This is an optimization exercise on Yosys and OpenROAD, whose aim is small area, not a production implementation. RTL that was checked went through simulation tests only; none was proved equivalent to the original. Some runs may be left out. An edit can pass the tests and still lose a function that they never use. No functional check of the RTL was part of runs 2 to 4. No activity file was given, so power comes from the tool's default toggle rates.

## run.sh

```bash
#!/bin/bash
# synth_recipe.tcl (not shown) runs the flow's synth.tcl, then flattens the netlist and writes it again
# the make line also repeats each setting of config.mk as NAME=value (left out here)
make -C /OpenROAD-flow-scripts/flow DESIGN_CONFIG=/design/flow/config.mk WORK_HOME=/design/flow/orfs CLKGATE_MAP_FILE= SYNTH_SCRIPT=/design/flow/synth_recipe.tcl finish
```

## config.mk

```make
export PLATFORM = sky130hd
export DESIGN_NAME = synth_core
export DESIGN_NICKNAME = synth_core
export VERILOG_FILES = /design/flow/design.v
export SDC_FILE = /design/flow/constraint.sdc
export NUM_CORES = 4
export LEC_CHECK = 0
export ABC_AREA = 1
export CAP_MARGIN = 20
export CORE_MARGIN = 2
export CORE_UTILIZATION = 55
export PLACE_DENSITY = 0.65
export SLEW_MARGIN = 20
```

## constraint.sdc

```tcl
create_clock -name core_clock -period 45.0 [get_ports {clk}]
set_input_delay 9.0000 -clock core_clock [delete_from_list [all_inputs] [get_ports {clk}]]
set_output_delay 9.0000 -clock core_clock [all_outputs]
set_load 0.01 [all_outputs]
```

## design.v

```verilog
module sc_add #(parameter W = 8) (
    input  [W-1:0] a,
    input  [W-1:0] b,
    input          ci,
    output [W-1:0] s
);
    wire [W:0] c;
    assign c[0] = ci;
    genvar k;
    generate
        for (k = 0; k < W; k = k + 1) begin : bit_
            assign s[k]   = a[k] ^ b[k] ^ c[k];
            assign c[k+1] = (a[k] & b[k]) | (a[k] & c[k]) | (b[k] & c[k]);
        end
    endgenerate
endmodule
module sc_uart (
    input            clk,
    input            rst,
    input            uart_rx,
    output reg [7:0] rx_byte,
    output reg [2:0] bidx,
    output           flip,       
    output           new_bit,    
    output     [9:0] LEDR,
    output     [6:0] HEX0,
    output     [6:0] HEX1,
    output     [6:0] HEX2
);
    localparam S_IDLE = 2'd0, S_START = 2'd1, S_DATA = 2'd2, S_STOP = 2'd3;
    reg [2:0]  rx_sync;
    reg        rx_data, rx_prev;
    reg [1:0]  state;
    reg [12:0] cnt;
    reg [7:0]  led;
    reg        hex_ok;
    wire cnt_half = (cnt & 13'd2603) == 13'd2603;
    wire cnt_full = (cnt & 13'd5207) == 13'd5207;
    wire cnt_end  = (state == S_START) ? cnt_half : cnt_full;
    wire data_end = (state == S_DATA) & cnt_full;
    wire start_ok = (state == S_START) & cnt_half & ~rx_data;
    assign new_bit = start_ok | (data_end & (bidx != 3'd7));
    assign flip    = data_end & (rx_data != rx_byte[bidx]);
    always @(posedge clk) begin
        if (rst) begin
            rx_sync <= 3'b111;
            rx_data <= 1'b1;
            rx_prev <= 1'b1;
            state   <= S_IDLE;
            bidx    <= 3'd0;
            rx_byte <= 8'd0;
            led     <= 8'd0;
            hex_ok  <= 1'b0;
        end else begin
            rx_sync <= {rx_sync[1:0], uart_rx};
            rx_data <= rx_sync[2];
            rx_prev <= rx_data;
            case (state)
                S_IDLE:  if (rx_prev & ~rx_data) state <= S_START;
                S_START: if (cnt_half) state <= rx_data ? S_IDLE : S_DATA;
                S_DATA:  if (cnt_full) begin
                             rx_byte[bidx] <= rx_data;
                             bidx <= bidx + 3'd1;
                             if (bidx == 3'd7) state <= S_STOP;
                         end
                S_STOP:  if (cnt_full) begin
                             state <= S_IDLE;
                             if (rx_data && rx_byte <= 8'd200) begin
                                 led    <= rx_byte;
                                 hex_ok <= 1'b1;
                             end
                         end
            endcase
        end
    end
    always @(posedge clk)
        cnt <= (state == S_IDLE || cnt_end) ? 13'd0 : cnt + 13'd1;
    function [6:0] seg7;
        input [3:0] d;
        case (d)
            4'd0: seg7 = 7'b1000000;
            4'd1: seg7 = 7'b1111001;
            4'd2: seg7 = 7'b0100100;
            4'd3: seg7 = 7'b0110000;
            4'd4: seg7 = 7'b0011001;
            4'd5: seg7 = 7'b0010010;
            4'd6: seg7 = 7'b0000010;
            4'd7: seg7 = 7'b1111000;
            4'd8: seg7 = 7'b0000000;
            4'd9: seg7 = 7'b0010000;
            default: seg7 = 7'b0000000;
        endcase
    endfunction
    wire [7:0] led_ones = led % 8'd10;
    wire [7:0] led_tens = (led / 8'd10) % 8'd10;
    wire [7:0] led_hund = led / 8'd100;
    assign LEDR = {2'b00, led};
    assign HEX0 = hex_ok ? seg7(led_ones[3:0]) : 7'b1111111;
    assign HEX1 = hex_ok ? seg7(led_tens[3:0]) : 7'b1111111;
    assign HEX2 = hex_ok ? seg7(led_hund[3:0]) : 7'b1111111;
endmodule
module sc_song (
    input             clk,
    input             rst,
    input             play_n,
    output reg [11:0] song_sel
);
    reg        playing, prev_key;
    reg [4:0]  nidx;
    reg [12:0] ntimer;
    reg [12:0] dur;
    always @(*) begin
        case (nidx)
            5'd1, 5'd3, 5'd19, 5'd21: dur = 13'd750;
            5'd8:                     dur = 13'd6000;
            5'd13, 5'd15, 5'd17:      dur = 13'd1500;
            5'd24, 5'd25, 5'd26:      dur = 13'd4500;
            default:                  dur = 13'd3000;
        endcase
    end
    always @(*) begin
        case (nidx)
            5'd11, 5'd15, 5'd25: song_sel = 12'b000010000000;  
            5'd17:               song_sel = 12'b000000010000;  
            5'd19, 5'd24:        song_sel = 12'b001000000000;  
            5'd21:               song_sel = 12'b100000000000;  
            5'd23:               song_sel = 12'b010000000000;  
            default:             song_sel = 12'b000000000000;
        endcase
    end
    always @(posedge clk) begin
        if (rst) begin
            nidx     <= 5'd0;
            playing  <= 1'b0;
            prev_key <= 1'b1;
        end else begin
            if (prev_key & ~play_n) playing <= ~playing;
            prev_key <= play_n;
            if (playing) begin
                if (ntimer == 13'd0) nidx <= nidx + 5'd1;
            end else
                nidx <= 5'd0;
        end
    end
    always @(posedge clk) begin
        if (playing) begin
            if (ntimer == 13'd0) ntimer <= dur;
            else                 ntimer <= ntimer - 13'd1;
        end else
            ntimer <= 13'd0;
    end
endmodule
module sc_bend (
    input               clk,
    input               rst,
    input               flip,
    input               new_bit,
    input  [7:0]        rx_byte,
    input  [2:0]        bidx,
    output reg [419:0] mainv,
    output reg          bvalid      
);
    reg [419:0] sh;      
    reg [4:0]   wi, bp;   
    reg [2:0]   w5;       
    reg [24:0]  cr;       
    reg [16:0] d;
    always @(*) begin
        case (wi)
            5'd0: d = 17'd26554;
            5'd1: d = 17'd95493;
            5'd2: d = 17'd90186;
            5'd3: d = 17'd85118;
            5'd4: d = 17'd80421;
            5'd5: d = 17'd75955;
            5'd6: d = 17'd71700;
            5'd7: d = 17'd69599;
            5'd8: d = 17'd64063;
            5'd9: d = 17'd60262;
            5'd10: d = 17'd56818;
            5'd11: d = 17'd53837;
            5'd12: d = 17'd51130;
            5'd13: d = 17'd47746;
            5'd14: d = 17'd45029;
            5'd15: d = 17'd42558;
            5'd16: d = 17'd40213;
            5'd17: d = 17'd37977;
            5'd18: d = 17'd35850;
            5'd19: d = 17'd34799;
            5'd20: d = 17'd32031;
            5'd21: d = 17'd30105;
            5'd22: d = 17'd28530;
            5'd23: d = 17'd27213;
            default: d = 17'd0;
        endcase
    end
    wire [7:0]  uc    = rx_byte ^ (8'd1 << bidx);
    wire [8:0]  z     = 9'd200 - {1'b0, uc};
    wire        neg   = z[8];
    wire        cw    = (w5 == 3'd1);
    wire        ew    = (w5 == 3'd0);
    wire        nw17  = (wi == 5'd0) | (wi >= 5'd13);    
    wire [4:0]  mk    = nw17 ? bp - 5'd1 : bp;            
    wire        mul   = cw & (mk <= 5'd8);
    wire        first = mul & (mk == 5'd8);
    wire        zk    = z[mk[3:0]];
    wire        addon = mul & zk;
    wire [24:0] base  = first ? (neg ? 25'd17408 : 25'd0) : cr;
    wire [24:0] addend = addon ? ({8'd0, d} ^ {25{first}}) : 25'd0;
    wire [24:0] sum;
    sc_add #(25) add_cr (.a({base[23:0], 1'b0}), .b(addend), .ci(addon & first), .s(sum));
    wire [7:0]  t     = cr[24:17];
    wire        q     = t >= 8'd100;
    wire [7:0]  tq    = t - 8'd100;
    wire [6:0]  rn    = q ? tq[6:0] : t[6:0];
    always @(posedge clk) begin
        cr <= {mul ? sum[24:18] : rn, sum[17:0]};
        sh <= {sh[418:0], ew ? q : sh[419]};
        if (new_bit) begin
            wi <= 5'd9;
            bp <= 5'd4;
            w5 <= 3'd2;
        end else if (bp == 5'd0) begin
            wi <= (wi == 5'd0) ? 5'd23 : wi - 5'd1;
            bp <= nw17 ? 5'd16 : 5'd17;
            w5 <= (w5 == 3'd0) ? 3'd4 : w5 - 3'd1;
        end else
            bp <= bp - 5'd1;
    end
    always @(posedge clk) begin
        if (rst) bvalid <= 1'b0;
        else if (flip) bvalid <= 1'b1;
        if (flip) mainv <= sh;
    end
endmodule
module sc_voice #(
    parameter [18:0] D4 = 19'd0,
    parameter [18:0] D5 = 19'd0
) (
    input        clk,
    input        rst,
    input [17:0] m4,
    input [16:0] m5,
    input        neg,
    input        oct4,
    input        octon,
    input        bend,
    input        bvalid,
    input        en,
    input [1:0]  wsel,
    output       cmp
);
    wire [18:0] b4    = {neg, neg | m4[17], m4[16:0]};
    wire [18:0] b5    = {neg, neg, m5};
    wire [18:0] bentv = oct4 ? b4 : b5;
    wire [18:0] dbl   = oct4 ? {D4[17:0], 1'b0} : {D5[17:0], 1'b0};
    wire [18:0] plain = oct4 ? D4 : D5;
    wire [18:0] dp    = (en & octon) ? (bend ? (bvalid ? bentv : dbl) : plain) : 19'd0;
    wire [18:0] thr   = (wsel == 2'b01) ? {1'b0, dp[18:1]} :
                        (wsel == 2'b11) ? {2'b00, dp[18:2]} : dp;
    reg  [18:0] ph;
    wire [18:0] a1 = {1'b0, ph[18:1]};
    wire [19:0] c1, c2;    
    assign c1[0] = 1'b0;
    assign c2[0] = 1'b0;
    genvar k;
    generate
        for (k = 0; k < 19; k = k + 1) begin : cmp_
            assign c1[k+1] = (~a1[k] & dp[k])  | ((~a1[k] | dp[k])  & c1[k]);
            assign c2[k+1] = (~ph[k] & thr[k]) | ((~ph[k] | thr[k]) & c2[k]);
        end
    endgenerate
    wire clr = ~c1[19];    
    always @(posedge clk)
        ph <= (rst | clr) ? 19'd0 : ph + 19'd1;
    assign cmp = c2[19];
endmodule
module sc_filter (
    input             clk,
    input             rst,
    input             en,
    input      [2:0]  s,
    input      [5:0]  code,
    output reg [31:0] aout
);
    reg [26:0] a;    
    always @(*) begin
        case (code)
            6'b000000: a = 27'd130467728;
            6'b000001: a = 27'd130780228;
            6'b000010: a = 27'd131092728;
            6'b000011: a = 27'd131405228;
            6'b000100: a = 27'd131717728;
            6'b000101: a = 27'd132030228;
            6'b000110: a = 27'd132342728;
            6'b000111: a = 27'd132655228;
            6'b001000: a = 27'd132967728;
            6'b001001: a = 27'd133280228;
            6'b001010: a = 27'd133592728;
            6'b001011: a = 27'd133905228;
            6'b001100: a = 27'd0;
            6'b001101: a = 27'd312500;
            6'b001110: a = 27'd625000;
            6'b001111: a = 27'd937500;
            6'b010000: a = 27'd1250000;
            6'b010001: a = 27'd1562500;
            6'b010010: a = 27'd1875000;
            6'b010011: a = 27'd2187500;
            6'b010100: a = 27'd2500000;
            6'b010101: a = 27'd2812500;
            6'b010110: a = 27'd3125000;
            6'b010111: a = 27'd3437500;
            6'b011000: a = 27'd3750000;
            6'b100000: a = 27'd133280228;
            6'b100001: a = 27'd133358353;
            6'b100010: a = 27'd133436478;
            6'b100011: a = 27'd133514603;
            6'b100100: a = 27'd133592728;
            6'b100101: a = 27'd133670853;
            6'b100110: a = 27'd133748978;
            6'b100111: a = 27'd133827103;
            6'b101000: a = 27'd133905228;
            6'b101001: a = 27'd133983353;
            6'b101010: a = 27'd134061478;
            6'b101011: a = 27'd134139603;
            6'b101100: a = 27'd0;
            6'b101101: a = 27'd78125;
            6'b101110: a = 27'd156250;
            6'b101111: a = 27'd234375;
            6'b110000: a = 27'd312500;
            6'b110001: a = 27'd390625;
            6'b110010: a = 27'd468750;
            6'b110011: a = 27'd546875;
            6'b110100: a = 27'd625000;
            6'b110101: a = 27'd703125;
            6'b110110: a = 27'd781250;
            6'b110111: a = 27'd859375;
            6'b111000: a = 27'd937500;
            default: a = 27'd0;
        endcase
    end
    reg  [5:0]  dl0, dl1, dl2, dl3;
    reg  [28:0] avgp;      
    reg  [31:0] wsum;      
    reg [28:0] x;    
    always @(*) begin
        case (dl3)
            6'b000000: x = 29'd533120912;
            6'b000001: x = 29'd533433412;
            6'b000010: x = 29'd533745912;
            6'b000011: x = 29'd534058412;
            6'b000100: x = 29'd534370912;
            6'b000101: x = 29'd534683412;
            6'b000110: x = 29'd534995912;
            6'b000111: x = 29'd535308412;
            6'b001000: x = 29'd535620912;
            6'b001001: x = 29'd535933412;
            6'b001010: x = 29'd536245912;
            6'b001011: x = 29'd536558412;
            6'b001100: x = 29'd0;
            6'b001101: x = 29'd312500;
            6'b001110: x = 29'd625000;
            6'b001111: x = 29'd937500;
            6'b010000: x = 29'd1250000;
            6'b010001: x = 29'd1562500;
            6'b010010: x = 29'd1875000;
            6'b010011: x = 29'd2187500;
            6'b010100: x = 29'd2500000;
            6'b010101: x = 29'd2812500;
            6'b010110: x = 29'd3125000;
            6'b010111: x = 29'd3437500;
            6'b011000: x = 29'd3750000;
            6'b100000: x = 29'd535933412;
            6'b100001: x = 29'd536011537;
            6'b100010: x = 29'd536089662;
            6'b100011: x = 29'd536167787;
            6'b100100: x = 29'd536245912;
            6'b100101: x = 29'd536324037;
            6'b100110: x = 29'd536402162;
            6'b100111: x = 29'd536480287;
            6'b101000: x = 29'd536558412;
            6'b101001: x = 29'd536636537;
            6'b101010: x = 29'd536714662;
            6'b101011: x = 29'd536792787;
            6'b101100: x = 29'd0;
            6'b101101: x = 29'd78125;
            6'b101110: x = 29'd156250;
            6'b101111: x = 29'd234375;
            6'b110000: x = 29'd312500;
            6'b110001: x = 29'd390625;
            6'b110010: x = 29'd468750;
            6'b110011: x = 29'd546875;
            6'b110100: x = 29'd625000;
            6'b110101: x = 29'd703125;
            6'b110110: x = 29'd781250;
            6'b110111: x = 29'd859375;
            6'b111000: x = 29'd937500;
            default: x = 29'd0;
        endcase
    end
    wire [28:0] avgn;
    sc_add #(29) add_avg (.a(avgp), .b(x), .ci(1'b0), .s(avgn));
    wire [28:0] ap = {a, 2'b00};
    wire [28:0] r0 = s[0] ? avgp : ap;
    wire [28:0] r1 = s[1] ? avgp : ap;
    wire [28:0] r2 = s[2] ? avgp : ap;
    wire [30:0] t1;
    sc_add #(31) add_t1 (.a({2'b00, r1}), .b({1'b0, r2, 1'b0}), .ci(1'b0), .s(t1));
    wire [31:0] w2;
    sc_add #(32) add_w2 (.a({1'b0, t1}), .b({1'b0, r0, 2'b00}), .ci(1'b0), .s(w2));
    wire [36:0] o1 = {t1, 6'd0};
    wire [36:0] o2 = {5'd0, w2};
    wire [36:0] o3 = {2'b00, w2, 3'd0};
    wire [36:0] cs = o1 ^ o2 ^ o3;
    wire [36:0] cc = (o1 & o2) | (o1 & o3) | (o2 & o3);
    wire [36:0] f;
    sc_add #(37) add_f (.a(cs), .b({cc[35:0], 1'b0}), .ci(1'b0), .s(f));
    always @(posedge clk) begin
        if (rst) begin
            dl0  <= 6'd12;
            dl1  <= 6'd12;
            dl2  <= 6'd12;
            dl3  <= 6'd12;
            avgp <= 29'd0;
            wsum <= 32'd0;
            aout <= 32'd0;
        end else if (en) begin
            dl0  <= code;
            dl1  <= dl0;
            dl2  <= dl1;
            dl3  <= dl2;
            avgp <= avgn;
            wsum <= f[36:5];
            aout <= wsum;
        end else
            aout <= {a, 5'd0};
    end
endmodule
module synth_core (
    input             clk,
    input             rst_n,
    input             play_n,
    input      [9:0]  SW,
    input      [11:0] GPIO_0,
    input             uart_rx,
    output     [31:0] audio_out,
    output     [9:0]  LEDR,
    output     [6:0]  HEX0,
    output     [6:0]  HEX1,
    output     [6:0]  HEX2
);
    wire rst = ~rst_n;
    wire [7:0]  rx_byte;
    wire [2:0]  bidx;
    wire        flip, new_bit;
    sc_uart uart (
        .clk(clk), .rst(rst), .uart_rx(uart_rx), .rx_byte(rx_byte), .bidx(bidx),
        .flip(flip), .new_bit(new_bit), .LEDR(LEDR), .HEX0(HEX0), .HEX1(HEX1),
        .HEX2(HEX2));
    wire [11:0] song_sel;
    sc_song song (.clk(clk), .rst(rst), .play_n(play_n), .song_sel(song_sel));
    wire [11:0] nsel = SW[0] ? song_sel : GPIO_0;
    wire [419:0] mainv;
    wire         bvalid;
    sc_bend bend (
        .clk(clk), .rst(rst), .flip(flip), .new_bit(new_bit), .rx_byte(rx_byte),
        .bidx(bidx), .mainv(mainv), .bvalid(bvalid));
    wire [17:0] m4_0 = mainv[17:0];
    wire [16:0] m5_0 = mainv[232:216];
    wire [17:0] m4_1 = mainv[35:18];
    wire [16:0] m5_1 = mainv[249:233];
    wire [17:0] m4_2 = mainv[53:36];
    wire [16:0] m5_2 = mainv[266:250];
    wire [17:0] m4_3 = mainv[71:54];
    wire [16:0] m5_3 = mainv[283:267];
    wire [17:0] m4_4 = mainv[89:72];
    wire [16:0] m5_4 = mainv[300:284];
    wire [17:0] m4_5 = mainv[107:90];
    wire [16:0] m5_5 = mainv[317:301];
    wire [17:0] m4_6 = mainv[125:108];
    wire [16:0] m5_6 = mainv[334:318];
    wire [17:0] m4_7 = mainv[143:126];
    wire [16:0] m5_7 = mainv[351:335];
    wire [17:0] m4_8 = mainv[161:144];
    wire [16:0] m5_8 = mainv[368:352];
    wire [17:0] m4_9 = mainv[179:162];
    wire [16:0] m5_9 = mainv[385:369];
    wire [17:0] m4_10 = mainv[197:180];
    wire [16:0] m5_10 = mainv[402:386];
    wire [17:0] m4_11 = mainv[215:198];
    wire [16:0] m5_11 = mainv[419:403];
    wire neg   = rx_byte > 8'd200;
    wire octon = SW[9] | SW[8];
    wire [11:0] cmp;
    sc_voice #(.D4(19'd95493), .D5(19'd47746)) v0 (
        .clk(clk), .rst(rst), .m4(m4_0), .m5(m5_0), .neg(neg), .oct4(SW[9]),
        .octon(octon), .bend(SW[7]), .bvalid(bvalid), .en(nsel[0]), .wsel(SW[6:5]),
        .cmp(cmp[0]));
    sc_voice #(.D4(19'd90186), .D5(19'd45029)) v1 (
        .clk(clk), .rst(rst), .m4(m4_1), .m5(m5_1), .neg(neg), .oct4(SW[9]),
        .octon(octon), .bend(SW[7]), .bvalid(bvalid), .en(nsel[1]), .wsel(SW[6:5]),
        .cmp(cmp[1]));
    sc_voice #(.D4(19'd85118), .D5(19'd42558)) v2 (
        .clk(clk), .rst(rst), .m4(m4_2), .m5(m5_2), .neg(neg), .oct4(SW[9]),
        .octon(octon), .bend(SW[7]), .bvalid(bvalid), .en(nsel[2]), .wsel(SW[6:5]),
        .cmp(cmp[2]));
    sc_voice #(.D4(19'd80421), .D5(19'd40213)) v3 (
        .clk(clk), .rst(rst), .m4(m4_3), .m5(m5_3), .neg(neg), .oct4(SW[9]),
        .octon(octon), .bend(SW[7]), .bvalid(bvalid), .en(nsel[3]), .wsel(SW[6:5]),
        .cmp(cmp[3]));
    sc_voice #(.D4(19'd75955), .D5(19'd37977)) v4 (
        .clk(clk), .rst(rst), .m4(m4_4), .m5(m5_4), .neg(neg), .oct4(SW[9]),
        .octon(octon), .bend(SW[7]), .bvalid(bvalid), .en(nsel[4]), .wsel(SW[6:5]),
        .cmp(cmp[4]));
    sc_voice #(.D4(19'd71700), .D5(19'd35850)) v5 (
        .clk(clk), .rst(rst), .m4(m4_5), .m5(m5_5), .neg(neg), .oct4(SW[9]),
        .octon(octon), .bend(SW[7]), .bvalid(bvalid), .en(nsel[5]), .wsel(SW[6:5]),
        .cmp(cmp[5]));
    sc_voice #(.D4(19'd69599), .D5(19'd34799)) v6 (
        .clk(clk), .rst(rst), .m4(m4_6), .m5(m5_6), .neg(neg), .oct4(SW[9]),
        .octon(octon), .bend(SW[7]), .bvalid(bvalid), .en(nsel[6]), .wsel(SW[6:5]),
        .cmp(cmp[6]));
    sc_voice #(.D4(19'd64063), .D5(19'd32031)) v7 (
        .clk(clk), .rst(rst), .m4(m4_7), .m5(m5_7), .neg(neg), .oct4(SW[9]),
        .octon(octon), .bend(SW[7]), .bvalid(bvalid), .en(nsel[7]), .wsel(SW[6:5]),
        .cmp(cmp[7]));
    sc_voice #(.D4(19'd60262), .D5(19'd30105)) v8 (
        .clk(clk), .rst(rst), .m4(m4_8), .m5(m5_8), .neg(neg), .oct4(SW[9]),
        .octon(octon), .bend(SW[7]), .bvalid(bvalid), .en(nsel[8]), .wsel(SW[6:5]),
        .cmp(cmp[8]));
    sc_voice #(.D4(19'd56818), .D5(19'd28530)) v9 (
        .clk(clk), .rst(rst), .m4(m4_9), .m5(m5_9), .neg(neg), .oct4(SW[9]),
        .octon(octon), .bend(SW[7]), .bvalid(bvalid), .en(nsel[9]), .wsel(SW[6:5]),
        .cmp(cmp[9]));
    sc_voice #(.D4(19'd53837), .D5(19'd27213)) v10 (
        .clk(clk), .rst(rst), .m4(m4_10), .m5(m5_10), .neg(neg), .oct4(SW[9]),
        .octon(octon), .bend(SW[7]), .bvalid(bvalid), .en(nsel[10]), .wsel(SW[6:5]),
        .cmp(cmp[10]));
    sc_voice #(.D4(19'd51130), .D5(19'd26554)) v11 (
        .clk(clk), .rst(rst), .m4(m4_11), .m5(m5_11), .neg(neg), .oct4(SW[9]),
        .octon(octon), .bend(SW[7]), .bvalid(bvalid), .en(nsel[11]), .wsel(SW[6:5]),
        .cmp(cmp[11]));
    wire [11:0] up = nsel & cmp;
    wire [11:0] nd = ~nsel | cmp;
    reg  [4:0]  cnt;
    integer vi;
    always @(*) begin
        cnt = 5'd0;
        for (vi = 0; vi < 12; vi = vi + 1)
            cnt = cnt + up[vi] + nd[vi];
    end
    reg [4:0] vc;     
    reg       low;    
    always @(posedge clk) begin
        vc  <= rst ? 5'd12 : cnt;
        low <= (SW[6:5] == 2'b10);
    end
    wire [31:0] aout;
    sc_filter filt (
        .clk(clk), .rst(rst), .en(SW[4]), .s(SW[3:1]), .code({low, vc}),
        .aout(aout));
    assign audio_out = aout;
endmodule
```

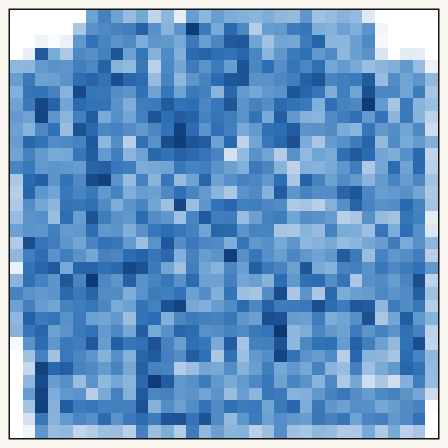
Figure 1: run 1, local utilization.
The die is cut into 34 by 34 equal tiles; white is low, dark blue is high, 0 to 100% covered.
- fullest tile: 97%
- mean over tiles: 58%
- tiles over 75% full: 15%
- nearly empty tiles: 3.4%

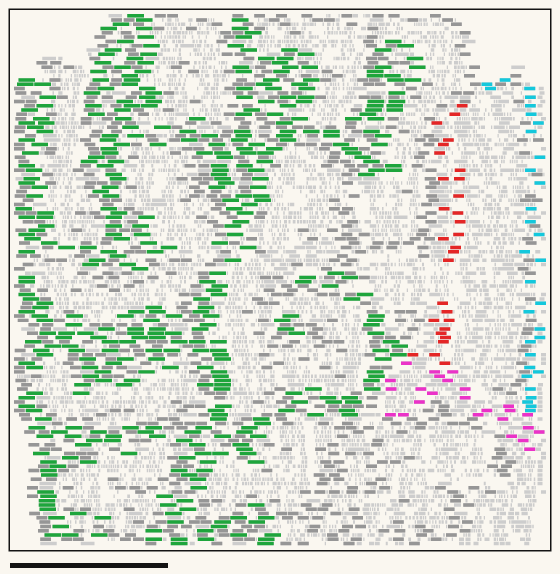
Figure 2: run 1, sequential cells colored by netlist name.
Bar = 100 um.
- `bend.cr`: magenta (sequential cells 25; where bottom right)
- `filt.avgp`: red (sequential cells 29)
- `bend.mainv`: green (sequential cells 420)
- `filt.aout`: cyan (sequential cells 32)
- not colored: 838

==> qor.yml, run 1 <==
layout:
  drive_gt1_share_pct: 7.800
  nNetsFinal: 7625
  instances_no_fill: 8987
  top_regs: "bend.mainv (420), bend.sh (420)"
  area_growth_pct: 10.88
floorplanning:
  rows: 124
  core_mm2: 0.1139
  pin_count: 89
  start_util_pct: 55.25
  die-area_mm2: 0.1171
  die_y_um: 342.2
  die_x_um: 342.2
setup_path:
  path_delay_family: "adder cells"
  crit_cells: 49
  start_kind: "input pin"
  required_ns: 45.59
  crit_path_frequent_cell: "fa_1"
  crit_end: "filt.wsum[30]"
  cp_num_buf_inv: 7
  critPathCaptureType: "flip-flop"
  r2r_cells: 48
  cpPeakStageDelay_ns: 0.59
  slowest_stage: "clkinv_1"
  critPathKind: "in2reg"
  crit_arrival_ns: 25.88
  reg2reg_slack_ns: 28.02
  critPathLaunch: "SW[3]"
  rr_startpoint: "low"
  worstPathMaxFanout: 28
  reg2reg_to: "filt.wsum[30]"
placed_design:
  hpwlAfterDp_um: 107100
  io_buffers: 86
  dp.cells: 8728
  gp_congestion: 0.8881
  place_ws_ns: 19.06
timing:
  fmax_ghz: 0.03955
  tightest_slew_ns: 1.088
  setup_tns_ns: 0
  rsz0062_at_grt: "false"
  fin_worst_skew_ns: 0.03880
  fin_crit_ns: 25.29
  hold_viol: 0
  slew_violations: 0
  setup_violations: 0
  layout_worst_path_cycle_share_pct: 56.19
  setup_ws_ns: 19.71
  slew_headroom_pct: 27.48
clocking:
  cts-resized-gates: 0
  clk_pin_slew_worst_paths_ns: 0.06
  clock_sinks: 1344
  cts_buffer_depth: 3
  h-tree-depth: 4
  clkLatencyLatePin_ns: 0.76
  cts_tree: "built"
  cts-buffers-inserted: 139
  ctsHoldBuffers: 0
  cts_setup_buffers: 0
  cts_root_buffer: "clkbuf_16"
global_route:
  busiest_layer: "met2"
  gr-usage-met2_pct: 44.41
  grt-ovfl-total: 0
  grt_use_met1_pct: 36.19
  met3_usage_pct: 3.945
  grt_antenna_before_repair: 2
  grtUsageTotal_pct: 26.78
  grt_pass1_vias: 46088
  grt_pass1_wl_um: 250300
  grt_max_degree: 164
synth:
  ys_top_cells_by_count: "nand2_1, dfxtp_1, inv_1, nor2_1, nand3_1"
  syn_area_mm2: 0.06291
  synth_compound_area_share_pct: 11.67
  yosys.area_share.simple_pct: 20.97
  synth_cell_type_count: 80
  ys_ff_latch: 1344
  synth_edf_count: 420
  synth_area_leaders: "dfxtp_1, edfxtp_1, nand2_1, inv_1, fa_1"
  synth-xor-area-share_pct: 4.051
  yosysSeqAreaShare_pct: 49.45
  synth_top_area_cell: "dfxtp_1"
  synth-main-ff-cell: "dfxtp_1"
  synth.most_common_cell: "nand2_1"
  ys_warn_count: 17
  synth_top_area_share_pct: 29.40
  synthCells: 7333
  synth_mux_area_share_pct: 0.1114
  synth_top_family_by_area: "simple AND/OR/NAND/NOR gates"
  yosys.area_share.adder_pct: 6.456
  syn-mean-instance-area_um2: 8.579
  async_reset_ff_share_pct: 0
power_and_ir_drop:
  peakVddDrop_v: 0.00003892
  leakage_uw: 0.02694
  powerDensity_mw_per_mm2: 47.18
  p_total_uw: 3291
worst_hold_path:
  worstHoldStart: "bend.sh[59]"
  min_to: "bend.sh[60]"
  min_path_type: "reg2reg"
  min_path_cells: 0
outcome:
  outcome: "finished clean"
routing:
  wl_um: 158300
  vias: 48972
  drt_iter0_markers: 4281
  drc: 0
  m1WireLength_um: 69950
  ant_nets: 0
  via_per_inst: 5.449
  wire_per_inst_um: 17.61
  routed.top_layer: "met4"
  wl_met3_um: 9892
  wl_met2_um: 74280
  drt-pass1-iter-count: 6
run:
  drv_cap: 0
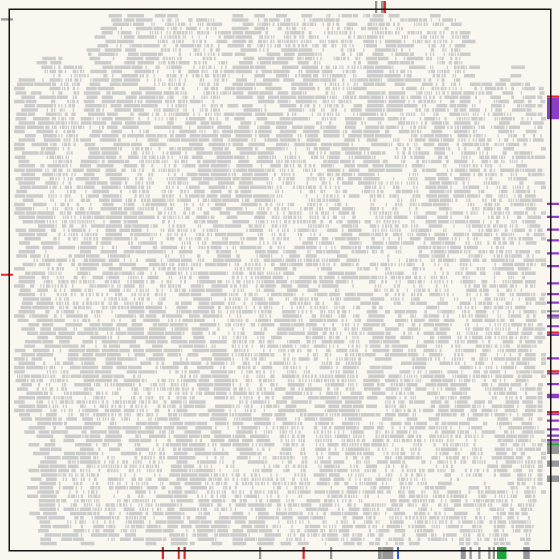
Figure 3: run 1, I/O pins on the die edge.
Pins as bars across the die edge, other pins in gray.
- `uart_rx`: blue (pins 1; direction input; edge bottom)
- `audio_out`: purple (pins 32; direction output; edge right)
- `HEX2`: green (pins 7; direction output; edge 6 bottom, 1 right)
- `SW`: red (pins 10; direction input; edge 4 right, 4 bottom, 1 top, 1 left)
- all pins by edge: 50 right, 33 bottom, 4 top, 2 left

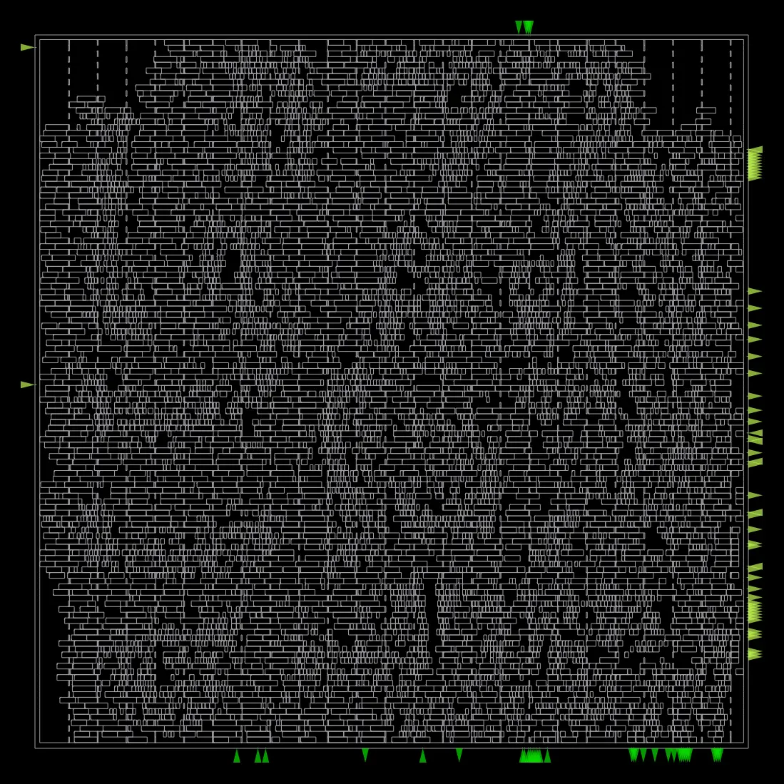
Figure 4: run 1, cell placement.
Finished Core Util: 61.26%
fillers: 9905
register share of the cell area: 44.60%

==> run 1: layout make-up <==
class,instances,area (um2)
clock inverters,67,863.3
flip-flops and latches,1344,31110
repair buffers,135,1265
clock buffers,191,3834
inverters,932,3518
well taps,1512,1892
diodes,1,2.502
fillers,9905,44120
multi-input cells,4805,27270
==> run 1: power by group <==
| part | leakage [uW] | switching, uW | internal [uW] |
|---|---|---|---|
| Sequential | 0.0105 | 33.8 | 1310 |
| Combinational | 0.0142 | 482 | 305 |
| Clock | 0.00226 | 499 | 662 |
==> run 1: layout by cell type (no fill, tap or decap), drive strengths merged, types with 207 or more instances in the layout <==
cell,Yosys,layout
nor2,630,630
a21oi,257,257
nand2,1587,1587
inv,921,930
dfxtp,924,924
nand3,486,486
or2,207,207
xor2,246,246
edfxtp,420,420
o21ai,412,412
==> run 1: metrics by stage <==
stage               instance area, um2  hold WS (ns)
floorplan                        62920        0.3265
global placement                 65030        0.3284
detailed placement               65060        0.3323
CTS                              69760        0.3405
global route                     69760        0.3454
finish                           69760        0.3375
==> run 1 -> run 2 <==
--- a/design.v
+++ b/design.v
@@ -104,29 +104,22 @@
     input             rst,
     input             play_n,
-    output reg [11:0] song_sel
+    output     [11:0] song_sel
 );
     reg        playing, prev_key;
     reg [4:0]  nidx;
     reg [12:0] ntimer;
-    reg [12:0] dur;
-    always @(*) begin
-        case (nidx)
-            5'd1, 5'd3, 5'd19, 5'd21: dur = 13'd750;
-            5'd8:                     dur = 13'd6000;
-            5'd13, 5'd15, 5'd17:      dur = 13'd1500;
-            5'd24, 5'd25, 5'd26:      dur = 13'd4500;
-            default:                  dur = 13'd3000;
-        endcase
-    end
-    always @(*) begin
-        case (nidx)
-            5'd11, 5'd15, 5'd25: song_sel = 12'b000010000000;  
-            5'd17:               song_sel = 12'b000000010000;  
-            5'd19, 5'd24:        song_sel = 12'b001000000000;  
-            5'd21:               song_sel = 12'b100000000000;  
-            5'd23:               song_sel = 12'b010000000000;  
-            default:             song_sel = 12'b000000000000;
-        endcase
-    end
+    wire [12:0] dur =
+        (nidx == 5'd1 || nidx == 5'd3 || nidx == 5'd19 || nidx == 5'd21) ? 13'd750 :
+        (nidx == 5'd8) ? 13'd6000 :
+        (nidx == 5'd13 || nidx == 5'd15 || nidx == 5'd17) ? 13'd1500 :
+        (nidx == 5'd24 || nidx == 5'd25 || nidx == 5'd26) ? 13'd4500 : 13'd3000;
+    assign song_sel = {nidx == 5'd21,                                    
+                       nidx == 5'd23,                                    
+                       nidx == 5'd19 || nidx == 5'd24,                   
+                       1'b0,
+                       nidx == 5'd11 || nidx == 5'd15 || nidx == 5'd25,  
+                       2'b00,
+                       nidx == 5'd17,                                    
+                       4'b0000};
     always @(posedge clk) begin
         if (rst) begin
@@ -165,7 +158,13 @@
     reg [2:0]   w5;       
     reg [24:0]  cr;       
+    wire [7:0]  uc    = rx_byte ^ (8'd1 << bidx);
+    wire [8:0]  z     = 9'd200 - {1'b0, uc};
+    wire        neg   = z[8];
+    wire        cw    = (w5 == 3'd1);
+    wire        ew    = (w5 == 3'd0);
+    wire [4:0] da = wi & {5{cw}};
     reg [16:0] d;
     always @(*) begin
-        case (wi)
+        case (da)
             5'd0: d = 17'd26554;
             5'd1: d = 17'd95493;
@@ -192,12 +191,7 @@
             5'd22: d = 17'd28530;
             5'd23: d = 17'd27213;
-            default: d = 17'd0;
+            default: d = 17'bx;
         endcase
     end
-    wire [7:0]  uc    = rx_byte ^ (8'd1 << bidx);
-    wire [8:0]  z     = 9'd200 - {1'b0, uc};
-    wire        neg   = z[8];
-    wire        cw    = (w5 == 3'd1);
-    wire        ew    = (w5 == 3'd0);
     wire        nw17  = (wi == 5'd0) | (wi >= 5'd13);    
     wire [4:0]  mk    = nw17 ? bp - 5'd1 : bp;            
@@ -287,55 +281,55 @@
     always @(*) begin
         case (code)
-            6'b000000: a = 27'd130467728;
-            6'b000001: a = 27'd130780228;
-            6'b000010: a = 27'd131092728;
-            6'b000011: a = 27'd131405228;
-            6'b000100: a = 27'd131717728;
-            6'b000101: a = 27'd132030228;
-            6'b000110: a = 27'd132342728;
-            6'b000111: a = 27'd132655228;
-            6'b001000: a = 27'd132967728;
-            6'b001001: a = 27'd133280228;
-            6'b001010: a = 27'd133592728;
-            6'b001011: a = 27'd133905228;
-            6'b001100: a = 27'd0;
-            6'b001101: a = 27'd312500;
-            6'b001110: a = 27'd625000;
-            6'b001111: a = 27'd937500;
-            6'b010000: a = 27'd1250000;
-            6'b010001: a = 27'd1562500;
-            6'b010010: a = 27'd1875000;
-            6'b010011: a = 27'd2187500;
-            6'b010100: a = 27'd2500000;
-            6'b010101: a = 27'd2812500;
-            6'b010110: a = 27'd3125000;
-            6'b010111: a = 27'd3437500;
-            6'b011000: a = 27'd3750000;
-            6'b100000: a = 27'd133280228;
-            6'b100001: a = 27'd133358353;
-            6'b100010: a = 27'd133436478;
-            6'b100011: a = 27'd133514603;
-            6'b100100: a = 27'd133592728;
-            6'b100101: a = 27'd133670853;
-            6'b100110: a = 27'd133748978;
-            6'b100111: a = 27'd133827103;
-            6'b101000: a = 27'd133905228;
-            6'b101001: a = 27'd133983353;
-            6'b101010: a = 27'd134061478;
-            6'b101011: a = 27'd134139603;
-            6'b101100: a = 27'd0;
-            6'b101101: a = 27'd78125;
-            6'b101110: a = 27'd156250;
-            6'b101111: a = 27'd234375;
-            6'b110000: a = 27'd312500;
-            6'b110001: a = 27'd390625;
-            6'b110010: a = 27'd468750;
-            6'b110011: a = 27'd546875;
-            6'b110100: a = 27'd625000;
-            6'b110101: a = 27'd703125;
-            6'b110110: a = 27'd781250;
-            6'b110111: a = 27'd859375;
-            6'b111000: a = 27'd937500;
-            default: a = 27'd0;
+            6'd0: a = 27'd130467728;
+            6'd1: a = 27'd130780228;
+            6'd2: a = 27'd131092728;
+            6'd3: a = 27'd131405228;
+            6'd4: a = 27'd131717728;
+            6'd5: a = 27'd132030228;
+            6'd6: a = 27'd132342728;
+            6'd7: a = 27'd132655228;
+            6'd8: a = 27'd132967728;
+            6'd9: a = 27'd133280228;
+            6'd10: a = 27'd133592728;
+            6'd11: a = 27'd133905228;
+            6'd12: a = 27'd0;
+            6'd13: a = 27'd312500;
+            6'd14: a = 27'd625000;
+            6'd15: a = 27'd937500;
+            6'd16: a = 27'd1250000;
+            6'd17: a = 27'd1562500;
+            6'd18: a = 27'd1875000;
+            6'd19: a = 27'd2187500;
+            6'd20: a = 27'd2500000;
+            6'd21: a = 27'd2812500;
+            6'd22: a = 27'd3125000;
+            6'd23: a = 27'd3437500;
+            6'd24: a = 27'd3750000;
+            6'd32: a = 27'd133280228;
+            6'd33: a = 27'd133358353;
+            6'd34: a = 27'd133436478;
+            6'd35: a = 27'd133514603;
+            6'd36: a = 27'd133592728;
+            6'd37: a = 27'd133670853;
+            6'd38: a = 27'd133748978;
+            6'd39: a = 27'd133827103;
+            6'd40: a = 27'd133905228;
+            6'd41: a = 27'd133983353;
+            6'd42: a = 27'd134061478;
+            6'd43: a = 27'd134139603;
+            6'd44: a = 27'd0;
+            6'd45: a = 27'd78125;
+            6'd46: a = 27'd156250;
+            6'd47: a = 27'd234375;
+            6'd48: a = 27'd312500;
+            6'd49: a = 27'd390625;
+            6'd50: a = 27'd468750;
+            6'd51: a = 27'd546875;
+            6'd52: a = 27'd625000;
+            6'd53: a = 27'd703125;
+            6'd54: a = 27'd781250;
+            6'd55: a = 27'd859375;
+            6'd56: a = 27'd937500;
+            default: a = 27'bx;
         endcase
     end
@@ -343,58 +337,59 @@
     reg  [28:0] avgp;      
     reg  [31:0] wsum;      
-    reg [28:0] x;    
+    wire [5:0] xa = dl3 & {6{en}};
+    reg [28:0] x;
     always @(*) begin
-        case (dl3)
-            6'b000000: x = 29'd533120912;
-            6'b000001: x = 29'd533433412;
-            6'b000010: x = 29'd533745912;
-            6'b000011: x = 29'd534058412;
-            6'b000100: x = 29'd534370912;
-            6'b000101: x = 29'd534683412;
-            6'b000110: x = 29'd534995912;
-            6'b000111: x = 29'd535308412;
-            6'b001000: x = 29'd535620912;
-            6'b001001: x = 29'd535933412;
-            6'b001010: x = 29'd536245912;
-            6'b001011: x = 29'd536558412;
-            6'b001100: x = 29'd0;
-            6'b001101: x = 29'd312500;
-            6'b001110: x = 29'd625000;
-            6'b001111: x = 29'd937500;
-            6'b010000: x = 29'd1250000;
-            6'b010001: x = 29'd1562500;
-            6'b010010: x = 29'd1875000;
-            6'b010011: x = 29'd2187500;
-            6'b010100: x = 29'd2500000;
-            6'b010101: x = 29'd2812500;
-            6'b010110: x = 29'd3125000;
-            6'b010111: x = 29'd3437500;
-            6'b011000: x = 29'd3750000;
-            6'b100000: x = 29'd535933412;
-            6'b100001: x = 29'd536011537;
-            6'b100010: x = 29'd536089662;
-            6'b100011: x = 29'd536167787;
-            6'b100100: x = 29'd536245912;
-            6'b100101: x = 29'd536324037;
-            6'b100110: x = 29'd536402162;
-            6'b100111: x = 29'd536480287;
-            6'b101000: x = 29'd536558412;
-            6'b101001: x = 29'd536636537;
-            6'b101010: x = 29'd536714662;
-            6'b101011: x = 29'd536792787;
-            6'b101100: x = 29'd0;
-            6'b101101: x = 29'd78125;
-            6'b101110: x = 29'd156250;
-            6'b101111: x = 29'd234375;
-            6'b110000: x = 29'd312500;
-            6'b110001: x = 29'd390625;
-            6'b110010: x = 29'd468750;
-            6'b110011: x = 29'd546875;
-            6'b110100: x = 29'd625000;
-            6'b110101: x = 29'd703125;
-            6'b110110: x = 29'd781250;
-            6'b110111: x = 29'd859375;
-            6'b111000: x = 29'd937500;
-            default: x = 29'd0;
+        case (xa)
+            6'd0: x = 29'd533120912;
+            6'd1: x = 29'd533433412;
+            6'd2: x = 29'd533745912;
+            6'd3: x = 29'd534058412;
+            6'd4: x = 29'd534370912;
+            6'd5: x = 29'd534683412;
+            6'd6: x = 29'd534995912;
+            6'd7: x = 29'd535308412;
+            6'd8: x = 29'd535620912;
+            6'd9: x = 29'd535933412;
+            6'd10: x = 29'd536245912;
+            6'd11: x = 29'd536558412;
+            6'd12: x = 29'd0;
+            6'd13: x = 29'd312500;
+            6'd14: x = 29'd625000;
+            6'd15: x = 29'd937500;
+            6'd16: x = 29'd1250000;
+            6'd17: x = 29'd1562500;
+            6'd18: x = 29'd1875000;
+            6'd19: x = 29'd2187500;
+            6'd20: x = 29'd2500000;
+            6'd21: x = 29'd2812500;
+            6'd22: x = 29'd3125000;
+            6'd23: x = 29'd3437500;
+            6'd24: x = 29'd3750000;
+            6'd32: x = 29'd535933412;
+            6'd33: x = 29'd536011537;
+            6'd34: x = 29'd536089662;
+            6'd35: x = 29'd536167787;
+            6'd36: x = 29'd536245912;
+            6'd37: x = 29'd536324037;
+            6'd38: x = 29'd536402162;
+            6'd39: x = 29'd536480287;
+            6'd40: x = 29'd536558412;
+            6'd41: x = 29'd536636537;
+            6'd42: x = 29'd536714662;
+            6'd43: x = 29'd536792787;
+            6'd44: x = 29'd0;
+            6'd45: x = 29'd78125;
+            6'd46: x = 29'd156250;
+            6'd47: x = 29'd234375;
+            6'd48: x = 29'd312500;
+            6'd49: x = 29'd390625;
+            6'd50: x = 29'd468750;
+            6'd51: x = 29'd546875;
+            6'd52: x = 29'd625000;
+            6'd53: x = 29'd703125;
+            6'd54: x = 29'd781250;
+            6'd55: x = 29'd859375;
+            6'd56: x = 29'd937500;
+            default: x = 29'bx;
         endcase
     end
--- a/config.mk
+++ b/config.mk
@@ -10,4 +10,6 @@
 export CORE_MARGIN = 2
 export CORE_UTILIZATION = 55
+export CTS_BUF_LIST = sky130_fd_sc_hd__clkbuf_4
+export GPL_TIMING_DRIVEN = 0
 export PLACE_DENSITY = 0.65
 export SLEW_MARGIN = 20
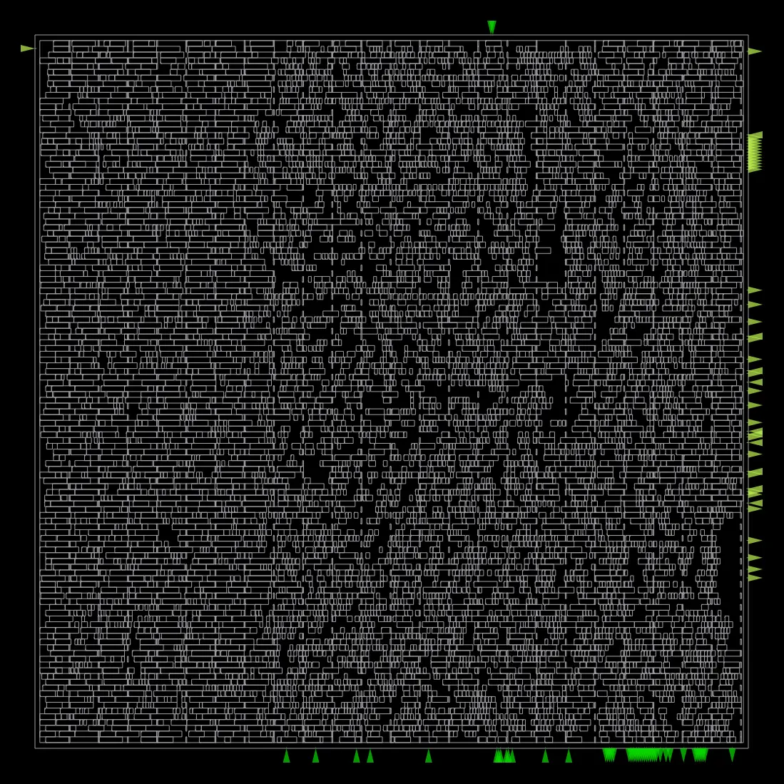
Figure 5: run 2, cell placement.
Tapcell Cnt: 1488
fillers: 9742
num sequential: 1290

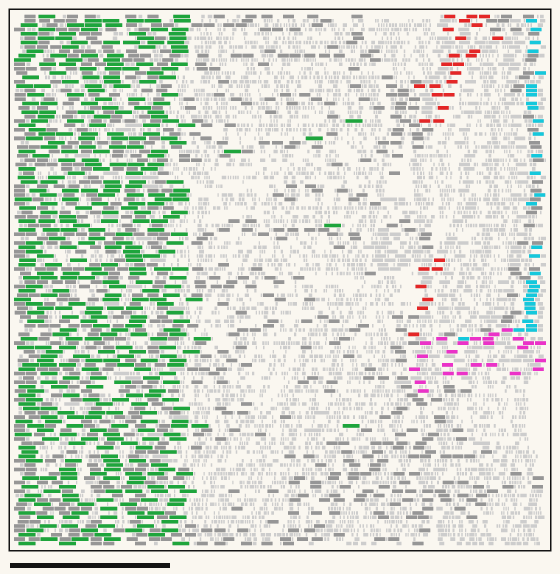
Figure 6: run 2, sequential cells colored by netlist name.
Bar = 100 um.
- `bend.mainv`: green (sequential cells 420)
- `filt.aout`: cyan (sequential cells 32)
- `filt.avgp`: red (sequential cells 29)
- `bend.cr`: magenta (sequential cells 25)

==> run 2 against run 1 <==
Compared with the run above: die area shrank 2.9%; clock power is 11% lower; area after synthesis decreased by 2.9%; non-clock buffer count grew 225; clock-buffer cell count grew 316; sequential power down 4%; power is 1.9% lower; final cell count is 3.1% higher; largest power group unchanged; highest routed layer is now met5.
==> qor.yml, run 2 <==
outcome:
  outcome: "finished clean"  # unchanged
timing:
  setup_ws_ns: 20.28  # was 19.71 ns
  worst_hold_slack_ns: 0.2907  # was 0.3375 ns
  fin_crit_ns: 24.72  # was 25.29 ns
  fin_worst_skew_ns: 0.1082  # was 0.03880 ns
  slew_headroom_pct: 15.64  # was 27.48%
  slew_violations: 0  # unchanged
  fmax_ghz: 0.04045  # was 0.03955 GHz
synth:
  synth_cell_type_count: 80  # unchanged
  syn_area_mm2: 0.06106  # was 0.06291 mm2
  synthCells: 7081  # was 7333
  ys_ff_latch: 1290  # was 1344
  synth.most_common_cell: "nand2_1"  # unchanged
  ys_warn_count: 17  # unchanged
  ys_top_cells_by_count: "nand2_1, dfxtp_1, inv_1, nor2_1, edfxtp_1"  # was nand2_1, dfxtp_1, inv_1, nor2_1, nand3_1
  synth_top_area_share_pct: 28.52  # was 29.40%
  synth_top_area_cell: "dfxtp_1"  # unchanged
  syn-mean-instance-area_um2: 8.624  # was 8.579 um2
  async_reset_ff_share_pct: 0  # unchanged
  synth-main-ff-cell: "dfxtp_1"  # unchanged
global_route:
  grt_antenna_before_repair: 5  # was 2
  grt-ovfl-total: 0  # unchanged
  grt_max_degree: 25  # was 164
  grtUsageTotal_pct: 34.41  # was 26.78%
  grt_pass1_vias: 47760  # was 46088
power_and_ir_drop:
  power.share.sequential_pct: 39.8  # was 40.8%
  pg_clk_uw: 1030  # was 1160 uW
  netSwitchingFraction_pct: 33.24  # was 30.84%
  power.share.clock_pct: 31.8  # was 35.3%
  powerDensity_mw_per_mm2: 46.96  # was 47.18 mW/mm2
  leakage_uw: 0.02684  # was 0.02694 uW
  pg_comb_uw: 918  # was 787 uW
  pg_seq_uw: 1280  # was 1340 uW
  switching_power_uw: 1073  # was 1015 uW
  combPwrFrac_pct: 28.5  # was 23.9%
  peakVddDrop_v: 0.00004050  # was 0.00003892 V
  p_total_uw: 3227  # was 3291 uW
layout:
  inv_count: 841  # was 932
  buf_share_pct: 3.627  # was 1.813%
  clock_cell_area_share_pct: 6.230  # was 6.733%
  mostFrequentLayoutCell: "nand2_1"  # unchanged
  antenna_cells: 3  # was 1
  drive_gt1_share_pct: 10.52  # was 7.800%
  multi_input_area_share_pct: 39.12  # was 39.10%
  num-clock-buffers: 507  # was 191
  area_growth_pct: 12.52  # was 10.88%
floorplanning:
  pin_count: 89  # unchanged
  die_y_um: 337.2  # was 342.2 um
  die_x_um: 337.2  # was 342.2 um
  rows: 122  # was 124
  core_mm2: 0.1104  # was 0.1139 mm2
  die-area_mm2: 0.1137  # was 0.1171 mm2
clocking:
  clk_pin_slew_worst_paths_ns: 0.07  # was 0.06 ns
  cts_root_buffer: "clkbuf_4"  # was clkbuf_16
  cts_buffer_depth: 4  # was 3
  cts_setup_buffers: 0  # unchanged
  cts-resized-gates: 0  # unchanged
  clkLatencyLatePin_ns: 1.21  # was 0.76 ns
  h-tree-depth: 5  # was 4
routing:
  wire_per_inst_um: 21.35  # was 17.61 um
  drc: 0  # unchanged
  ant_nets: 0  # unchanged
  vias: 51334  # was 48972
  drt_iter0_markers: 5716  # was 4281
setup_path:
  rr_startpoint: "vc[4]"  # was low
  r2r_cells: 50  # was 48
  path_delay_family: "adder cells"  # unchanged
  slowest_stage: "clkdlybuf4s50_1"  # was clkinv_1
  cpPeakStageDelay_ns: 0.61  # was 0.59 ns
  required_ns: 46.05  # was 45.59 ns
  reg2reg_slack_ns: 28.50  # was 28.02 ns
  cp_num_buf_inv: 8  # was 7
  worstPathMaxFanout: 10  # was 28
  critPathCaptureType: "flip-flop"  # unchanged
  critPathLaunch: "SW[2]"  # was SW[3]
  crit_path_frequent_cell: "fa_1"  # unchanged
  reg2reg_to: "filt.wsum[30]"  # unchanged
  critPathKind: "in2reg"  # unchanged
worst_hold_path:
  min_path_cells: 0  # unchanged
  min_path_type: "reg2reg"  # unchanged
placed_design:
  hpwlAfterDp_um: 153800  # was 107100 um
  io_buffers: 83  # was 86
  place_ws_ns: 19.22  # was 19.06 ns
  gp_congestion: 0.9676  # was 0.8881
run:
  drv_cap: 0  # unchanged
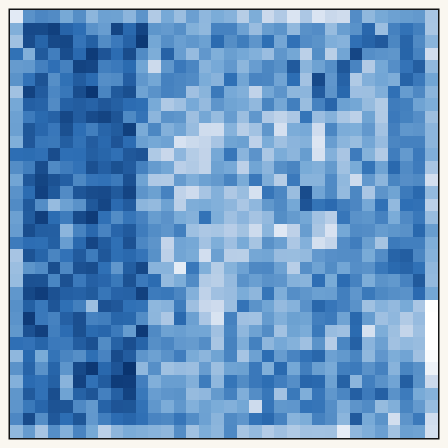
Figure 7: run 2, local utilization.
The die is cut into 34 by 34 equal tiles; white is low, dark blue is high, 0 to 100% covered.
Finished Core Util: 62.26%
initial core utilization: 55.33%

==> run 2: cell count changes after synthesis, sizes merged, moves of 41 or more <==
cell | previous run | this run
inv | 921 | 830
maj3 | 5 | 67
or2 | 207 | 104
dfxtp | 924 | 870
nand3 | 486 | 377
o211ai | 42 | 83
==> run 2: metrics by stage <==
step	cells	instance area [um2]
after floorplan	7082	61070
after global placement	8653	63760
after detailed placement	8678	64420
after CTS	9260	68700
after global routing	9262	68710
final	9263	68710
==> run 2: cell families (layout without fill, tap and decap cells) <==
family / Yosys count / after routing / synth area share (%)
compound gates: 1212 / 1212 / 12.36
flops: 1290 / 1290 / 49.18
mux: 8 / 8 / 0.1311
xor+xnor: 253 / 253 / 3.672
buf+inv: 1093 / 1783 / 6.870
fa+ha+maj: 311 / 311 / 7.718
other cells: 1 / 5 / 0.006141
simple gates: 2913 / 2913 / 20.07
==> run 2: routing by layer <==
layer | GRT usage, % | vias to the layer above | share of wire [%]
met3 | 7.376 | 426 | 8.3
met4 | 16.82 | 4 | 4.9
met2 | 54.64 | 2234 | 45
li1 | - | 24669 | -
met1 | 44.71 | 24001 | 42
met5 | 0 | - | 0.017
==> run 2 -> run 3 <==
--- a/design.v
+++ b/design.v
@@ -250,5 +250,6 @@
     wire [18:0] dbl   = oct4 ? {D4[17:0], 1'b0} : {D5[17:0], 1'b0};
     wire [18:0] plain = oct4 ? D4 : D5;
-    wire [18:0] dp    = (en & octon) ? (bend ? (bvalid ? bentv : dbl) : plain) : 19'd0;
+    wire        act   = en & octon;
+    wire [18:0] dp    = bend ? (bvalid ? bentv : dbl) : plain;
     wire [18:0] thr   = (wsel == 2'b01) ? {1'b0, dp[18:1]} :
                         (wsel == 2'b11) ? {2'b00, dp[18:2]} : dp;
@@ -265,8 +266,8 @@
         end
     endgenerate
-    wire clr = ~c1[19];    
+    wire clr = ~act | ~c1[19];    
     always @(posedge clk)
         ph <= (rst | clr) ? 19'd0 : ph + 19'd1;
-    assign cmp = c2[19];
+    assign cmp = act & c2[19];
 endmodule
 module sc_filter (
==> flow/run.sh (new file) <==
#!/bin/bash
# Own layout flow: the standard flow (standard.sh) unchanged, except that
# the synthesis maps logic with a stronger ABC area script
# (flow/abc_area_own.script). The synthesis script is the standard flow's
# synth_recipe.tcl, with Yosys's abc command wrapped so that it reads that
# script; every other step, and the registers, are the standard flow's.
set -euo pipefail
W=$(pwd)
cp flow/abc_area_own.script "$W/abc_area_own.script"
{
  echo 'proc abc {args} {'
  echo '  set i [lsearch -exact $args -script]'
  echo "  if {\$i >= 0} { lset args [expr {\$i + 1}] {$W/abc_area_own.script} }"
  echo '  yosys abc {*}$args'
  echo '}'
  cat synth_recipe.tcl
} > "$W/own_synth.tcl"
sed "s#SYNTH_SCRIPT=[^ ]*#SYNTH_SCRIPT=$W/own_synth.tcl#" standard.sh > "$W/own_standard.sh"
grep -q "SYNTH_SCRIPT=$W/own_synth.tcl" "$W/own_standard.sh"
bash "$W/own_standard.sh" > "$W/own_flow_make.log" 2>&1
test -s out/final.def
==> flow/abc_area_own.script (new file) <==
strash
balance; rewrite; refactor; balance; rewrite; rewrite -z; balance; refactor -z; rewrite -z; balance
balance; rewrite; refactor; balance; rewrite; rewrite -z; balance; refactor -z; rewrite -z; balance
dch -f
amap
strash
dch -f
amap
topo
==> standard.sh (new file) <==
#!/bin/bash
# synth_recipe.tcl (not shown) runs the flow's synth.tcl, then flattens the netlist and writes it again
# the make line also repeats each setting of config.mk as NAME=value (left out here)
make -C /OpenROAD-flow-scripts/flow DESIGN_CONFIG=/design/flow/config.mk WORK_HOME=/design/flow/orfs CLKGATE_MAP_FILE= SYNTH_SCRIPT=/design/flow/synth_recipe.tcl "${@:-finish}"
--- a/config.mk
+++ b/config.mk
@@ -10,6 +10,4 @@
 export CORE_MARGIN = 2
 export CORE_UTILIZATION = 55
-export CTS_BUF_LIST = sky130_fd_sc_hd__clkbuf_4
-export GPL_TIMING_DRIVEN = 0
 export PLACE_DENSITY = 0.65
 export SLEW_MARGIN = 20
removed: run.sh
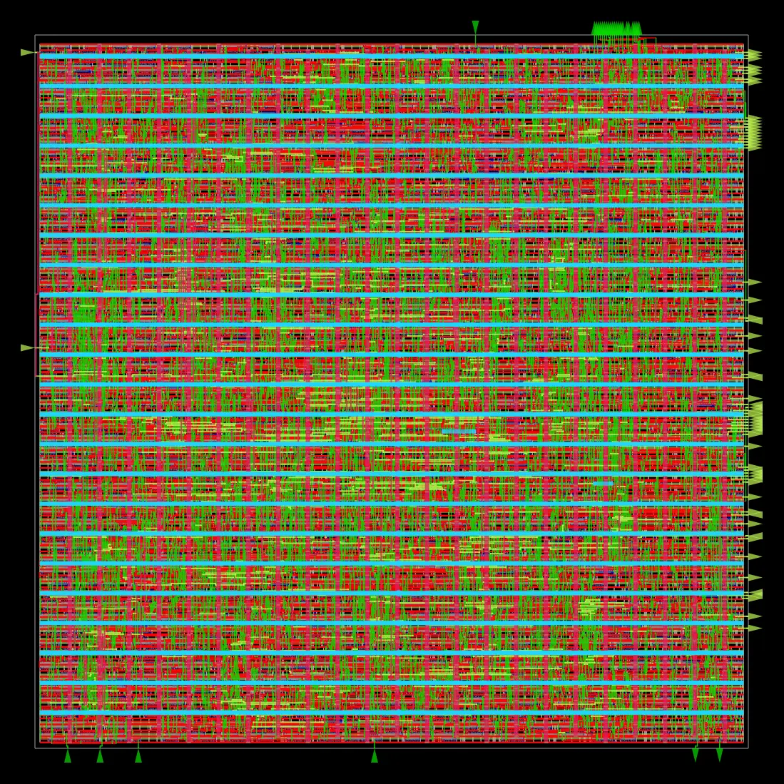
Figure 8: run 3, final layout.
die height: 325.2 um
Post-Layout Inst Area: 0.06449 mm2
Finished Core Util: 63.20%

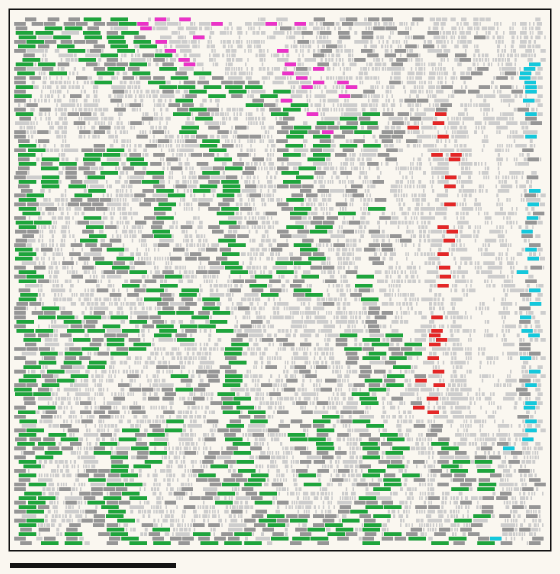
Figure 9: run 3, sequential cells colored by netlist name.
Bar = 100 um.
- `filt.avgp`: red (sequential cells 29)
- `bend.cr`: magenta (sequential cells 25; where top middle)
- `filt.aout`: cyan (sequential cells 32; where a column on the right)
- `bend.mainv`: green (sequential cells 420; where widely spread)
- not colored: 784

==> run 3 against run 2 <==
Compared with the run above: sequential share of layout area rose by 2.9 points; clock-buffer cell count decreased by 331; first-iteration DRC count decreased by 26%; die area fell by 7.0%; clock power up 9.7%; largest cell class unchanged; highest routed layer unchanged.
==> qor.yml, run 3 <==
outcome:
  outcome: "finished clean"  # unchanged
synth:
  ys_top_cells_by_count: "nor2_1, dfxtp_1, clkinv_1, edfxtp_1, nand2_1"  # was nand2_1, dfxtp_1, inv_1, nor2_1, edfxtp_1
  synth_top_area_share_pct: 30.70  # was 28.52%
  synth_area_leaders: "dfxtp_1, edfxtp_1, nor2_1, fa_1, clkinv_1"  # was dfxtp_1, edfxtp_1, nand2_1, inv_1, fa_1
  synth_top_area_cell: "dfxtp_1"  # unchanged
  ys_ff_latch: 1290  # unchanged
  synth_cell_type_count: 54  # was 80
  synth.most_common_cell: "nor2_1"  # was nand2_1
  async_reset_ff_share_pct: 0  # unchanged
  syn-mean-instance-area_um2: 9.714  # was 8.624 um2
  synth-main-ff-cell: "dfxtp_1"  # unchanged
  syn_area_mm2: 0.05674  # was 0.06106 mm2
  yosysSeqAreaShare_pct: 52.93  # was 49.18%
  ys_warn_count: 17  # unchanged
  synth_edf_count: 420  # unchanged
timing:
  hold_viol: 0  # unchanged
  tightest_slew_ns: 1.056  # was 1.265 ns
  worst_hold_slack_ns: 0.3377  # was 0.2907 ns
  slew_violations: 0  # unchanged
  rsz0062_at_grt: "false"  # unchanged
  setup_violations: 0  # unchanged
  fin_worst_skew_ns: 0.02890  # was 0.1082 ns
  setup_tns_ns: 0  # unchanged
  fin_crit_ns: 25.91  # was 24.72 ns
  slew_headroom_pct: 29.60  # was 15.64%
  layout_worst_path_cycle_share_pct: 57.59  # was 54.93%
setup_path:
  cp_num_buf_inv: 7  # was 8
  critPathKind: "in2reg"  # unchanged
  critPathCaptureType: "flip-flop"  # unchanged
  crit_path_frequent_cell: "fa_1"  # unchanged
  crit_cells: 54  # was 52
  required_ns: 45.58  # was 46.05 ns
  slowest_stage: "clkinv_1"  # was clkdlybuf4s50_1
  worstPathMaxFanout: 31  # was 10
  path_delay_family: "adder cells"  # unchanged
  start_kind: "input pin"  # unchanged
  cpPeakStageDelay_ns: 0.71  # was 0.61 ns
  r2r_cells: 54  # was 50
  crit_arrival_ns: 26.49  # was 25.77 ns
  reg2reg_slack_ns: 27.11  # was 28.50 ns
routing:
  wire_per_inst_um: 19.43  # was 21.35 um
  vias: 45393  # was 51334
  wl_um: 147900  # was 197800 um
  drt-pass1-iter-count: 8  # was 6
  drt_iter0_markers: 4208  # was 5716
  wl_met3_um: 8891  # was 16480 um
  routed.top_layer: "met5"  # unchanged
  ant_nets: 0  # unchanged
  m1WireLength_um: 67790  # was 82320 um
  via_per_inst: 5.965  # was 5.542
placed_design:
  dpl_cell_area_mm2: 0.05993  # was 0.06442 mm2
  gp_congestion: 0.8882  # was 0.9676
  hpwlAfterDp_um: 97920  # was 153800 um
  dp.cells: 7358  # was 8678
global_route:
  gr-usage-met2_pct: 43.89  # was 54.64%
  grt-ovfl-total: 0  # unchanged
  grt_pass1_wl_um: 233700  # was 290800 um
  met3_usage_pct: 3.921  # was 7.376%
  busiest_layer: "met2"  # unchanged
  grtUsageTotal_pct: 27.55  # was 34.41%
  grt_use_met1_pct: 38.95  # was 44.71%
  grt_pass1_vias: 42487  # was 47760
  grt_max_degree: 164  # was 25
  grt_antenna_before_repair: 7  # was 5
floorplanning:
  start_util_pct: 55.61  # was 55.33%
  rows: 117  # was 122
  pin_count: 89  # unchanged
  die-area_mm2: 0.1057  # was 0.1137 mm2
  taps: 1368  # was 1488
  core_mm2: 0.1020  # was 0.1104 mm2
layout:
  multi_input_area_share_pct: 37.72  # was 39.12%
  final_cell_mix: "nor2_1, dfxtp_1, clkinv_1, edfxtp_1, nand2_1"  # was nand2_1, dfxtp_1, inv_1, nor2_1, clkbuf_4
  buf_share_pct: 2.175  # was 3.627%
  clock_cell_area_share_pct: 7.063  # was 6.230%
  seq_area_share_pct: 46.57  # was 43.70%
  drive_gt1_share_pct: 4.871  # was 10.52%
  mostFrequentLayoutCell: "nor2_1"  # was nand2_1
  n_fill_cell: 8611  # was 9742
  antenna_cells: 1  # was 3
  instances_no_fill: 7610  # was 9263
  buffers: 152  # was 360
  inv_count: 653  # was 841
  seq_area_mm2: 0.03003  # about the same
  largest_class: "flip-flops and latches"  # unchanged
  area_growth_pct: 13.65  # was 12.52%
  nNetsFinal: 6396  # was 7801
  num-clock-buffers: 176  # was 507
  multi_input_gates: 3895  # was 4699
  top_regs: "bend.mainv (420), bend.sh (420)"  # unchanged
  design.seq.count: 1290  # unchanged
power_and_ir_drop:
  power.share.clock_pct: 29.7  # was 31.8%
  netSwitchingFraction_pct: 35.48  # was 33.24%
  combPwrFrac_pct: 36.6  # was 28.5%
  switching_power_uw: 1350  # was 1073 uW
  leakage_uw: 0.02126  # was 0.02684 uW
  power.share.sequential_pct: 33.7  # was 39.8%
  peakVddDrop_v: 0.00006214  # was 0.00004050 V
  powerDensity_mw_per_mm2: 59.01  # was 46.96 mW/mm2
  intPower_uw: 2455  # was 2154 uW
clocking:
  cts_buffer_depth: 3  # was 4
  cts_setup_buffers: 0  # unchanged
  cts_tree: "built"  # unchanged
  cts_root_buffer: "clkbuf_16"  # was clkbuf_4
  cts-buffers-inserted: 135  # was 339
  clkLatencyLatePin_ns: 0.75  # was 1.21 ns
  cts-resized-gates: 0  # unchanged
  clk_pin_slew_worst_paths_ns: 0.06  # was 0.07 ns
  clock_sinks: 1290  # unchanged
  h-tree-depth: 4  # was 5
  ctsHoldBuffers: 0  # unchanged
worst_hold_path:
  min_path_cells: 0  # unchanged
run:
  drv_cap: 0  # unchanged
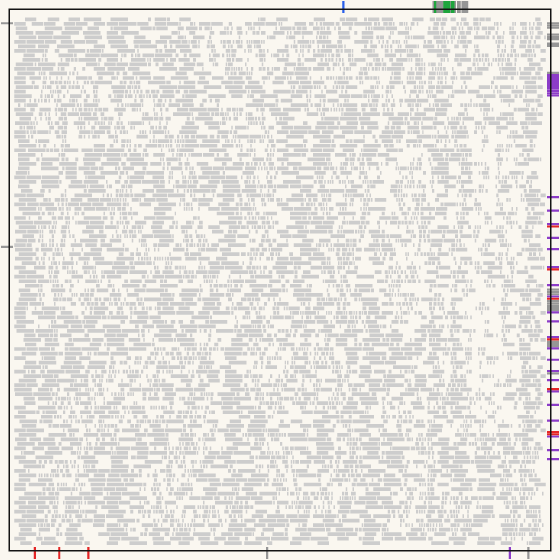
Figure 10: run 3, I/O pins on the die edge.
Pins as bars across the die edge, other pins in gray.
IO buf count: 86
Die Wd: 325.2 um

run 3: final timing paths:
path	startpoint	end
worst max register to register	low	filt.wsum[31]
worst min-delay path	bend.sh[325]	bend.sh[326]
worst max-delay path	SW[2]	filt.wsum[31]
worst min register to register	bend.sh[325]	bend.sh[326]
run 3: power by group through the flow:
stage / clock, uW / sequential (uW) / combinational, uW
after floorplan: 0 / 1300 / 1030
after global placement: 0 / 1300 / 1390
after detailed placement: 0 / 1310 / 1390
after CTS: 1150 / 1280 / 1400
after global routing: 1200 / 1290 / 1610
final: 1130 / 1280 / 1390
run 3: stage by stage:
step / setup WS, ns / total power (uW) / utilization (%)
3_3_place_gp: 18.48 / 2698 / 58.73
6_report: 19.09 / 3805 / 63.20
3_5_place_dp: 18.44 / 2693 / 58.73
5_1_grt: 18.26 / 4096 / 63.20
4_1_cts: 19.20 / 3836 / 63.20
2_1_floorplan: 11.14 / 2326 / -
run 3: cell families after synthesis:
logic type                 synth area share [%]
AOI/OAI and AO/OA                         23.09
and+or+nand+nor                           12.50
DFF                                       52.93
buffers and inverters                     4.366
adders and majority gates                 7.079
xor gates and xnor gates                0.03088
other                                  0.006609
==> run 3 -> run 4 <==
--- a/design.v
+++ b/design.v
@@ -35,6 +35,7 @@
     reg [7:0]  led;
     reg        hex_ok;
-    wire cnt_half = (cnt & 13'd2603) == 13'd2603;
-    wire cnt_full = (cnt & 13'd5207) == 13'd5207;
+    wire [12:0] cstep = {cnt[11:0], cnt[12] ^ cnt[3] ^ cnt[2] ^ cnt[0]};
+    wire cnt_half = cnt == 13'd3518;
+    wire cnt_full = cnt == 13'd4887;
     wire cnt_end  = (state == S_START) ? cnt_half : cnt_full;
     wire data_end = (state == S_DATA) & cnt_full;
@@ -75,5 +76,5 @@
     end
     always @(posedge clk)
-        cnt <= (state == S_IDLE || cnt_end) ? 13'd0 : cnt + 13'd1;
+        cnt <= (state == S_IDLE || cnt_end) ? 13'd1 : cstep;
     function [6:0] seg7;
         input [3:0] d;
@@ -110,8 +111,10 @@
     reg [12:0] ntimer;
     wire [12:0] dur =
-        (nidx == 5'd1 || nidx == 5'd3 || nidx == 5'd19 || nidx == 5'd21) ? 13'd750 :
-        (nidx == 5'd8) ? 13'd6000 :
-        (nidx == 5'd13 || nidx == 5'd15 || nidx == 5'd17) ? 13'd1500 :
-        (nidx == 5'd24 || nidx == 5'd25 || nidx == 5'd26) ? 13'd4500 : 13'd3000;
+        (nidx == 5'd1 || nidx == 5'd3 || nidx == 5'd19 || nidx == 5'd21) ? 13'd5137 :
+        (nidx == 5'd8) ? 13'd1173 :
+        (nidx == 5'd13 || nidx == 5'd15 || nidx == 5'd17) ? 13'd2353 :
+        (nidx == 5'd24 || nidx == 5'd25 || nidx == 5'd26) ? 13'd483 : 13'd5497;
+    wire [12:0] tstep = {ntimer[11:0], ntimer[12] ^ ntimer[3] ^ ntimer[2] ^ ntimer[0]};
+    wire        tzero = ntimer == 13'd1;
     assign song_sel = {nidx == 5'd21,                                    
                        nidx == 5'd23,                                    
@@ -131,5 +134,5 @@
             prev_key <= play_n;
             if (playing) begin
-                if (ntimer == 13'd0) nidx <= nidx + 5'd1;
+                if (tzero) nidx <= nidx + 5'd1;
             end else
                 nidx <= 5'd0;
@@ -137,9 +140,6 @@
     end
     always @(posedge clk) begin
-        if (playing) begin
-            if (ntimer == 13'd0) ntimer <= dur;
-            else                 ntimer <= ntimer - 13'd1;
-        end else
-            ntimer <= 13'd0;
+        if (playing) ntimer <= tzero ? dur : tstep;
+        else         ntimer <= 13'd1;
     end
 endmodule
@@ -151,8 +151,8 @@
     input  [7:0]        rx_byte,
     input  [2:0]        bidx,
-    output reg [419:0] mainv,
+    output reg [409:0] mainv,
     output reg          bvalid      
 );
-    reg [419:0] sh;      
+    reg [409:0] sh;      
     reg [4:0]   wi, bp;   
     reg [2:0]   w5;       
@@ -194,11 +194,16 @@
         endcase
     end
-    wire        nw17  = (wi == 5'd0) | (wi >= 5'd13);    
-    wire [4:0]  mk    = nw17 ? bp - 5'd1 : bp;            
+    wire        ng0   = (wi == 5'd1) | (wi == 5'd2) | (wi == 5'd3) | (wi == 5'd4) | (wi == 5'd5) | (wi == 5'd6) | (wi == 5'd7);
+    wire        ng1   = (wi == 5'd8) | (wi == 5'd9) | (wi == 5'd10) | (wi == 5'd11) | (wi == 5'd12) | (wi == 5'd13) | (wi == 5'd14) | (wi == 5'd15) | (wi == 5'd16) | (wi == 5'd17) | (wi == 5'd18) | (wi == 5'd19);
+    wire        ng2   = (wi == 5'd0) | (wi == 5'd20) | (wi == 5'd21) | (wi == 5'd22) | (wi == 5'd23);
+    wire [4:0]  nlast = ng0 ? 5'd17 : ng1 ? 5'd16 : 5'd15;
+    wire [4:0]  npre  = ng0 ? 5'd0 : ng1 ? 5'd1 : 5'd2;
+    wire [24:0] kinit = ng0 ? 25'd43008 : ng1 ? 25'd17408 : 25'd4608;
+    wire [4:0]  mk    = bp - npre;                        
     wire        mul   = cw & (mk <= 5'd8);
     wire        first = mul & (mk == 5'd8);
     wire        zk    = z[mk[3:0]];
     wire        addon = mul & zk;
-    wire [24:0] base  = first ? (neg ? 25'd17408 : 25'd0) : cr;
+    wire [24:0] base  = first ? (neg ? kinit : 25'd0) : cr;
     wire [24:0] addend = addon ? ({8'd0, d} ^ {25{first}}) : 25'd0;
     wire [24:0] sum;
@@ -210,12 +215,12 @@
     always @(posedge clk) begin
         cr <= {mul ? sum[24:18] : rn, sum[17:0]};
-        sh <= {sh[418:0], ew ? q : sh[419]};
+        sh <= {sh[408:0], ew ? q : sh[409]};
         if (new_bit) begin
-            wi <= 5'd9;
-            bp <= 5'd4;
+            wi <= 5'd16;
+            bp <= 5'd7;
             w5 <= 3'd2;
         end else if (bp == 5'd0) begin
             wi <= (wi == 5'd0) ? 5'd23 : wi - 5'd1;
-            bp <= nw17 ? 5'd16 : 5'd17;
+            bp <= nlast;
             w5 <= (w5 == 3'd0) ? 3'd4 : w5 - 3'd1;
         end else
@@ -234,7 +239,6 @@
     input        clk,
     input        rst,
-    input [17:0] m4,
-    input [16:0] m5,
-    input        neg,
+    input [18:0] b4,      
+    input [18:0] b5,
     input        oct4,
     input        octon,
@@ -245,6 +249,4 @@
     output       cmp
 );
-    wire [18:0] b4    = {neg, neg | m4[17], m4[16:0]};
-    wire [18:0] b5    = {neg, neg, m5};
     wire [18:0] bentv = oct4 ? b4 : b5;
     wire [18:0] dbl   = oct4 ? {D4[17:0], 1'b0} : {D5[17:0], 1'b0};
@@ -457,82 +459,82 @@
     sc_song song (.clk(clk), .rst(rst), .play_n(play_n), .song_sel(song_sel));
     wire [11:0] nsel = SW[0] ? song_sel : GPIO_0;
-    wire [419:0] mainv;
+    wire [409:0] mainv;
     wire         bvalid;
     sc_bend bend (
         .clk(clk), .rst(rst), .flip(flip), .new_bit(new_bit), .rx_byte(rx_byte),
         .bidx(bidx), .mainv(mainv), .bvalid(bvalid));
-    wire [17:0] m4_0 = mainv[17:0];
-    wire [16:0] m5_0 = mainv[232:216];
-    wire [17:0] m4_1 = mainv[35:18];
-    wire [16:0] m5_1 = mainv[249:233];
-    wire [17:0] m4_2 = mainv[53:36];
-    wire [16:0] m5_2 = mainv[266:250];
-    wire [17:0] m4_3 = mainv[71:54];
-    wire [16:0] m5_3 = mainv[283:267];
-    wire [17:0] m4_4 = mainv[89:72];
-    wire [16:0] m5_4 = mainv[300:284];
-    wire [17:0] m4_5 = mainv[107:90];
-    wire [16:0] m5_5 = mainv[317:301];
-    wire [17:0] m4_6 = mainv[125:108];
-    wire [16:0] m5_6 = mainv[334:318];
-    wire [17:0] m4_7 = mainv[143:126];
-    wire [16:0] m5_7 = mainv[351:335];
-    wire [17:0] m4_8 = mainv[161:144];
-    wire [16:0] m5_8 = mainv[368:352];
-    wire [17:0] m4_9 = mainv[179:162];
-    wire [16:0] m5_9 = mainv[385:369];
-    wire [17:0] m4_10 = mainv[197:180];
-    wire [16:0] m5_10 = mainv[402:386];
-    wire [17:0] m4_11 = mainv[215:198];
-    wire [16:0] m5_11 = mainv[419:403];
     wire neg   = rx_byte > 8'd200;
+    wire [18:0] b4_0 = {neg, mainv[17:0]};
+    wire [18:0] b4_1 = {neg, mainv[35:18]};
+    wire [18:0] b4_2 = {neg, mainv[53:36]};
+    wire [18:0] b4_3 = {neg, mainv[71:54]};
+    wire [18:0] b4_4 = {neg, mainv[89:72]};
+    wire [18:0] b4_5 = {neg, mainv[107:90]};
+    wire [18:0] b4_6 = {neg, mainv[125:108]};
+    wire [18:0] b4_7 = {neg, neg, mainv[142:126]};
+    wire [18:0] b4_8 = {neg, neg, mainv[159:143]};
+    wire [18:0] b4_9 = {neg, neg, mainv[176:160]};
+    wire [18:0] b4_10 = {neg, neg, mainv[193:177]};
+    wire [18:0] b4_11 = {neg, neg, mainv[210:194]};
+    wire [18:0] b5_0 = {neg, neg, mainv[227:211]};
+    wire [18:0] b5_1 = {neg, neg, mainv[244:228]};
+    wire [18:0] b5_2 = {neg, neg, mainv[261:245]};
+    wire [18:0] b5_3 = {neg, neg, mainv[278:262]};
+    wire [18:0] b5_4 = {neg, neg, mainv[295:279]};
+    wire [18:0] b5_5 = {neg, neg, mainv[312:296]};
+    wire [18:0] b5_6 = {neg, neg, mainv[329:313]};
+    wire [18:0] b5_7 = {neg, neg, neg, mainv[345:330]};
+    wire [18:0] b5_8 = {neg, neg, neg, mainv[361:346]};
+    wire [18:0] b5_9 = {neg, neg, neg, mainv[377:362]};
+    wire [18:0] b5_10 = {neg, neg, neg, mainv[393:378]};
+    wire [18:0] b5_11 = {neg, neg, neg, mainv[409:394]};
     wire octon = SW[9] | SW[8];
     wire [11:0] cmp;
     sc_voice #(.D4(19'd95493), .D5(19'd47746)) v0 (
-        .clk(clk), .rst(rst), .m4(m4_0), .m5(m5_0), .neg(neg), .oct4(SW[9]),
+        .clk(clk), .rst(rst), .b4(b4_0), .b5(b5_0), .oct4(SW[9]),
         .octon(octon), .bend(SW[7]), .bvalid(bvalid), .en(nsel[0]), .wsel(SW[6:5]),
         .cmp(cmp[0]));
     sc_voice #(.D4(19'd90186), .D5(19'd45029)) v1 (
-        .clk(clk), .rst(rst), .m4(m4_1), .m5(m5_1), .neg(neg), .oct4(SW[9]),
+        .clk(clk), .rst(rst), .b4(b4_1), .b5(b5_1), .oct4(SW[9]),
         .octon(octon), .bend(SW[7]), .bvalid(bvalid), .en(nsel[1]), .wsel(SW[6:5]),
         .cmp(cmp[1]));
     sc_voice #(.D4(19'd85118), .D5(19'd42558)) v2 (
-        .clk(clk), .rst(rst), .m4(m4_2), .m5(m5_2), .neg(neg), .oct4(SW[9]),
+        .clk(clk), .rst(rst), .b4(b4_2), .b5(b5_2), .oct4(SW[9]),
         .octon(octon), .bend(SW[7]), .bvalid(bvalid), .en(nsel[2]), .wsel(SW[6:5]),
         .cmp(cmp[2]));
     sc_voice #(.D4(19'd80421), .D5(19'd40213)) v3 (
-        .clk(clk), .rst(rst), .m4(m4_3), .m5(m5_3), .neg(neg), .oct4(SW[9]),
+        .clk(clk), .rst(rst), .b4(b4_3), .b5(b5_3), .oct4(SW[9]),
         .octon(octon), .bend(SW[7]), .bvalid(bvalid), .en(nsel[3]), .wsel(SW[6:5]),
         .cmp(cmp[3]));
     sc_voice #(.D4(19'd75955), .D5(19'd37977)) v4 (
-        .clk(clk), .rst(rst), .m4(m4_4), .m5(m5_4), .neg(neg), .oct4(SW[9]),
+        .clk(clk), .rst(rst), .b4(b4_4), .b5(b5_4), .oct4(SW[9]),
         .octon(octon), .bend(SW[7]), .bvalid(bvalid), .en(nsel[4]), .wsel(SW[6:5]),
         .cmp(cmp[4]));
     sc_voice #(.D4(19'd71700), .D5(19'd35850)) v5 (
-        .clk(clk), .rst(rst), .m4(m4_5), .m5(m5_5), .neg(neg), .oct4(SW[9]),
+        .clk(clk), .rst(rst), .b4(b4_5), .b5(b5_5), .oct4(SW[9]),
         .octon(octon), .bend(SW[7]), .bvalid(bvalid), .en(nsel[5]), .wsel(SW[6:5]),
         .cmp(cmp[5]));
     sc_voice #(.D4(19'd69599), .D5(19'd34799)) v6 (
-        .clk(clk), .rst(rst), .m4(m4_6), .m5(m5_6), .neg(neg), .oct4(SW[9]),
+        .clk(clk), .rst(rst), .b4(b4_6), .b5(b5_6), .oct4(SW[9]),
         .octon(octon), .bend(SW[7]), .bvalid(bvalid), .en(nsel[6]), .wsel(SW[6:5]),
         .cmp(cmp[6]));
     sc_voice #(.D4(19'd64063), .D5(19'd32031)) v7 (
-        .clk(clk), .rst(rst), .m4(m4_7), .m5(m5_7), .neg(neg), .oct4(SW[9]),
+        .clk(clk), .rst(rst), .b4(b4_7), .b5(b5_7), .oct4(SW[9]),
         .octon(octon), .bend(SW[7]), .bvalid(bvalid), .en(nsel[7]), .wsel(SW[6:5]),
         .cmp(cmp[7]));
     sc_voice #(.D4(19'd60262), .D5(19'd30105)) v8 (
-        .clk(clk), .rst(rst), .m4(m4_8), .m5(m5_8), .neg(neg), .oct4(SW[9]),
+        .clk(clk), .rst(rst), .b4(b4_8), .b5(b5_8), .oct4(SW[9]),
         .octon(octon), .bend(SW[7]), .bvalid(bvalid), .en(nsel[8]), .wsel(SW[6:5]),
         .cmp(cmp[8]));
     sc_voice #(.D4(19'd56818), .D5(19'd28530)) v9 (
-        .clk(clk), .rst(rst), .m4(m4_9), .m5(m5_9), .neg(neg), .oct4(SW[9]),
+        .clk(clk), .rst(rst), .b4(b4_9), .b5(b5_9), .oct4(SW[9]),
         .octon(octon), .bend(SW[7]), .bvalid(bvalid), .en(nsel[9]), .wsel(SW[6:5]),
         .cmp(cmp[9]));
     sc_voice #(.D4(19'd53837), .D5(19'd27213)) v10 (
-        .clk(clk), .rst(rst), .m4(m4_10), .m5(m5_10), .neg(neg), .oct4(SW[9]),
+        .clk(clk), .rst(rst), .b4(b4_10), .b5(b5_10), .oct4(SW[9]),
         .octon(octon), .bend(SW[7]), .bvalid(bvalid), .en(nsel[10]), .wsel(SW[6:5]),
         .cmp(cmp[10]));
     sc_voice #(.D4(19'd51130), .D5(19'd26554)) v11 (
-        .clk(clk), .rst(rst), .m4(m4_11), .m5(m5_11), .neg(neg), .oct4(SW[9]),
+        .clk(clk), .rst(rst), .b4(b4_11), .b5(b5_11), .oct4(SW[9]),
         .octon(octon), .bend(SW[7]), .bvalid(bvalid), .en(nsel[11]), .wsel(SW[6:5]),
         .cmp(cmp[11]));
--- a/config.mk
+++ b/config.mk
@@ -9,5 +9,7 @@
 export CAP_MARGIN = 20
 export CORE_MARGIN = 2
-export CORE_UTILIZATION = 55
-export PLACE_DENSITY = 0.65
+export CORE_UTILIZATION = 68
+export CTS_CLUSTER_DIAMETER = 100
+export CTS_CLUSTER_SIZE = 30
+export PLACE_DENSITY = 0.75
 export SLEW_MARGIN = 20
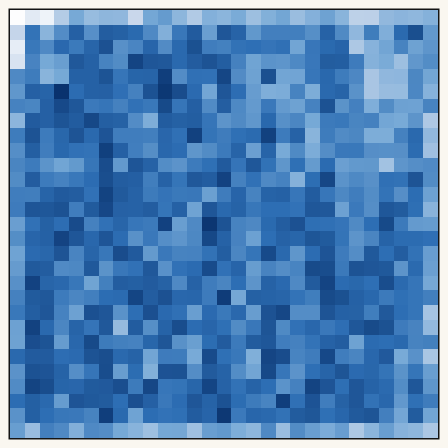
Figure 11: run 4, local utilization.
The die is cut into 29 by 29 equal tiles; white is low, dark blue is high, 0 to 100% covered.
- mean over tiles: 70%
- fullest tile: 99%
- emptiest ninth of the die: top right

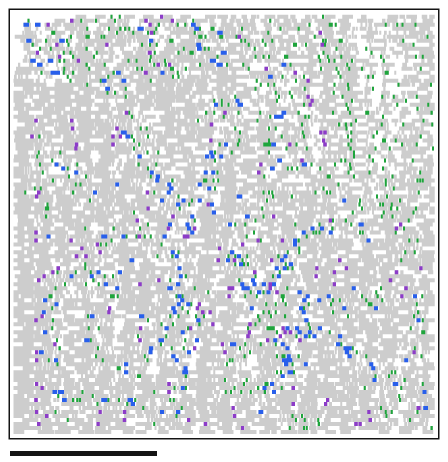
Figure 12: run 4, gate-type map.
Bar = 100 um.
- AND and OR gates: purple (cells 156; where widely spread)
- inverters: green (cells 641; where widely spread)
- AND-OR and OR-AND gates: blue (cells 205; where widely spread)

==> run 4 against run 3 <==
Compared with the run above: critical path depth down 2; still clean; power decreased by 14%; maximum frequency about the same; non-clock buffer count down 4; area after synthesis fell by 0.86%; sequential share of layout area grew 2.1 points; cell area down 6.0%.
==> qor.yml, run 4 <==
worst_hold_path:
  min_to: "bend.sh[350]"  # was bend.sh[326]
  worstHoldStart: "bend.sh[349]"  # was bend.sh[325]
  min_path_cells: 0  # unchanged
  min_path_type: "reg2reg"  # unchanged
global_route:
  grt_pass1_wl_um: 216900  # was 233700 um
  grt_use_met1_pct: 45.01  # was 38.95%
  grt_max_degree: 170  # was 164
  grt-ovfl-total: 0  # unchanged
  met3_usage_pct: 3.410  # was 3.921%
  grt_pass1_vias: 41505  # was 42487
  gr-usage-met2_pct: 50.82  # was 43.89%
  grt_antenna_before_repair: 1  # was 7
  busiest_layer: "met2"  # unchanged
  grtUsageTotal_pct: 31.27  # was 27.55%
routing:
  drc: 0  # unchanged
  ant_nets: 0  # unchanged
  wl_met3_um: 10940  # was 8891 um
  wl_um: 135200  # was 147900 um
  m1WireLength_um: 58840  # was 67790 um
  wire_per_inst_um: 18.85  # was 19.43 um
  drt-pass1-iter-count: 10  # was 8
  via_per_inst: 6.275  # was 5.965
  routed.top_layer: "met4"  # was met5
  vias: 45027  # was 45393
  wl_met2_um: 61880  # was 67060 um
placed_design:
  hpwlAfterDp_um: 91250  # was 97920 um
  io_buffers: 86  # unchanged
  place_ws_ns: 18.59  # was 18.44 ns
  dp.cells: 7078  # was 7358
  gp_congestion: 0.9103  # was 0.8882
  dpl_cell_area_mm2: 0.05901  # was 0.05993 mm2
synth:
  synth_cell_type_count: 53  # was 54
  yosysSeqAreaShare_pct: 52.49  # was 52.93%
  ys_ff_latch: 1270  # was 1290
  synth.most_common_cell: "nor2_1"  # unchanged
  synthCells: 5864  # was 5841
  synth_edf_count: 410  # was 420
  synth_top_area_share_pct: 30.61  # was 30.70%
  async_reset_ff_share_pct: 0  # unchanged
  synth_area_leaders: "dfxtp_1, edfxtp_1, nor2_1, fa_1, clkinv_1"  # unchanged
  ys_warn_count: 17  # unchanged
  ys_top_cells_by_count: "nor2_1, dfxtp_1, clkinv_1, o21ai_0, nand2_1"  # was nor2_1, dfxtp_1, clkinv_1, edfxtp_1, nand2_1
  synth_top_area_cell: "dfxtp_1"  # unchanged
  syn_area_mm2: 0.05625  # was 0.05674 mm2
  synth-main-ff-cell: "dfxtp_1"  # unchanged
  syn-mean-instance-area_um2: 9.592  # was 9.714 um2
layout:
  area_growth_pct: 7.765  # was 13.65%
  instances_no_fill: 7176  # was 7610
  top_regs: "bend.mainv (410), bend.sh (410)"  # was bend.mainv (420), bend.sh (420)
  final_util_pct: 73.94  # was 63.20%
  seq_area_mm2: 0.02953  # was 0.03003 mm2
  multiInputGateArea_mm2: 0.02437  # was 0.02432 mm2
  mostFrequentLayoutCell: "nor2_1"  # unchanged
  final_area_mm2: 0.06062  # was 0.06449 mm2
  drive_gt1_share_pct: 2.343  # was 4.871%
  final_cell_mix: "nor2_1, dfxtp_1, clkinv_1, o21ai_0, nand2_1"  # was nor2_1, dfxtp_1, clkinv_1, edfxtp_1, nand2_1
timing:
  layout_worst_path_cycle_share_pct: 57.62  # was 57.59%
  slew_violations: 0  # unchanged
  slew_headroom_pct: 28.18  # was 29.60%
  worst_hold_slack_ns: 0.3372  # was 0.3377 ns
  fin_worst_skew_ns: 0.03540  # was 0.02890 ns
  rsz0062_at_grt: "false"  # unchanged
  fin_crit_ns: 25.93  # was 25.91 ns
  setup_tns_ns: 0  # unchanged
  setup_ws_ns: 19.07  # was 19.09 ns
  hold_viol: 0  # unchanged
  fmax_ghz: 0.03857  # was 0.03859 GHz
  setup_violations: 0  # unchanged
  tightest_slew_ns: 1.073  # was 1.056 ns
clocking:
  cts_buffer_depth: 3  # unchanged
  cts_setup_buffers: 0  # unchanged
  cts-buffers-inserted: 50  # was 135
  ctsHoldBuffers: 0  # unchanged
  clkLatencyLatePin_ns: 0.67  # was 0.75 ns
  cts-resized-gates: 0  # unchanged
  cts_root_buffer: "clkbuf_16"  # unchanged
  clk_pin_slew_worst_paths_ns: 0.12  # was 0.06 ns
  cts_tree: "built"  # unchanged
  clock_sinks: 1270  # was 1290
  h-tree-depth: 2  # was 4
setup_path:
  crit_cells: 52  # was 54
  slowest_stage: "clkinv_1"  # unchanged
  reg2reg_to: "filt.wsum[30]"  # was filt.wsum[31]
  cp_num_buf_inv: 7  # unchanged
  crit_arrival_ns: 26.42  # was 26.49 ns
  required_ns: 45.49  # was 45.58 ns
  critPathCaptureType: "flip-flop"  # unchanged
  crit_path_frequent_cell: "fa_1"  # unchanged
  worstPathMaxFanout: 29  # was 31
  path_delay_family: "adder cells"  # unchanged
  cpPeakStageDelay_ns: 0.66  # was 0.71 ns
  crit_end: "filt.wsum[30]"  # was filt.wsum[31]
  reg2reg_slack_ns: 27.74  # was 27.11 ns
  critPathKind: "in2reg"  # unchanged
  rr_startpoint: "vc[3]"  # was low
  r2r_cells: 53  # was 54
  critPathLaunch: "SW[2]"  # unchanged
  start_kind: "input pin"  # unchanged
floorplanning:
  start_util_pct: 68.62  # was 55.61%
  pin_count: 89  # unchanged
  die-area_mm2: 0.08504  # was 0.1057 mm2
  die_y_um: 291.6  # was 325.2 um
  die_x_um: 291.6  # was 325.2 um
outcome:
  outcome: "finished clean"  # unchanged
power_and_ir_drop:
  p_total_uw: 3258  # was 3805 uW
  peakVddDrop_v: 0.00006730  # was 0.00006214 V
  leakage_uw: 0.02047  # was 0.02126 uW
  powerDensity_mw_per_mm2: 53.75  # was 59.01 mW/mm2
run:
  drv_cap: 0  # unchanged
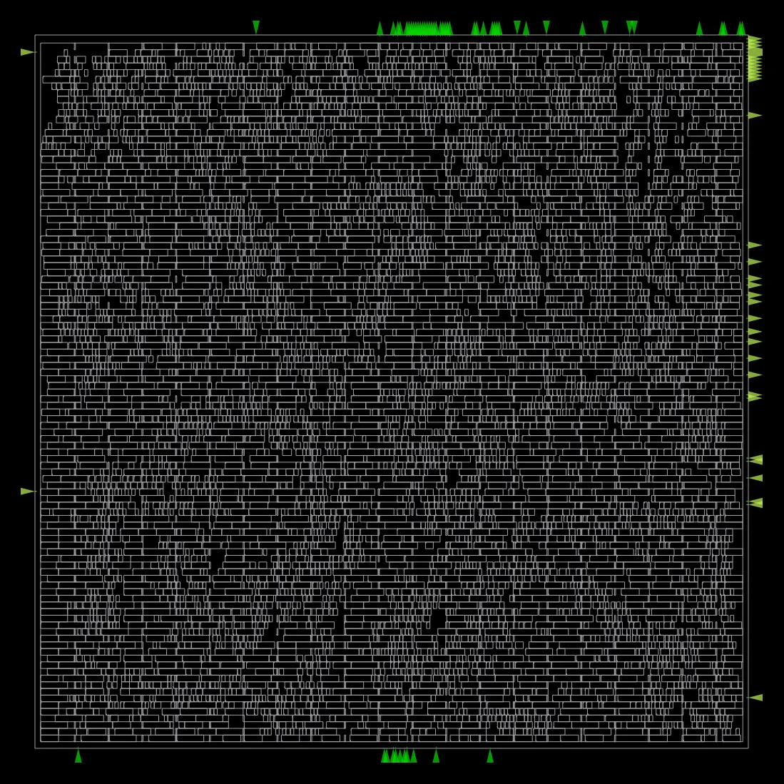
Figure 13: run 4, cell placement.
num sequential: 1270
Tapcell Cnt: 1070
fillers: 6118
Row Count: 105
Core Area: 0.08198 mm2

[run 4: changes by cell type in the layout (fill, tap and decap cells not counted), moves of 27 or more]
cell	delta
o21a_1	+28
o21ai_0	+55
a21oi_1	+42
o221ai_1	-30
clkbuf_16	-88
a211oi_1	-27
o22ai_1	-28
a221oi_1	+33
[run 4: layout make-up]
| cell class | count | area share (%) |
|---|---|---|
| inverter | 641 | 3.986 |
| sequential | 1270 | 48.72 |
| clock buffer | 85 | 2.367 |
| multi-input combinational | 3950 | 40.21 |
| timing repair buffer | 148 | 2.277 |
| clock inverter | 8 | 0.2167 |
| antenna | 4 | 0.01651 |
| tap | 1070 | 2.209 |
[run 4: kinds of logic after synthesis]
group,share of synthesized area [%]
AO/OA/AOI/OAI,23.12
AND/OR/NAND/NOR,12.82
flip-flops,52.49
buffers and inverters,4.324
adder cells (fa/ha/maj),7.220
XOR/XNOR,0.01557
other,0.006667
[run 4: where the power goes]
group	internal, uW	switching [uW]
Sequential	1240	34.0
Clock	227	349
Combinational	555	857
Total	2020	1240
==> run 4 -> run 5 <==
--- a/design.v
+++ b/design.v
@@ -65,5 +65,5 @@
                              if (bidx == 3'd7) state <= S_STOP;
                          end
-                S_STOP:  if (cnt_full) begin
+                default: if (cnt_full) begin           
                              state <= S_IDLE;
                              if (rx_data && rx_byte <= 8'd200) begin
==> flow/abc_area_own.script (replaced) <==
strash
&get -n
&deepsyn -T 20
&put
dch -f
amap
strash
dch -f
amap
topo
--- a/config.mk
+++ b/config.mk
@@ -9,7 +9,8 @@
 export CAP_MARGIN = 20
 export CORE_MARGIN = 2
-export CORE_UTILIZATION = 68
+export CORE_UTILIZATION = 55
 export CTS_CLUSTER_DIAMETER = 100
 export CTS_CLUSTER_SIZE = 30
-export PLACE_DENSITY = 0.75
+export GPL_TIMING_DRIVEN = 0
+export PLACE_DENSITY = 0.65
 export SLEW_MARGIN = 20
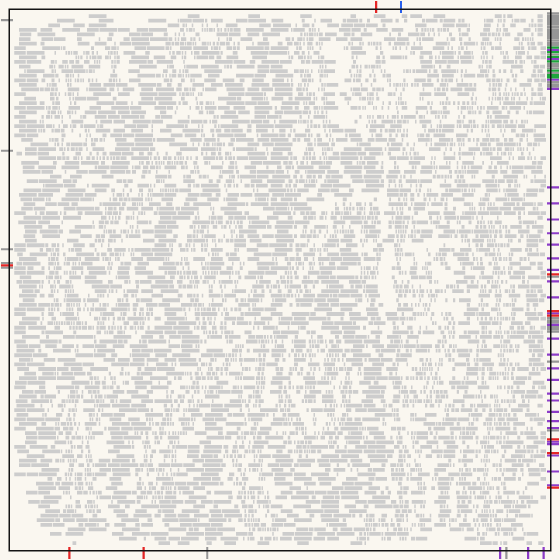
Figure 14: run 5, I/O pins on the die edge.
Pins as bars across the die edge, other pins in gray.
die height: 320.5 um
Die Wd: 320.5 um

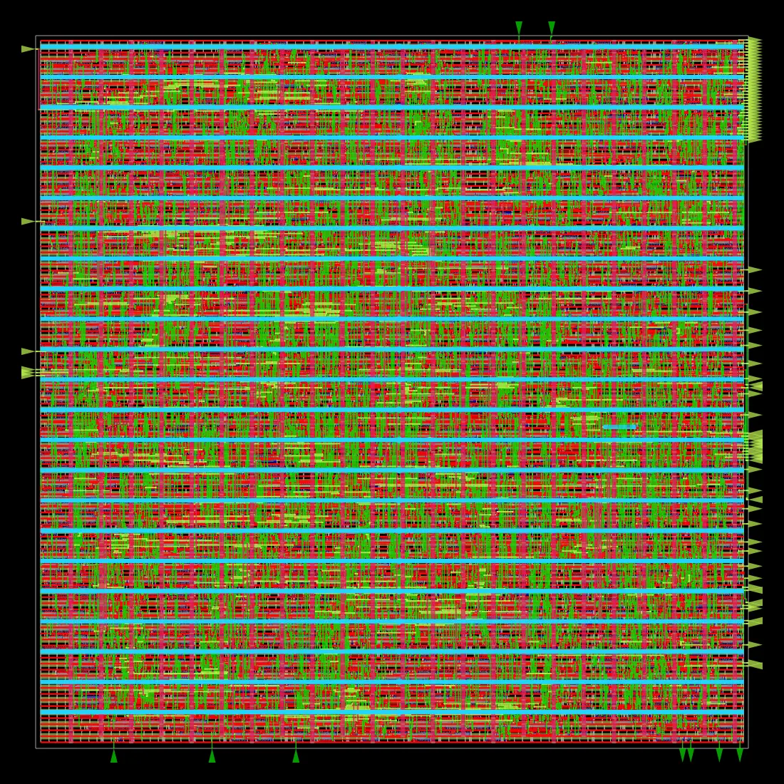
Figure 15: run 5, final layout.
Row Count: 116
Finished Core Util: 61.00%
# IOs: 89
area of the die: 0.1027 mm2
Routed WL: 138500 um

==> run 5 against run 4 <==
Compared with the run above: die area is 21% higher; flip-flop and latch count did not move; wire length grew 2.4%; clock skew is 0.0036 ns lower; largest cell class unchanged; global-route usage decreased by 4.6 points; area after synthesis fell by 2.0%; critical path depth unchanged; hold slack worse by 0.0027 ns; via count decreased by 4.0%; cell area grew 0.34%.
==> qor.yml, run 5 <==
synth:
  synth-xor-area-share_pct: 0  # was 0.01557%
  yosys.area_share.simple_pct: 11.34  # was 12.82%
  synth_top_area_cell: "dfxtp_1"  # unchanged
  ys_top_cells_by_count: "nor2_1, dfxtp_1, clkinv_1, edfxtp_1, o21ai_0"  # was nor2_1, dfxtp_1, clkinv_1, o21ai_0, nand2_1
  async_reset_ff_share_pct: 0  # unchanged
  synth_compound_area_share_pct: 22.97  # was 23.12%
  synth-main-ff-cell: "dfxtp_1"  # unchanged
  synth_top_area_share_pct: 31.25  # was 30.61%
  yosys.area_share.adder_pct: 7.280  # was 7.220%
  synth_edf_count: 410  # unchanged
  synth_area_leaders: "dfxtp_1, edfxtp_1, nor2_1, clkinv_1, fa_1"  # was dfxtp_1, edfxtp_1, nor2_1, fa_1, clkinv_1
  syn-mean-instance-area_um2: 9.806  # was 9.592 um2
  synth.most_common_cell: "nor2_1"  # unchanged
global_route:
  grt_max_degree: 72  # was 170
  grt_use_met1_pct: 36.30  # was 45.01%
  gr-usage-met2_pct: 45.26  # was 50.82%
  met3_usage_pct: 3.018  # was 3.410%
  grt_pass1_wl_um: 219500  # was 216900 um
  grtUsageTotal_pct: 26.63  # was 31.27%
  grt_pass1_vias: 40496  # was 41505
layout:
  final_cell_mix: "nor2_1, dfxtp_1, clkinv_1, edfxtp_1, o21ai_0"  # was nor2_1, dfxtp_1, clkinv_1, o21ai_0, nand2_1
  seq_area_share_pct: 48.55  # was 48.72%
  seq_area_mm2: 0.02953  # about the same
  instances_no_fill: 7178  # was 7176
  inv_count: 700  # was 641
  buf_share_pct: 3.880  # was 2.277%
  buffers: 169  # was 148
  n_fill_cell: 8455  # was 6118
  multiInputGateArea_mm2: 0.02305  # was 0.02437 mm2
  largest_class: "flip-flops and latches"  # unchanged
  nNetsFinal: 6106  # was 6333
  drive_gt1_share_pct: 3.112  # was 2.343%
run:
  drv_cap: 0  # unchanged
clocking:
  clkLatencyLatePin_ns: 0.69  # was 0.67 ns
  cts_setup_buffers: 0  # unchanged
  cts-buffers-inserted: 51  # was 50
  clock_sinks: 1270  # unchanged
  cts-resized-gates: 0  # unchanged
  clk_pin_slew_worst_paths_ns: 0.12  # about the same
  cts_tree: "built"  # unchanged
worst_hold_path:
  min_path_cells: 0  # unchanged
  min_to: "bend.sh[383]"  # was bend.sh[350]
  worstHoldStart: "bend.sh[382]"  # was bend.sh[349]
timing:
  slew_headroom_pct: 28.36  # was 28.18%
  fmax_ghz: 0.03779  # was 0.03857 GHz
  fin_crit_ns: 26.46  # was 25.93 ns
  rsz0062_at_grt: "false"  # unchanged
  setup_tns_ns: 0  # unchanged
  tightest_slew_ns: 1.058  # was 1.073 ns
  setup_violations: 0  # unchanged
  setup_ws_ns: 18.54  # was 19.07 ns
power_and_ir_drop:
  leakage_uw: 0.01919  # was 0.02047 uW
  intPower_uw: 1997  # was 2018 uW
  power.share.clock_pct: 18.6  # was 17.7%
  peakVddDrop_v: 0.00005168  # was 0.00006730 V
  powerDensity_mw_per_mm2: 52.31  # was 53.75 mW/mm2
  combPwrFrac_pct: 41.5  # was 43.3%
setup_path:
  required_ns: 45.60  # was 45.49 ns
  cp_num_buf_inv: 8  # was 7
  reg2reg_slack_ns: 27.80  # was 27.74 ns
  path_delay_family: "adder cells"  # unchanged
  critPathKind: "in2reg"  # unchanged
  worstPathMaxFanout: 28  # was 29
  r2r_cells: 52  # was 53
  rr_startpoint: "vc[0]"  # was vc[3]
  crit_path_frequent_cell: "fa_1"  # unchanged
  critPathCaptureType: "flip-flop"  # unchanged
  cpPeakStageDelay_ns: 1.14  # was 0.66 ns
placed_design:
  dpl_cell_area_mm2: 0.05922  # was 0.05901 mm2
  hpwlAfterDp_um: 96890  # was 91250 um
outcome:
  outcome: "finished clean"  # unchanged
routing:
  via_per_inst: 6.020  # was 6.275
  drt-pass1-iter-count: 13  # was 10
  wl_met3_um: 7530  # was 10940 um
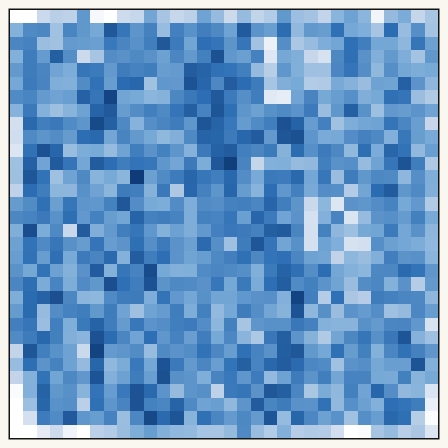
Figure 16: run 5, local utilization.
The die is cut into 32 by 32 equal tiles; white is low, dark blue is high, 0 to 100% covered.
- fullest tile: 95%
- mean over tiles: 58%
- tiles over 75% full: 13%
- nearly empty tiles: 0.90%

[run 5: cell count changes in the layout (fill, tap and decap cells not counted), sizes merged, moves of 33 or more]
cell    change
a21oi      -57
a31oi      -77
clkinv     +68
nand2      -43
nor2      -102
o21a       -33
o21ai      -41
o22ai      +49
or2        -89
[run 5: cell families (layout without fill, tap and decap cells)]
| family | Yosys count | after routing |
|---|---|---|
| flip-flops | 1270 | 1270 |
| adder cells (fa/ha/maj) | 242 | 242 |
| AND/OR/NAND/NOR | 1539 | 1539 |
| AO/OA/AOI/OAI | 1863 | 1863 |
| buffers and inverters | 704 | 964 |
| other | 1 | 2 |
[run 5: how the worst max path moves through the flow]
stage | from | end | slack (ns)
CTS | SW[2] | filt.wsum[31] | 18.62
detailed placement | SW[2] | filt.wsum[31] | 17.86
finish | SW[2] | filt.wsum[31] | 18.54
global placement | uart.cnt[0] | bend.mainv[266] | -1.41
floorplan | uart.cnt[0] | bend.mainv[0] | 12.05
global route | SW[2] | filt.wsum[31] | 17.73
[run 5: power groups by stage]
stage	clock [uW]	sequential, uW	combinational (uW)
floorplan	0	1290	1010
global placement	0	1300	1290
detailed placement	0	1300	1310
CTS	605	1270	1320
global route	642	1280	1530
finish	591	1270	1320
==> run 5 -> run 6 <==
--- a/config.mk
+++ b/config.mk
@@ -12,5 +12,4 @@
 export CTS_CLUSTER_DIAMETER = 100
 export CTS_CLUSTER_SIZE = 30
-export GPL_TIMING_DRIVEN = 0
 export PLACE_DENSITY = 0.65
 export SLEW_MARGIN = 20
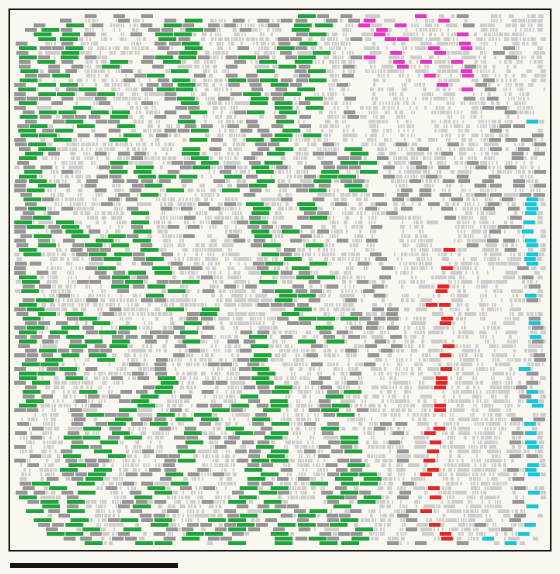
Figure 17: run 6, sequential cells colored by netlist name.
Bar = 100 um.
- `filt.aout`: cyan (sequential cells 32)
- `bend.mainv`: green (sequential cells 410)
- `bend.cr`: magenta (sequential cells 25; where top right)
- `filt.avgp`: red (sequential cells 29)
- not colored: 774

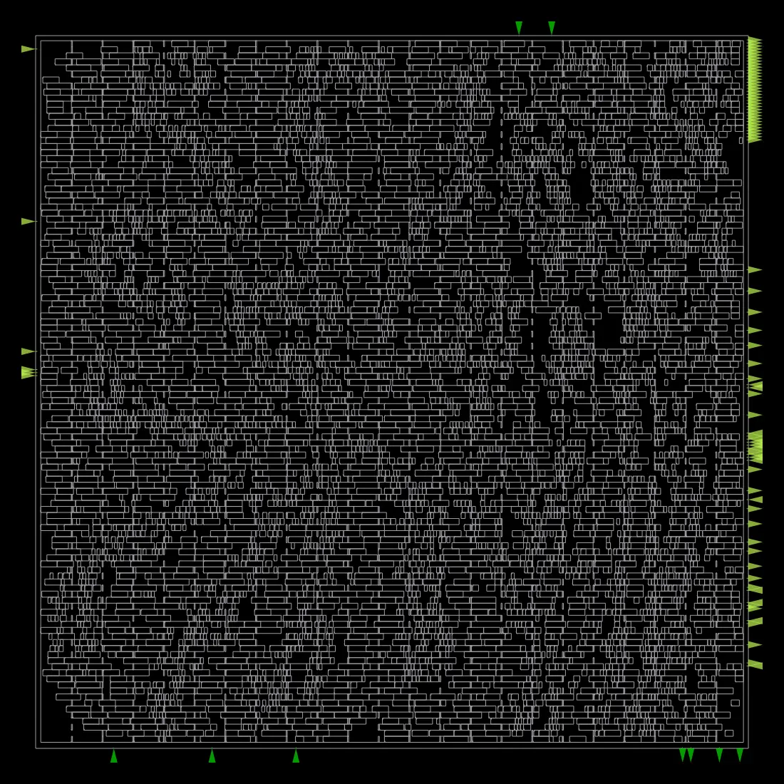
Figure 18: run 6, cell placement.
Final Instance Count excl. Fillers: 7157
register share of the cell area: 49.38%

==> run 6 against run 5 <==
Compared with the run above: still clean on timing, DRC and antenna; maximum frequency up 3.4%; die area stayed put; synthesized cell count did not move; critical path depth unchanged; first-iteration DRC count grew 0.90%; wire length grew 1.8%; via count about the same; power increased by 1.1%; largest power group unchanged.
==> qor.yml, run 6 <==
clocking:
  clk_pin_slew_worst_paths_ns: 0.11  # was 0.12 ns
  clock_sinks: 1270  # unchanged
  cts-buffers-inserted: 51  # unchanged
  ctsHoldBuffers: 0  # unchanged
  cts_buffer_depth: 3  # unchanged
  clkLatencyLatePin_ns: 0.71  # was 0.69 ns
  cts_root_buffer: "clkbuf_16"  # unchanged
  cts_tree: "built"  # unchanged
  cts_setup_buffers: 0  # unchanged
  h-tree-depth: 2  # unchanged
  cts-resized-gates: 0  # unchanged
routing:
  wl_met3_um: 8169  # was 7530 um
  via_per_inst: 6.032  # was 6.020
  wire_per_inst_um: 19.71  # was 19.30 um
  drt-pass1-iter-count: 9  # was 13
  ant_nets: 0  # unchanged
  wl_um: 141100  # was 138500 um
  m1WireLength_um: 62780  # was 62000 um
  wl_met2_um: 65110  # was 65710 um
  drc: 0  # unchanged
  routed.top_layer: "met4"  # was met5
  drt_iter0_markers: 4489  # was 4449
  vias: 43173  # was 43209
synth:
  yosysSeqAreaShare_pct: 53.59  # unchanged
  synth.most_common_cell: "nor2_1"  # unchanged
  synthCells: 5619  # unchanged
  syn_area_mm2: 0.05510  # unchanged
  syn-mean-instance-area_um2: 9.806  # unchanged
  ys_warn_count: 17  # unchanged
  async_reset_ff_share_pct: 0  # unchanged
  ys_top_cells_by_count: "nor2_1, dfxtp_1, clkinv_1, edfxtp_1, o21ai_0"  # unchanged
  synth_area_leaders: "dfxtp_1, edfxtp_1, nor2_1, clkinv_1, fa_1"  # unchanged
  synth_cell_type_count: 52  # unchanged
  synth-main-ff-cell: "dfxtp_1"  # unchanged
  ys_ff_latch: 1270  # unchanged
  synth_edf_count: 410  # unchanged
  synth_top_area_share_pct: 31.25  # unchanged
  synth_top_area_cell: "dfxtp_1"  # unchanged
layout:
  final_util_pct: 59.98  # was 61.00%
  mostFrequentLayoutCell: "nor2_1"  # unchanged
  area_growth_pct: 8.533  # was 10.39%
  final_area_mm2: 0.05980  # was 0.06083 mm2
  nNetsFinal: 6085  # was 6106
  antenna_cells: 0  # unchanged
  final_cell_mix: "nor2_1, dfxtp_1, clkinv_1, edfxtp_1, o21ai_0"  # unchanged
  drive_gt1_share_pct: 2.526  # was 3.112%
  top_regs: "bend.mainv (410), bend.sh (410)"  # unchanged
setup_path:
  critPathKind: "in2reg"  # unchanged
  worstPathMaxFanout: 28  # unchanged
  slowest_stage: "clkinv_1"  # was clkdlybuf4s50_1
  crit_arrival_ns: 26.21  # was 27.07 ns
  path_delay_family: "adder cells"  # unchanged
  reg2reg_slack_ns: 27.93  # was 27.80 ns
  required_ns: 45.62  # was 45.60 ns
  critPathCaptureType: "flip-flop"  # unchanged
  crit_path_frequent_cell: "fa_1"  # unchanged
  cp_num_buf_inv: 9  # was 8
  cpPeakStageDelay_ns: 0.60  # was 1.14 ns
  start_kind: "input pin"  # unchanged
timing:
  rsz0062_at_grt: "false"  # unchanged
  slew_headroom_pct: 23.12  # was 28.36%
  setup_ws_ns: 19.41  # was 18.54 ns
  setup_violations: 0  # unchanged
  worst_hold_slack_ns: 0.3272  # was 0.3345 ns
  hold_viol: 0  # unchanged
  fin_crit_ns: 25.59  # was 26.46 ns
  slew_violations: 0  # unchanged
  tightest_slew_ns: 1.153  # was 1.058 ns
  fmax_ghz: 0.03907  # was 0.03779 GHz
  layout_worst_path_cycle_share_pct: 56.88  # was 58.81%
  setup_tns_ns: 0  # unchanged
  fin_worst_skew_ns: 0.04872  # was 0.03179 ns
floorplanning:
  pin_count: 89  # unchanged
  rows: 116  # unchanged
  die_x_um: 320.5  # unchanged
  die_y_um: 320.5  # unchanged
  die-area_mm2: 0.1027  # unchanged
  core_mm2: 0.09971  # unchanged
  start_util_pct: 55.26  # unchanged
global_route:
  grtUsageTotal_pct: 27.12  # was 26.63%
  grt-ovfl-total: 0  # unchanged
  grt_pass1_wl_um: 221700  # was 219500 um
  gr-usage-met2_pct: 45.02  # was 45.26%
  grt_use_met1_pct: 37.30  # was 36.30%
  grt_max_degree: 187  # was 72
  met3_usage_pct: 2.614  # was 3.018%
  grt_antenna_before_repair: 5  # unchanged
  busiest_layer: "met2"  # unchanged
  grt_pass1_vias: 40091  # was 40496
placed_design:
  gp_congestion: 0.8948  # was 0.8939
  dpl_cell_area_mm2: 0.05820  # was 0.05922 mm2
  dp.cells: 7062  # was 7083
  io_buffers: 86  # unchanged
  place_ws_ns: 18.80  # was 17.86 ns
  hpwlAfterDp_um: 95640  # was 96890 um
power_and_ir_drop:
  peakVddDrop_v: 0.00006345  # was 0.00005168 V
  leakage_uw: 0.01878  # was 0.01919 uW
  powerDensity_mw_per_mm2: 53.76  # was 52.31 mW/mm2
  p_total_uw: 3215  # was 3182 uW
run:
  drv_cap: 0  # unchanged
outcome:
  outcome: "finished clean"  # unchanged
worst_hold_path:
  min_path_type: "reg2reg"  # unchanged
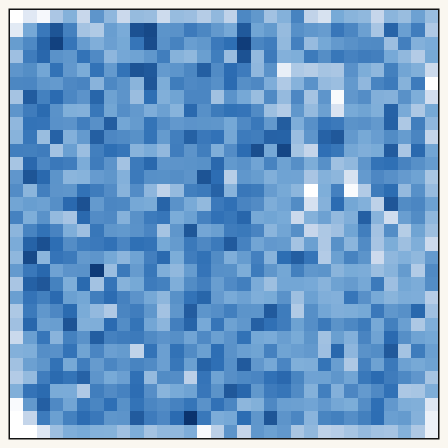
Figure 19: run 6, local utilization.
The die is cut into 32 by 32 equal tiles; white is low, dark blue is high, 0 to 100% covered.
- nearly empty tiles: 0.60%
- mean over tiles: 57%
- fullest tile: 99%
- tiles over 75% full: 10%

run 6: cell types whose count changed in the layout (fill, tap and decap cells not counted), sizes merged:
cell / change
clkinv: -6
clkbuf: -1
clkinvlp: -1
buf: -24
clkdlybuf4s50: +3
inv: +9
bufinv: -1
run 6: cell families (layout without fill, tap and decap cells):
family	count (synthesis)	count (layout)	share of synthesized area, %
simple gates	1539	1539	11.34
buf+inv	704	943	4.816
fa+ha+maj	242	242	7.280
other cells	1	2	0.006806
flops	1270	1270	53.59
compound gates	1863	1863	22.97
run 6: power by group:
group	internal [uW]	switching, uW
Combinational	538	819
Sequential	1240	32.1
Clock	227	360
Total	2000	1210
run 6: area by class of cell:
class	count	area [um2]
repair buffers	148	1388
clock inverters	14	183.9
fillers	8627	39910
inverters	700	2633
multi-input cells	3646	23040
flip-flops and latches	1270	29530
clock buffers	81	1410
well taps	1298	1624
run 6: final timing paths:
path	from	cells after the start	endpoint
worst max-delay path	SW[2]	52	filt.wsum[31]
worst min-delay path	bend.sh[238]	0	bend.sh[239]
worst max register to register	vc[0]	52	filt.wsum[31]
worst min register to register	bend.sh[238]	0	bend.sh[239]
==> run 6 -> run 7 <==
--- a/config.mk
+++ b/config.mk
@@ -7,5 +7,5 @@
 export LEC_CHECK = 0
 export ABC_AREA = 1
-export CAP_MARGIN = 20
+export CAP_MARGIN = 10
 export CORE_MARGIN = 2
 export CORE_UTILIZATION = 55
@@ -13,3 +13,3 @@
 export CTS_CLUSTER_SIZE = 30
 export PLACE_DENSITY = 0.65
-export SLEW_MARGIN = 20
+export SLEW_MARGIN = 10
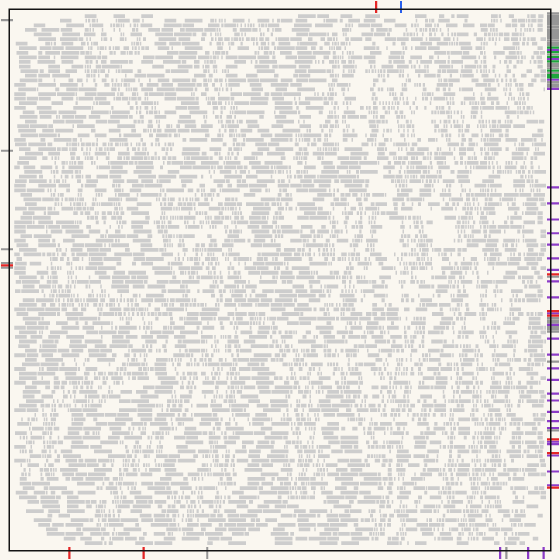
Figure 20: run 7, I/O pins on the die edge.
Pins as bars across the die edge, other pins in gray.
- `HEX2`: green (pins 7; direction output; edge right)
- `audio_out`: purple (pins 32; direction output; edge 29 right, 3 bottom)
- `uart_rx`: blue (pins 1; direction input; edge top)
- `SW`: red (pins 10; direction input; edge 6 right, 2 bottom, 1 left, 1 top)
- all pins by edge: 74 right, 7 bottom, 6 left, 2 top

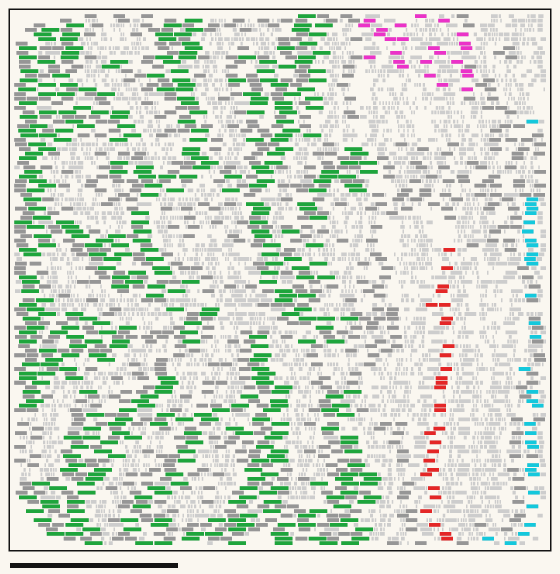
Figure 21: run 7, sequential cells colored by netlist name.
Bar = 100 um.
- `bend.mainv`: green (sequential cells 410)
- `filt.avgp`: red (sequential cells 29)
- `bend.cr`: magenta (sequential cells 25; where top right)
- `filt.aout`: cyan (sequential cells 32)

==> run 7 against run 6 <==
Compared with the run above: synthesized cell count unchanged; global-route usage unchanged; clock-buffer cell count unchanged; maximum frequency about the same; worst setup slack worse by 0.0048 ns; critical path depth unchanged; first-iteration DRC count unchanged; combinational power about the same; clock power about the same; critical endpoint unchanged; largest cell class unchanged.
==> qor.yml, run 7 <==
worst_hold_path:
  worstHoldStart: "bend.sh[238]"  # unchanged
  min_path_cells: 0  # unchanged
  min_path_type: "reg2reg"  # unchanged
  min_to: "bend.sh[239]"  # unchanged
synth:
  synth_top_area_cell: "dfxtp_1"  # unchanged
  async_reset_ff_share_pct: 0  # unchanged
  synth_cell_type_count: 52  # unchanged
  synthCells: 5619  # unchanged
  syn_area_mm2: 0.05510  # unchanged
  synth_edf_count: 410  # unchanged
  synth.most_common_cell: "nor2_1"  # unchanged
  yosysSeqAreaShare_pct: 53.59  # unchanged
  synth_top_area_share_pct: 31.25  # unchanged
  synth_area_leaders: "dfxtp_1, edfxtp_1, nor2_1, clkinv_1, fa_1"  # unchanged
  ys_ff_latch: 1270  # unchanged
  syn-mean-instance-area_um2: 9.806  # unchanged
  ys_warn_count: 17  # unchanged
  synth-main-ff-cell: "dfxtp_1"  # unchanged
  ys_top_cells_by_count: "nor2_1, dfxtp_1, clkinv_1, edfxtp_1, o21ai_0"  # unchanged
timing:
  setup_ws_ns: 19.40  # was 19.41 ns
  slew_violations: 0  # unchanged
  hold_viol: 0  # unchanged
  layout_worst_path_cycle_share_pct: 56.89  # was 56.88%
  fin_worst_skew_ns: 0.04930  # was 0.04872 ns
  rsz0062_at_grt: "false"  # unchanged
  setup_tns_ns: 0  # unchanged
  slew_headroom_pct: 23.01  # was 23.12%
  setup_violations: 0  # unchanged
  tightest_slew_ns: 1.155  # was 1.153 ns
  worst_hold_slack_ns: 0.3271  # was 0.3272 ns
  fmax_ghz: 0.03906  # was 0.03907 GHz
  fin_crit_ns: 25.60  # was 25.59 ns
setup_path:
  rr_startpoint: "vc[0]"  # unchanged
  path_delay_family: "adder cells"  # unchanged
  crit_path_frequent_cell: "fa_1"  # unchanged
  reg2reg_to: "filt.wsum[31]"  # unchanged
  slowest_stage: "clkinv_1"  # unchanged
  critPathLaunch: "SW[2]"  # unchanged
  reg2reg_slack_ns: 27.92  # was 27.93 ns
  start_kind: "input pin"  # unchanged
  worstPathMaxFanout: 28  # unchanged
  required_ns: 45.61  # was 45.62 ns
  crit_arrival_ns: 26.21  # about the same
  cpPeakStageDelay_ns: 0.60  # about the same
  r2r_cells: 52  # unchanged
  critPathKind: "in2reg"  # unchanged
  crit_end: "filt.wsum[31]"  # unchanged
  cp_num_buf_inv: 9  # unchanged
  crit_cells: 52  # unchanged
  critPathCaptureType: "flip-flop"  # unchanged
floorplanning:
  die-area_mm2: 0.1027  # unchanged
  start_util_pct: 55.26  # unchanged
  core_mm2: 0.09971  # unchanged
  pin_count: 89  # unchanged
  die_x_um: 320.5  # unchanged
  rows: 116  # unchanged
  die_y_um: 320.5  # unchanged
layout:
  mostFrequentLayoutCell: "nor2_1"  # unchanged
  area_growth_pct: 8.511  # was 8.533%
  multiInputGateArea_mm2: 0.02303  # was 0.02304 mm2
  top_regs: "bend.mainv (410), bend.sh (410)"  # unchanged
  final_cell_mix: "nor2_1, dfxtp_1, clkinv_1, edfxtp_1, o21ai_0"  # unchanged
  drive_gt1_share_pct: 2.526  # unchanged
  nNetsFinal: 6085  # unchanged
  antenna_cells: 0  # unchanged
  instances_no_fill: 7157  # unchanged
  n_fill_cell: 8630  # was 8627
  seq_area_mm2: 0.02953  # unchanged
placed_design:
  dpl_cell_area_mm2: 0.05820  # unchanged
  io_buffers: 86  # unchanged
  gp_congestion: 0.8948  # unchanged
  dp.cells: 7062  # unchanged
  hpwlAfterDp_um: 95640  # unchanged
  place_ws_ns: 18.80  # unchanged
power_and_ir_drop:
  peakVddDrop_v: 0.00006346  # was 0.00006345 V
  combPwrFrac_pct: 42.2  # about the same
  switching_power_uw: 1211  # was 1212 uW
  power.share.clock_pct: 18.3  # about the same
  p_total_uw: 3215  # about the same
  powerDensity_mw_per_mm2: 53.78  # was 53.76 mW/mm2
  leakage_uw: 0.01879  # was 0.01878 uW
  netSwitchingFraction_pct: 37.68  # about the same
  intPower_uw: 2004  # about the same
  power.share.sequential_pct: 39.5  # about the same
routing:
  via_per_inst: 6.030  # was 6.032
  drt_iter0_markers: 4489  # unchanged
  drt-pass1-iter-count: 10  # was 9
  ant_nets: 0  # unchanged
  vias: 43160  # was 43173
  wire_per_inst_um: 19.71  # about the same
  drc: 0  # unchanged
clocking:
  cts_root_buffer: "clkbuf_16"  # unchanged
  cts_tree: "built"  # unchanged
  clkLatencyLatePin_ns: 0.71  # about the same
  clk_pin_slew_worst_paths_ns: 0.11  # about the same
  ctsHoldBuffers: 0  # unchanged
  cts-resized-gates: 0  # unchanged
  h-tree-depth: 2  # unchanged
  clock_sinks: 1270  # unchanged
  cts_setup_buffers: 0  # unchanged
  cts_buffer_depth: 3  # unchanged
  cts-buffers-inserted: 51  # unchanged
global_route:
  grt_antenna_before_repair: 5  # unchanged
  grt_pass1_vias: 40091  # unchanged
  grt_pass1_wl_um: 221700  # unchanged
  grt_max_degree: 187  # unchanged
  grtUsageTotal_pct: 27.12  # unchanged
  grt-ovfl-total: 0  # unchanged
outcome:
  outcome: "finished clean"  # unchanged
run:
  drv_cap: 0  # unchanged
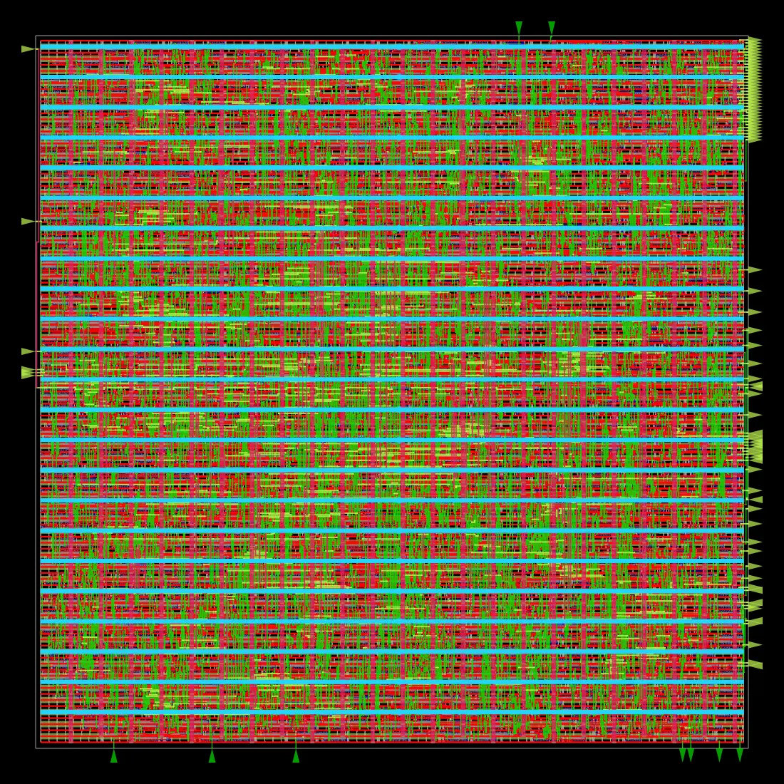
Figure 22: run 7, final layout.
Finished Core Util: 59.96%
Routed WL: 141100 um
Post-Layout Inst Area: 0.05979 mm2

-- run 7: cells by family (layout without fill, tap and decap cells) --
family / after synthesis / after routing / share of synthesized area [%]
adders and majority gates: 242 / 242 / 7.280
buffers and inverters: 704 / 943 / 4.816
AOI/OAI and AO/OA: 1863 / 1863 / 22.97
DFF: 1270 / 1270 / 53.59
other: 1 / 2 / 0.006806
and+or+nand+nor: 1539 / 1539 / 11.34
-- run 7: power groups by stage --
stage                     Clock (uW)  Combinational (uW)  Sequential (uW)
final                            587                1360             1270
after global routing             641                1560             1280
after floorplan                    0                1010             1290
after detailed placement           0                1340             1300
after global placement             0                1330             1300
after CTS                        603                1360             1270
-- run 7: cell type report --
class / instances / area share (%)
Clock inverter: 14 / 0.3076
Tap cell: 1298 / 2.716
Multi-Input combinational cell: 3646 / 38.51
Inverter: 700 / 4.403
Clock buffer: 81 / 2.358
Sequential cell: 1270 / 49.39
Timing Repair Buffer: 148 / 2.314
-- run 7: routing by layer --
layer / up-vias / global-route usage [%] / wire length [um]
li1: 21026 / - / -
met1: 20508 / 37.30 / 62960
met2: 1387 / 45.02 / 65180
met3: 239 / 2.614 / 8024
met4: 0 / 9.348 / 4899
met5: - / 0 / 0

-- static timing again, ports no longer ideal --
No port has a modelled driver above. Below, the same layouts with a new extraction and two added sets of constraints.
Step 1, drivers: a clkbuf_16 drives clk and a buf_2 each remaining input, both assumed.
Step 2 also shifts input and output timing later by t, the mid clock arrival at the registers, as if the neighbouring blocks saw the same clock.
Three values: ideal, step 1, step 2; two values: the first two.
| run | shift t [ns] | setup WS [ns] | worst data-port slew with drivers (ns) |
|---|---|---|---|
| run 1 | 0.823 | 19.714 / 19.764 / 18.941 | 0.12 |
| run 2 | 1.229 | 20.280 / 20.287 / 19.058 | 0.11 |
| run 3 | 0.810 | 19.085 / 19.126 / 18.315 | 0.16 |
| run 4 | 0.726 | 19.073 / 19.123 / 18.398 | 0.05 |
| run 5 | 0.745 | 18.536 / 18.555 / 17.810 | 0.16 |
| run 6 | 0.752 | 19.406 / 19.448 / 18.696 | 0.16 |
| run 7 | 0.752 | 19.401 / 19.443 / 18.691 | 0.16 |
After both steps every run listed still meets setup and hold. For run 2, which loses most, drivers alone change the setup slack by +0.007 ns; drivers and shift together by -1.222 ns.
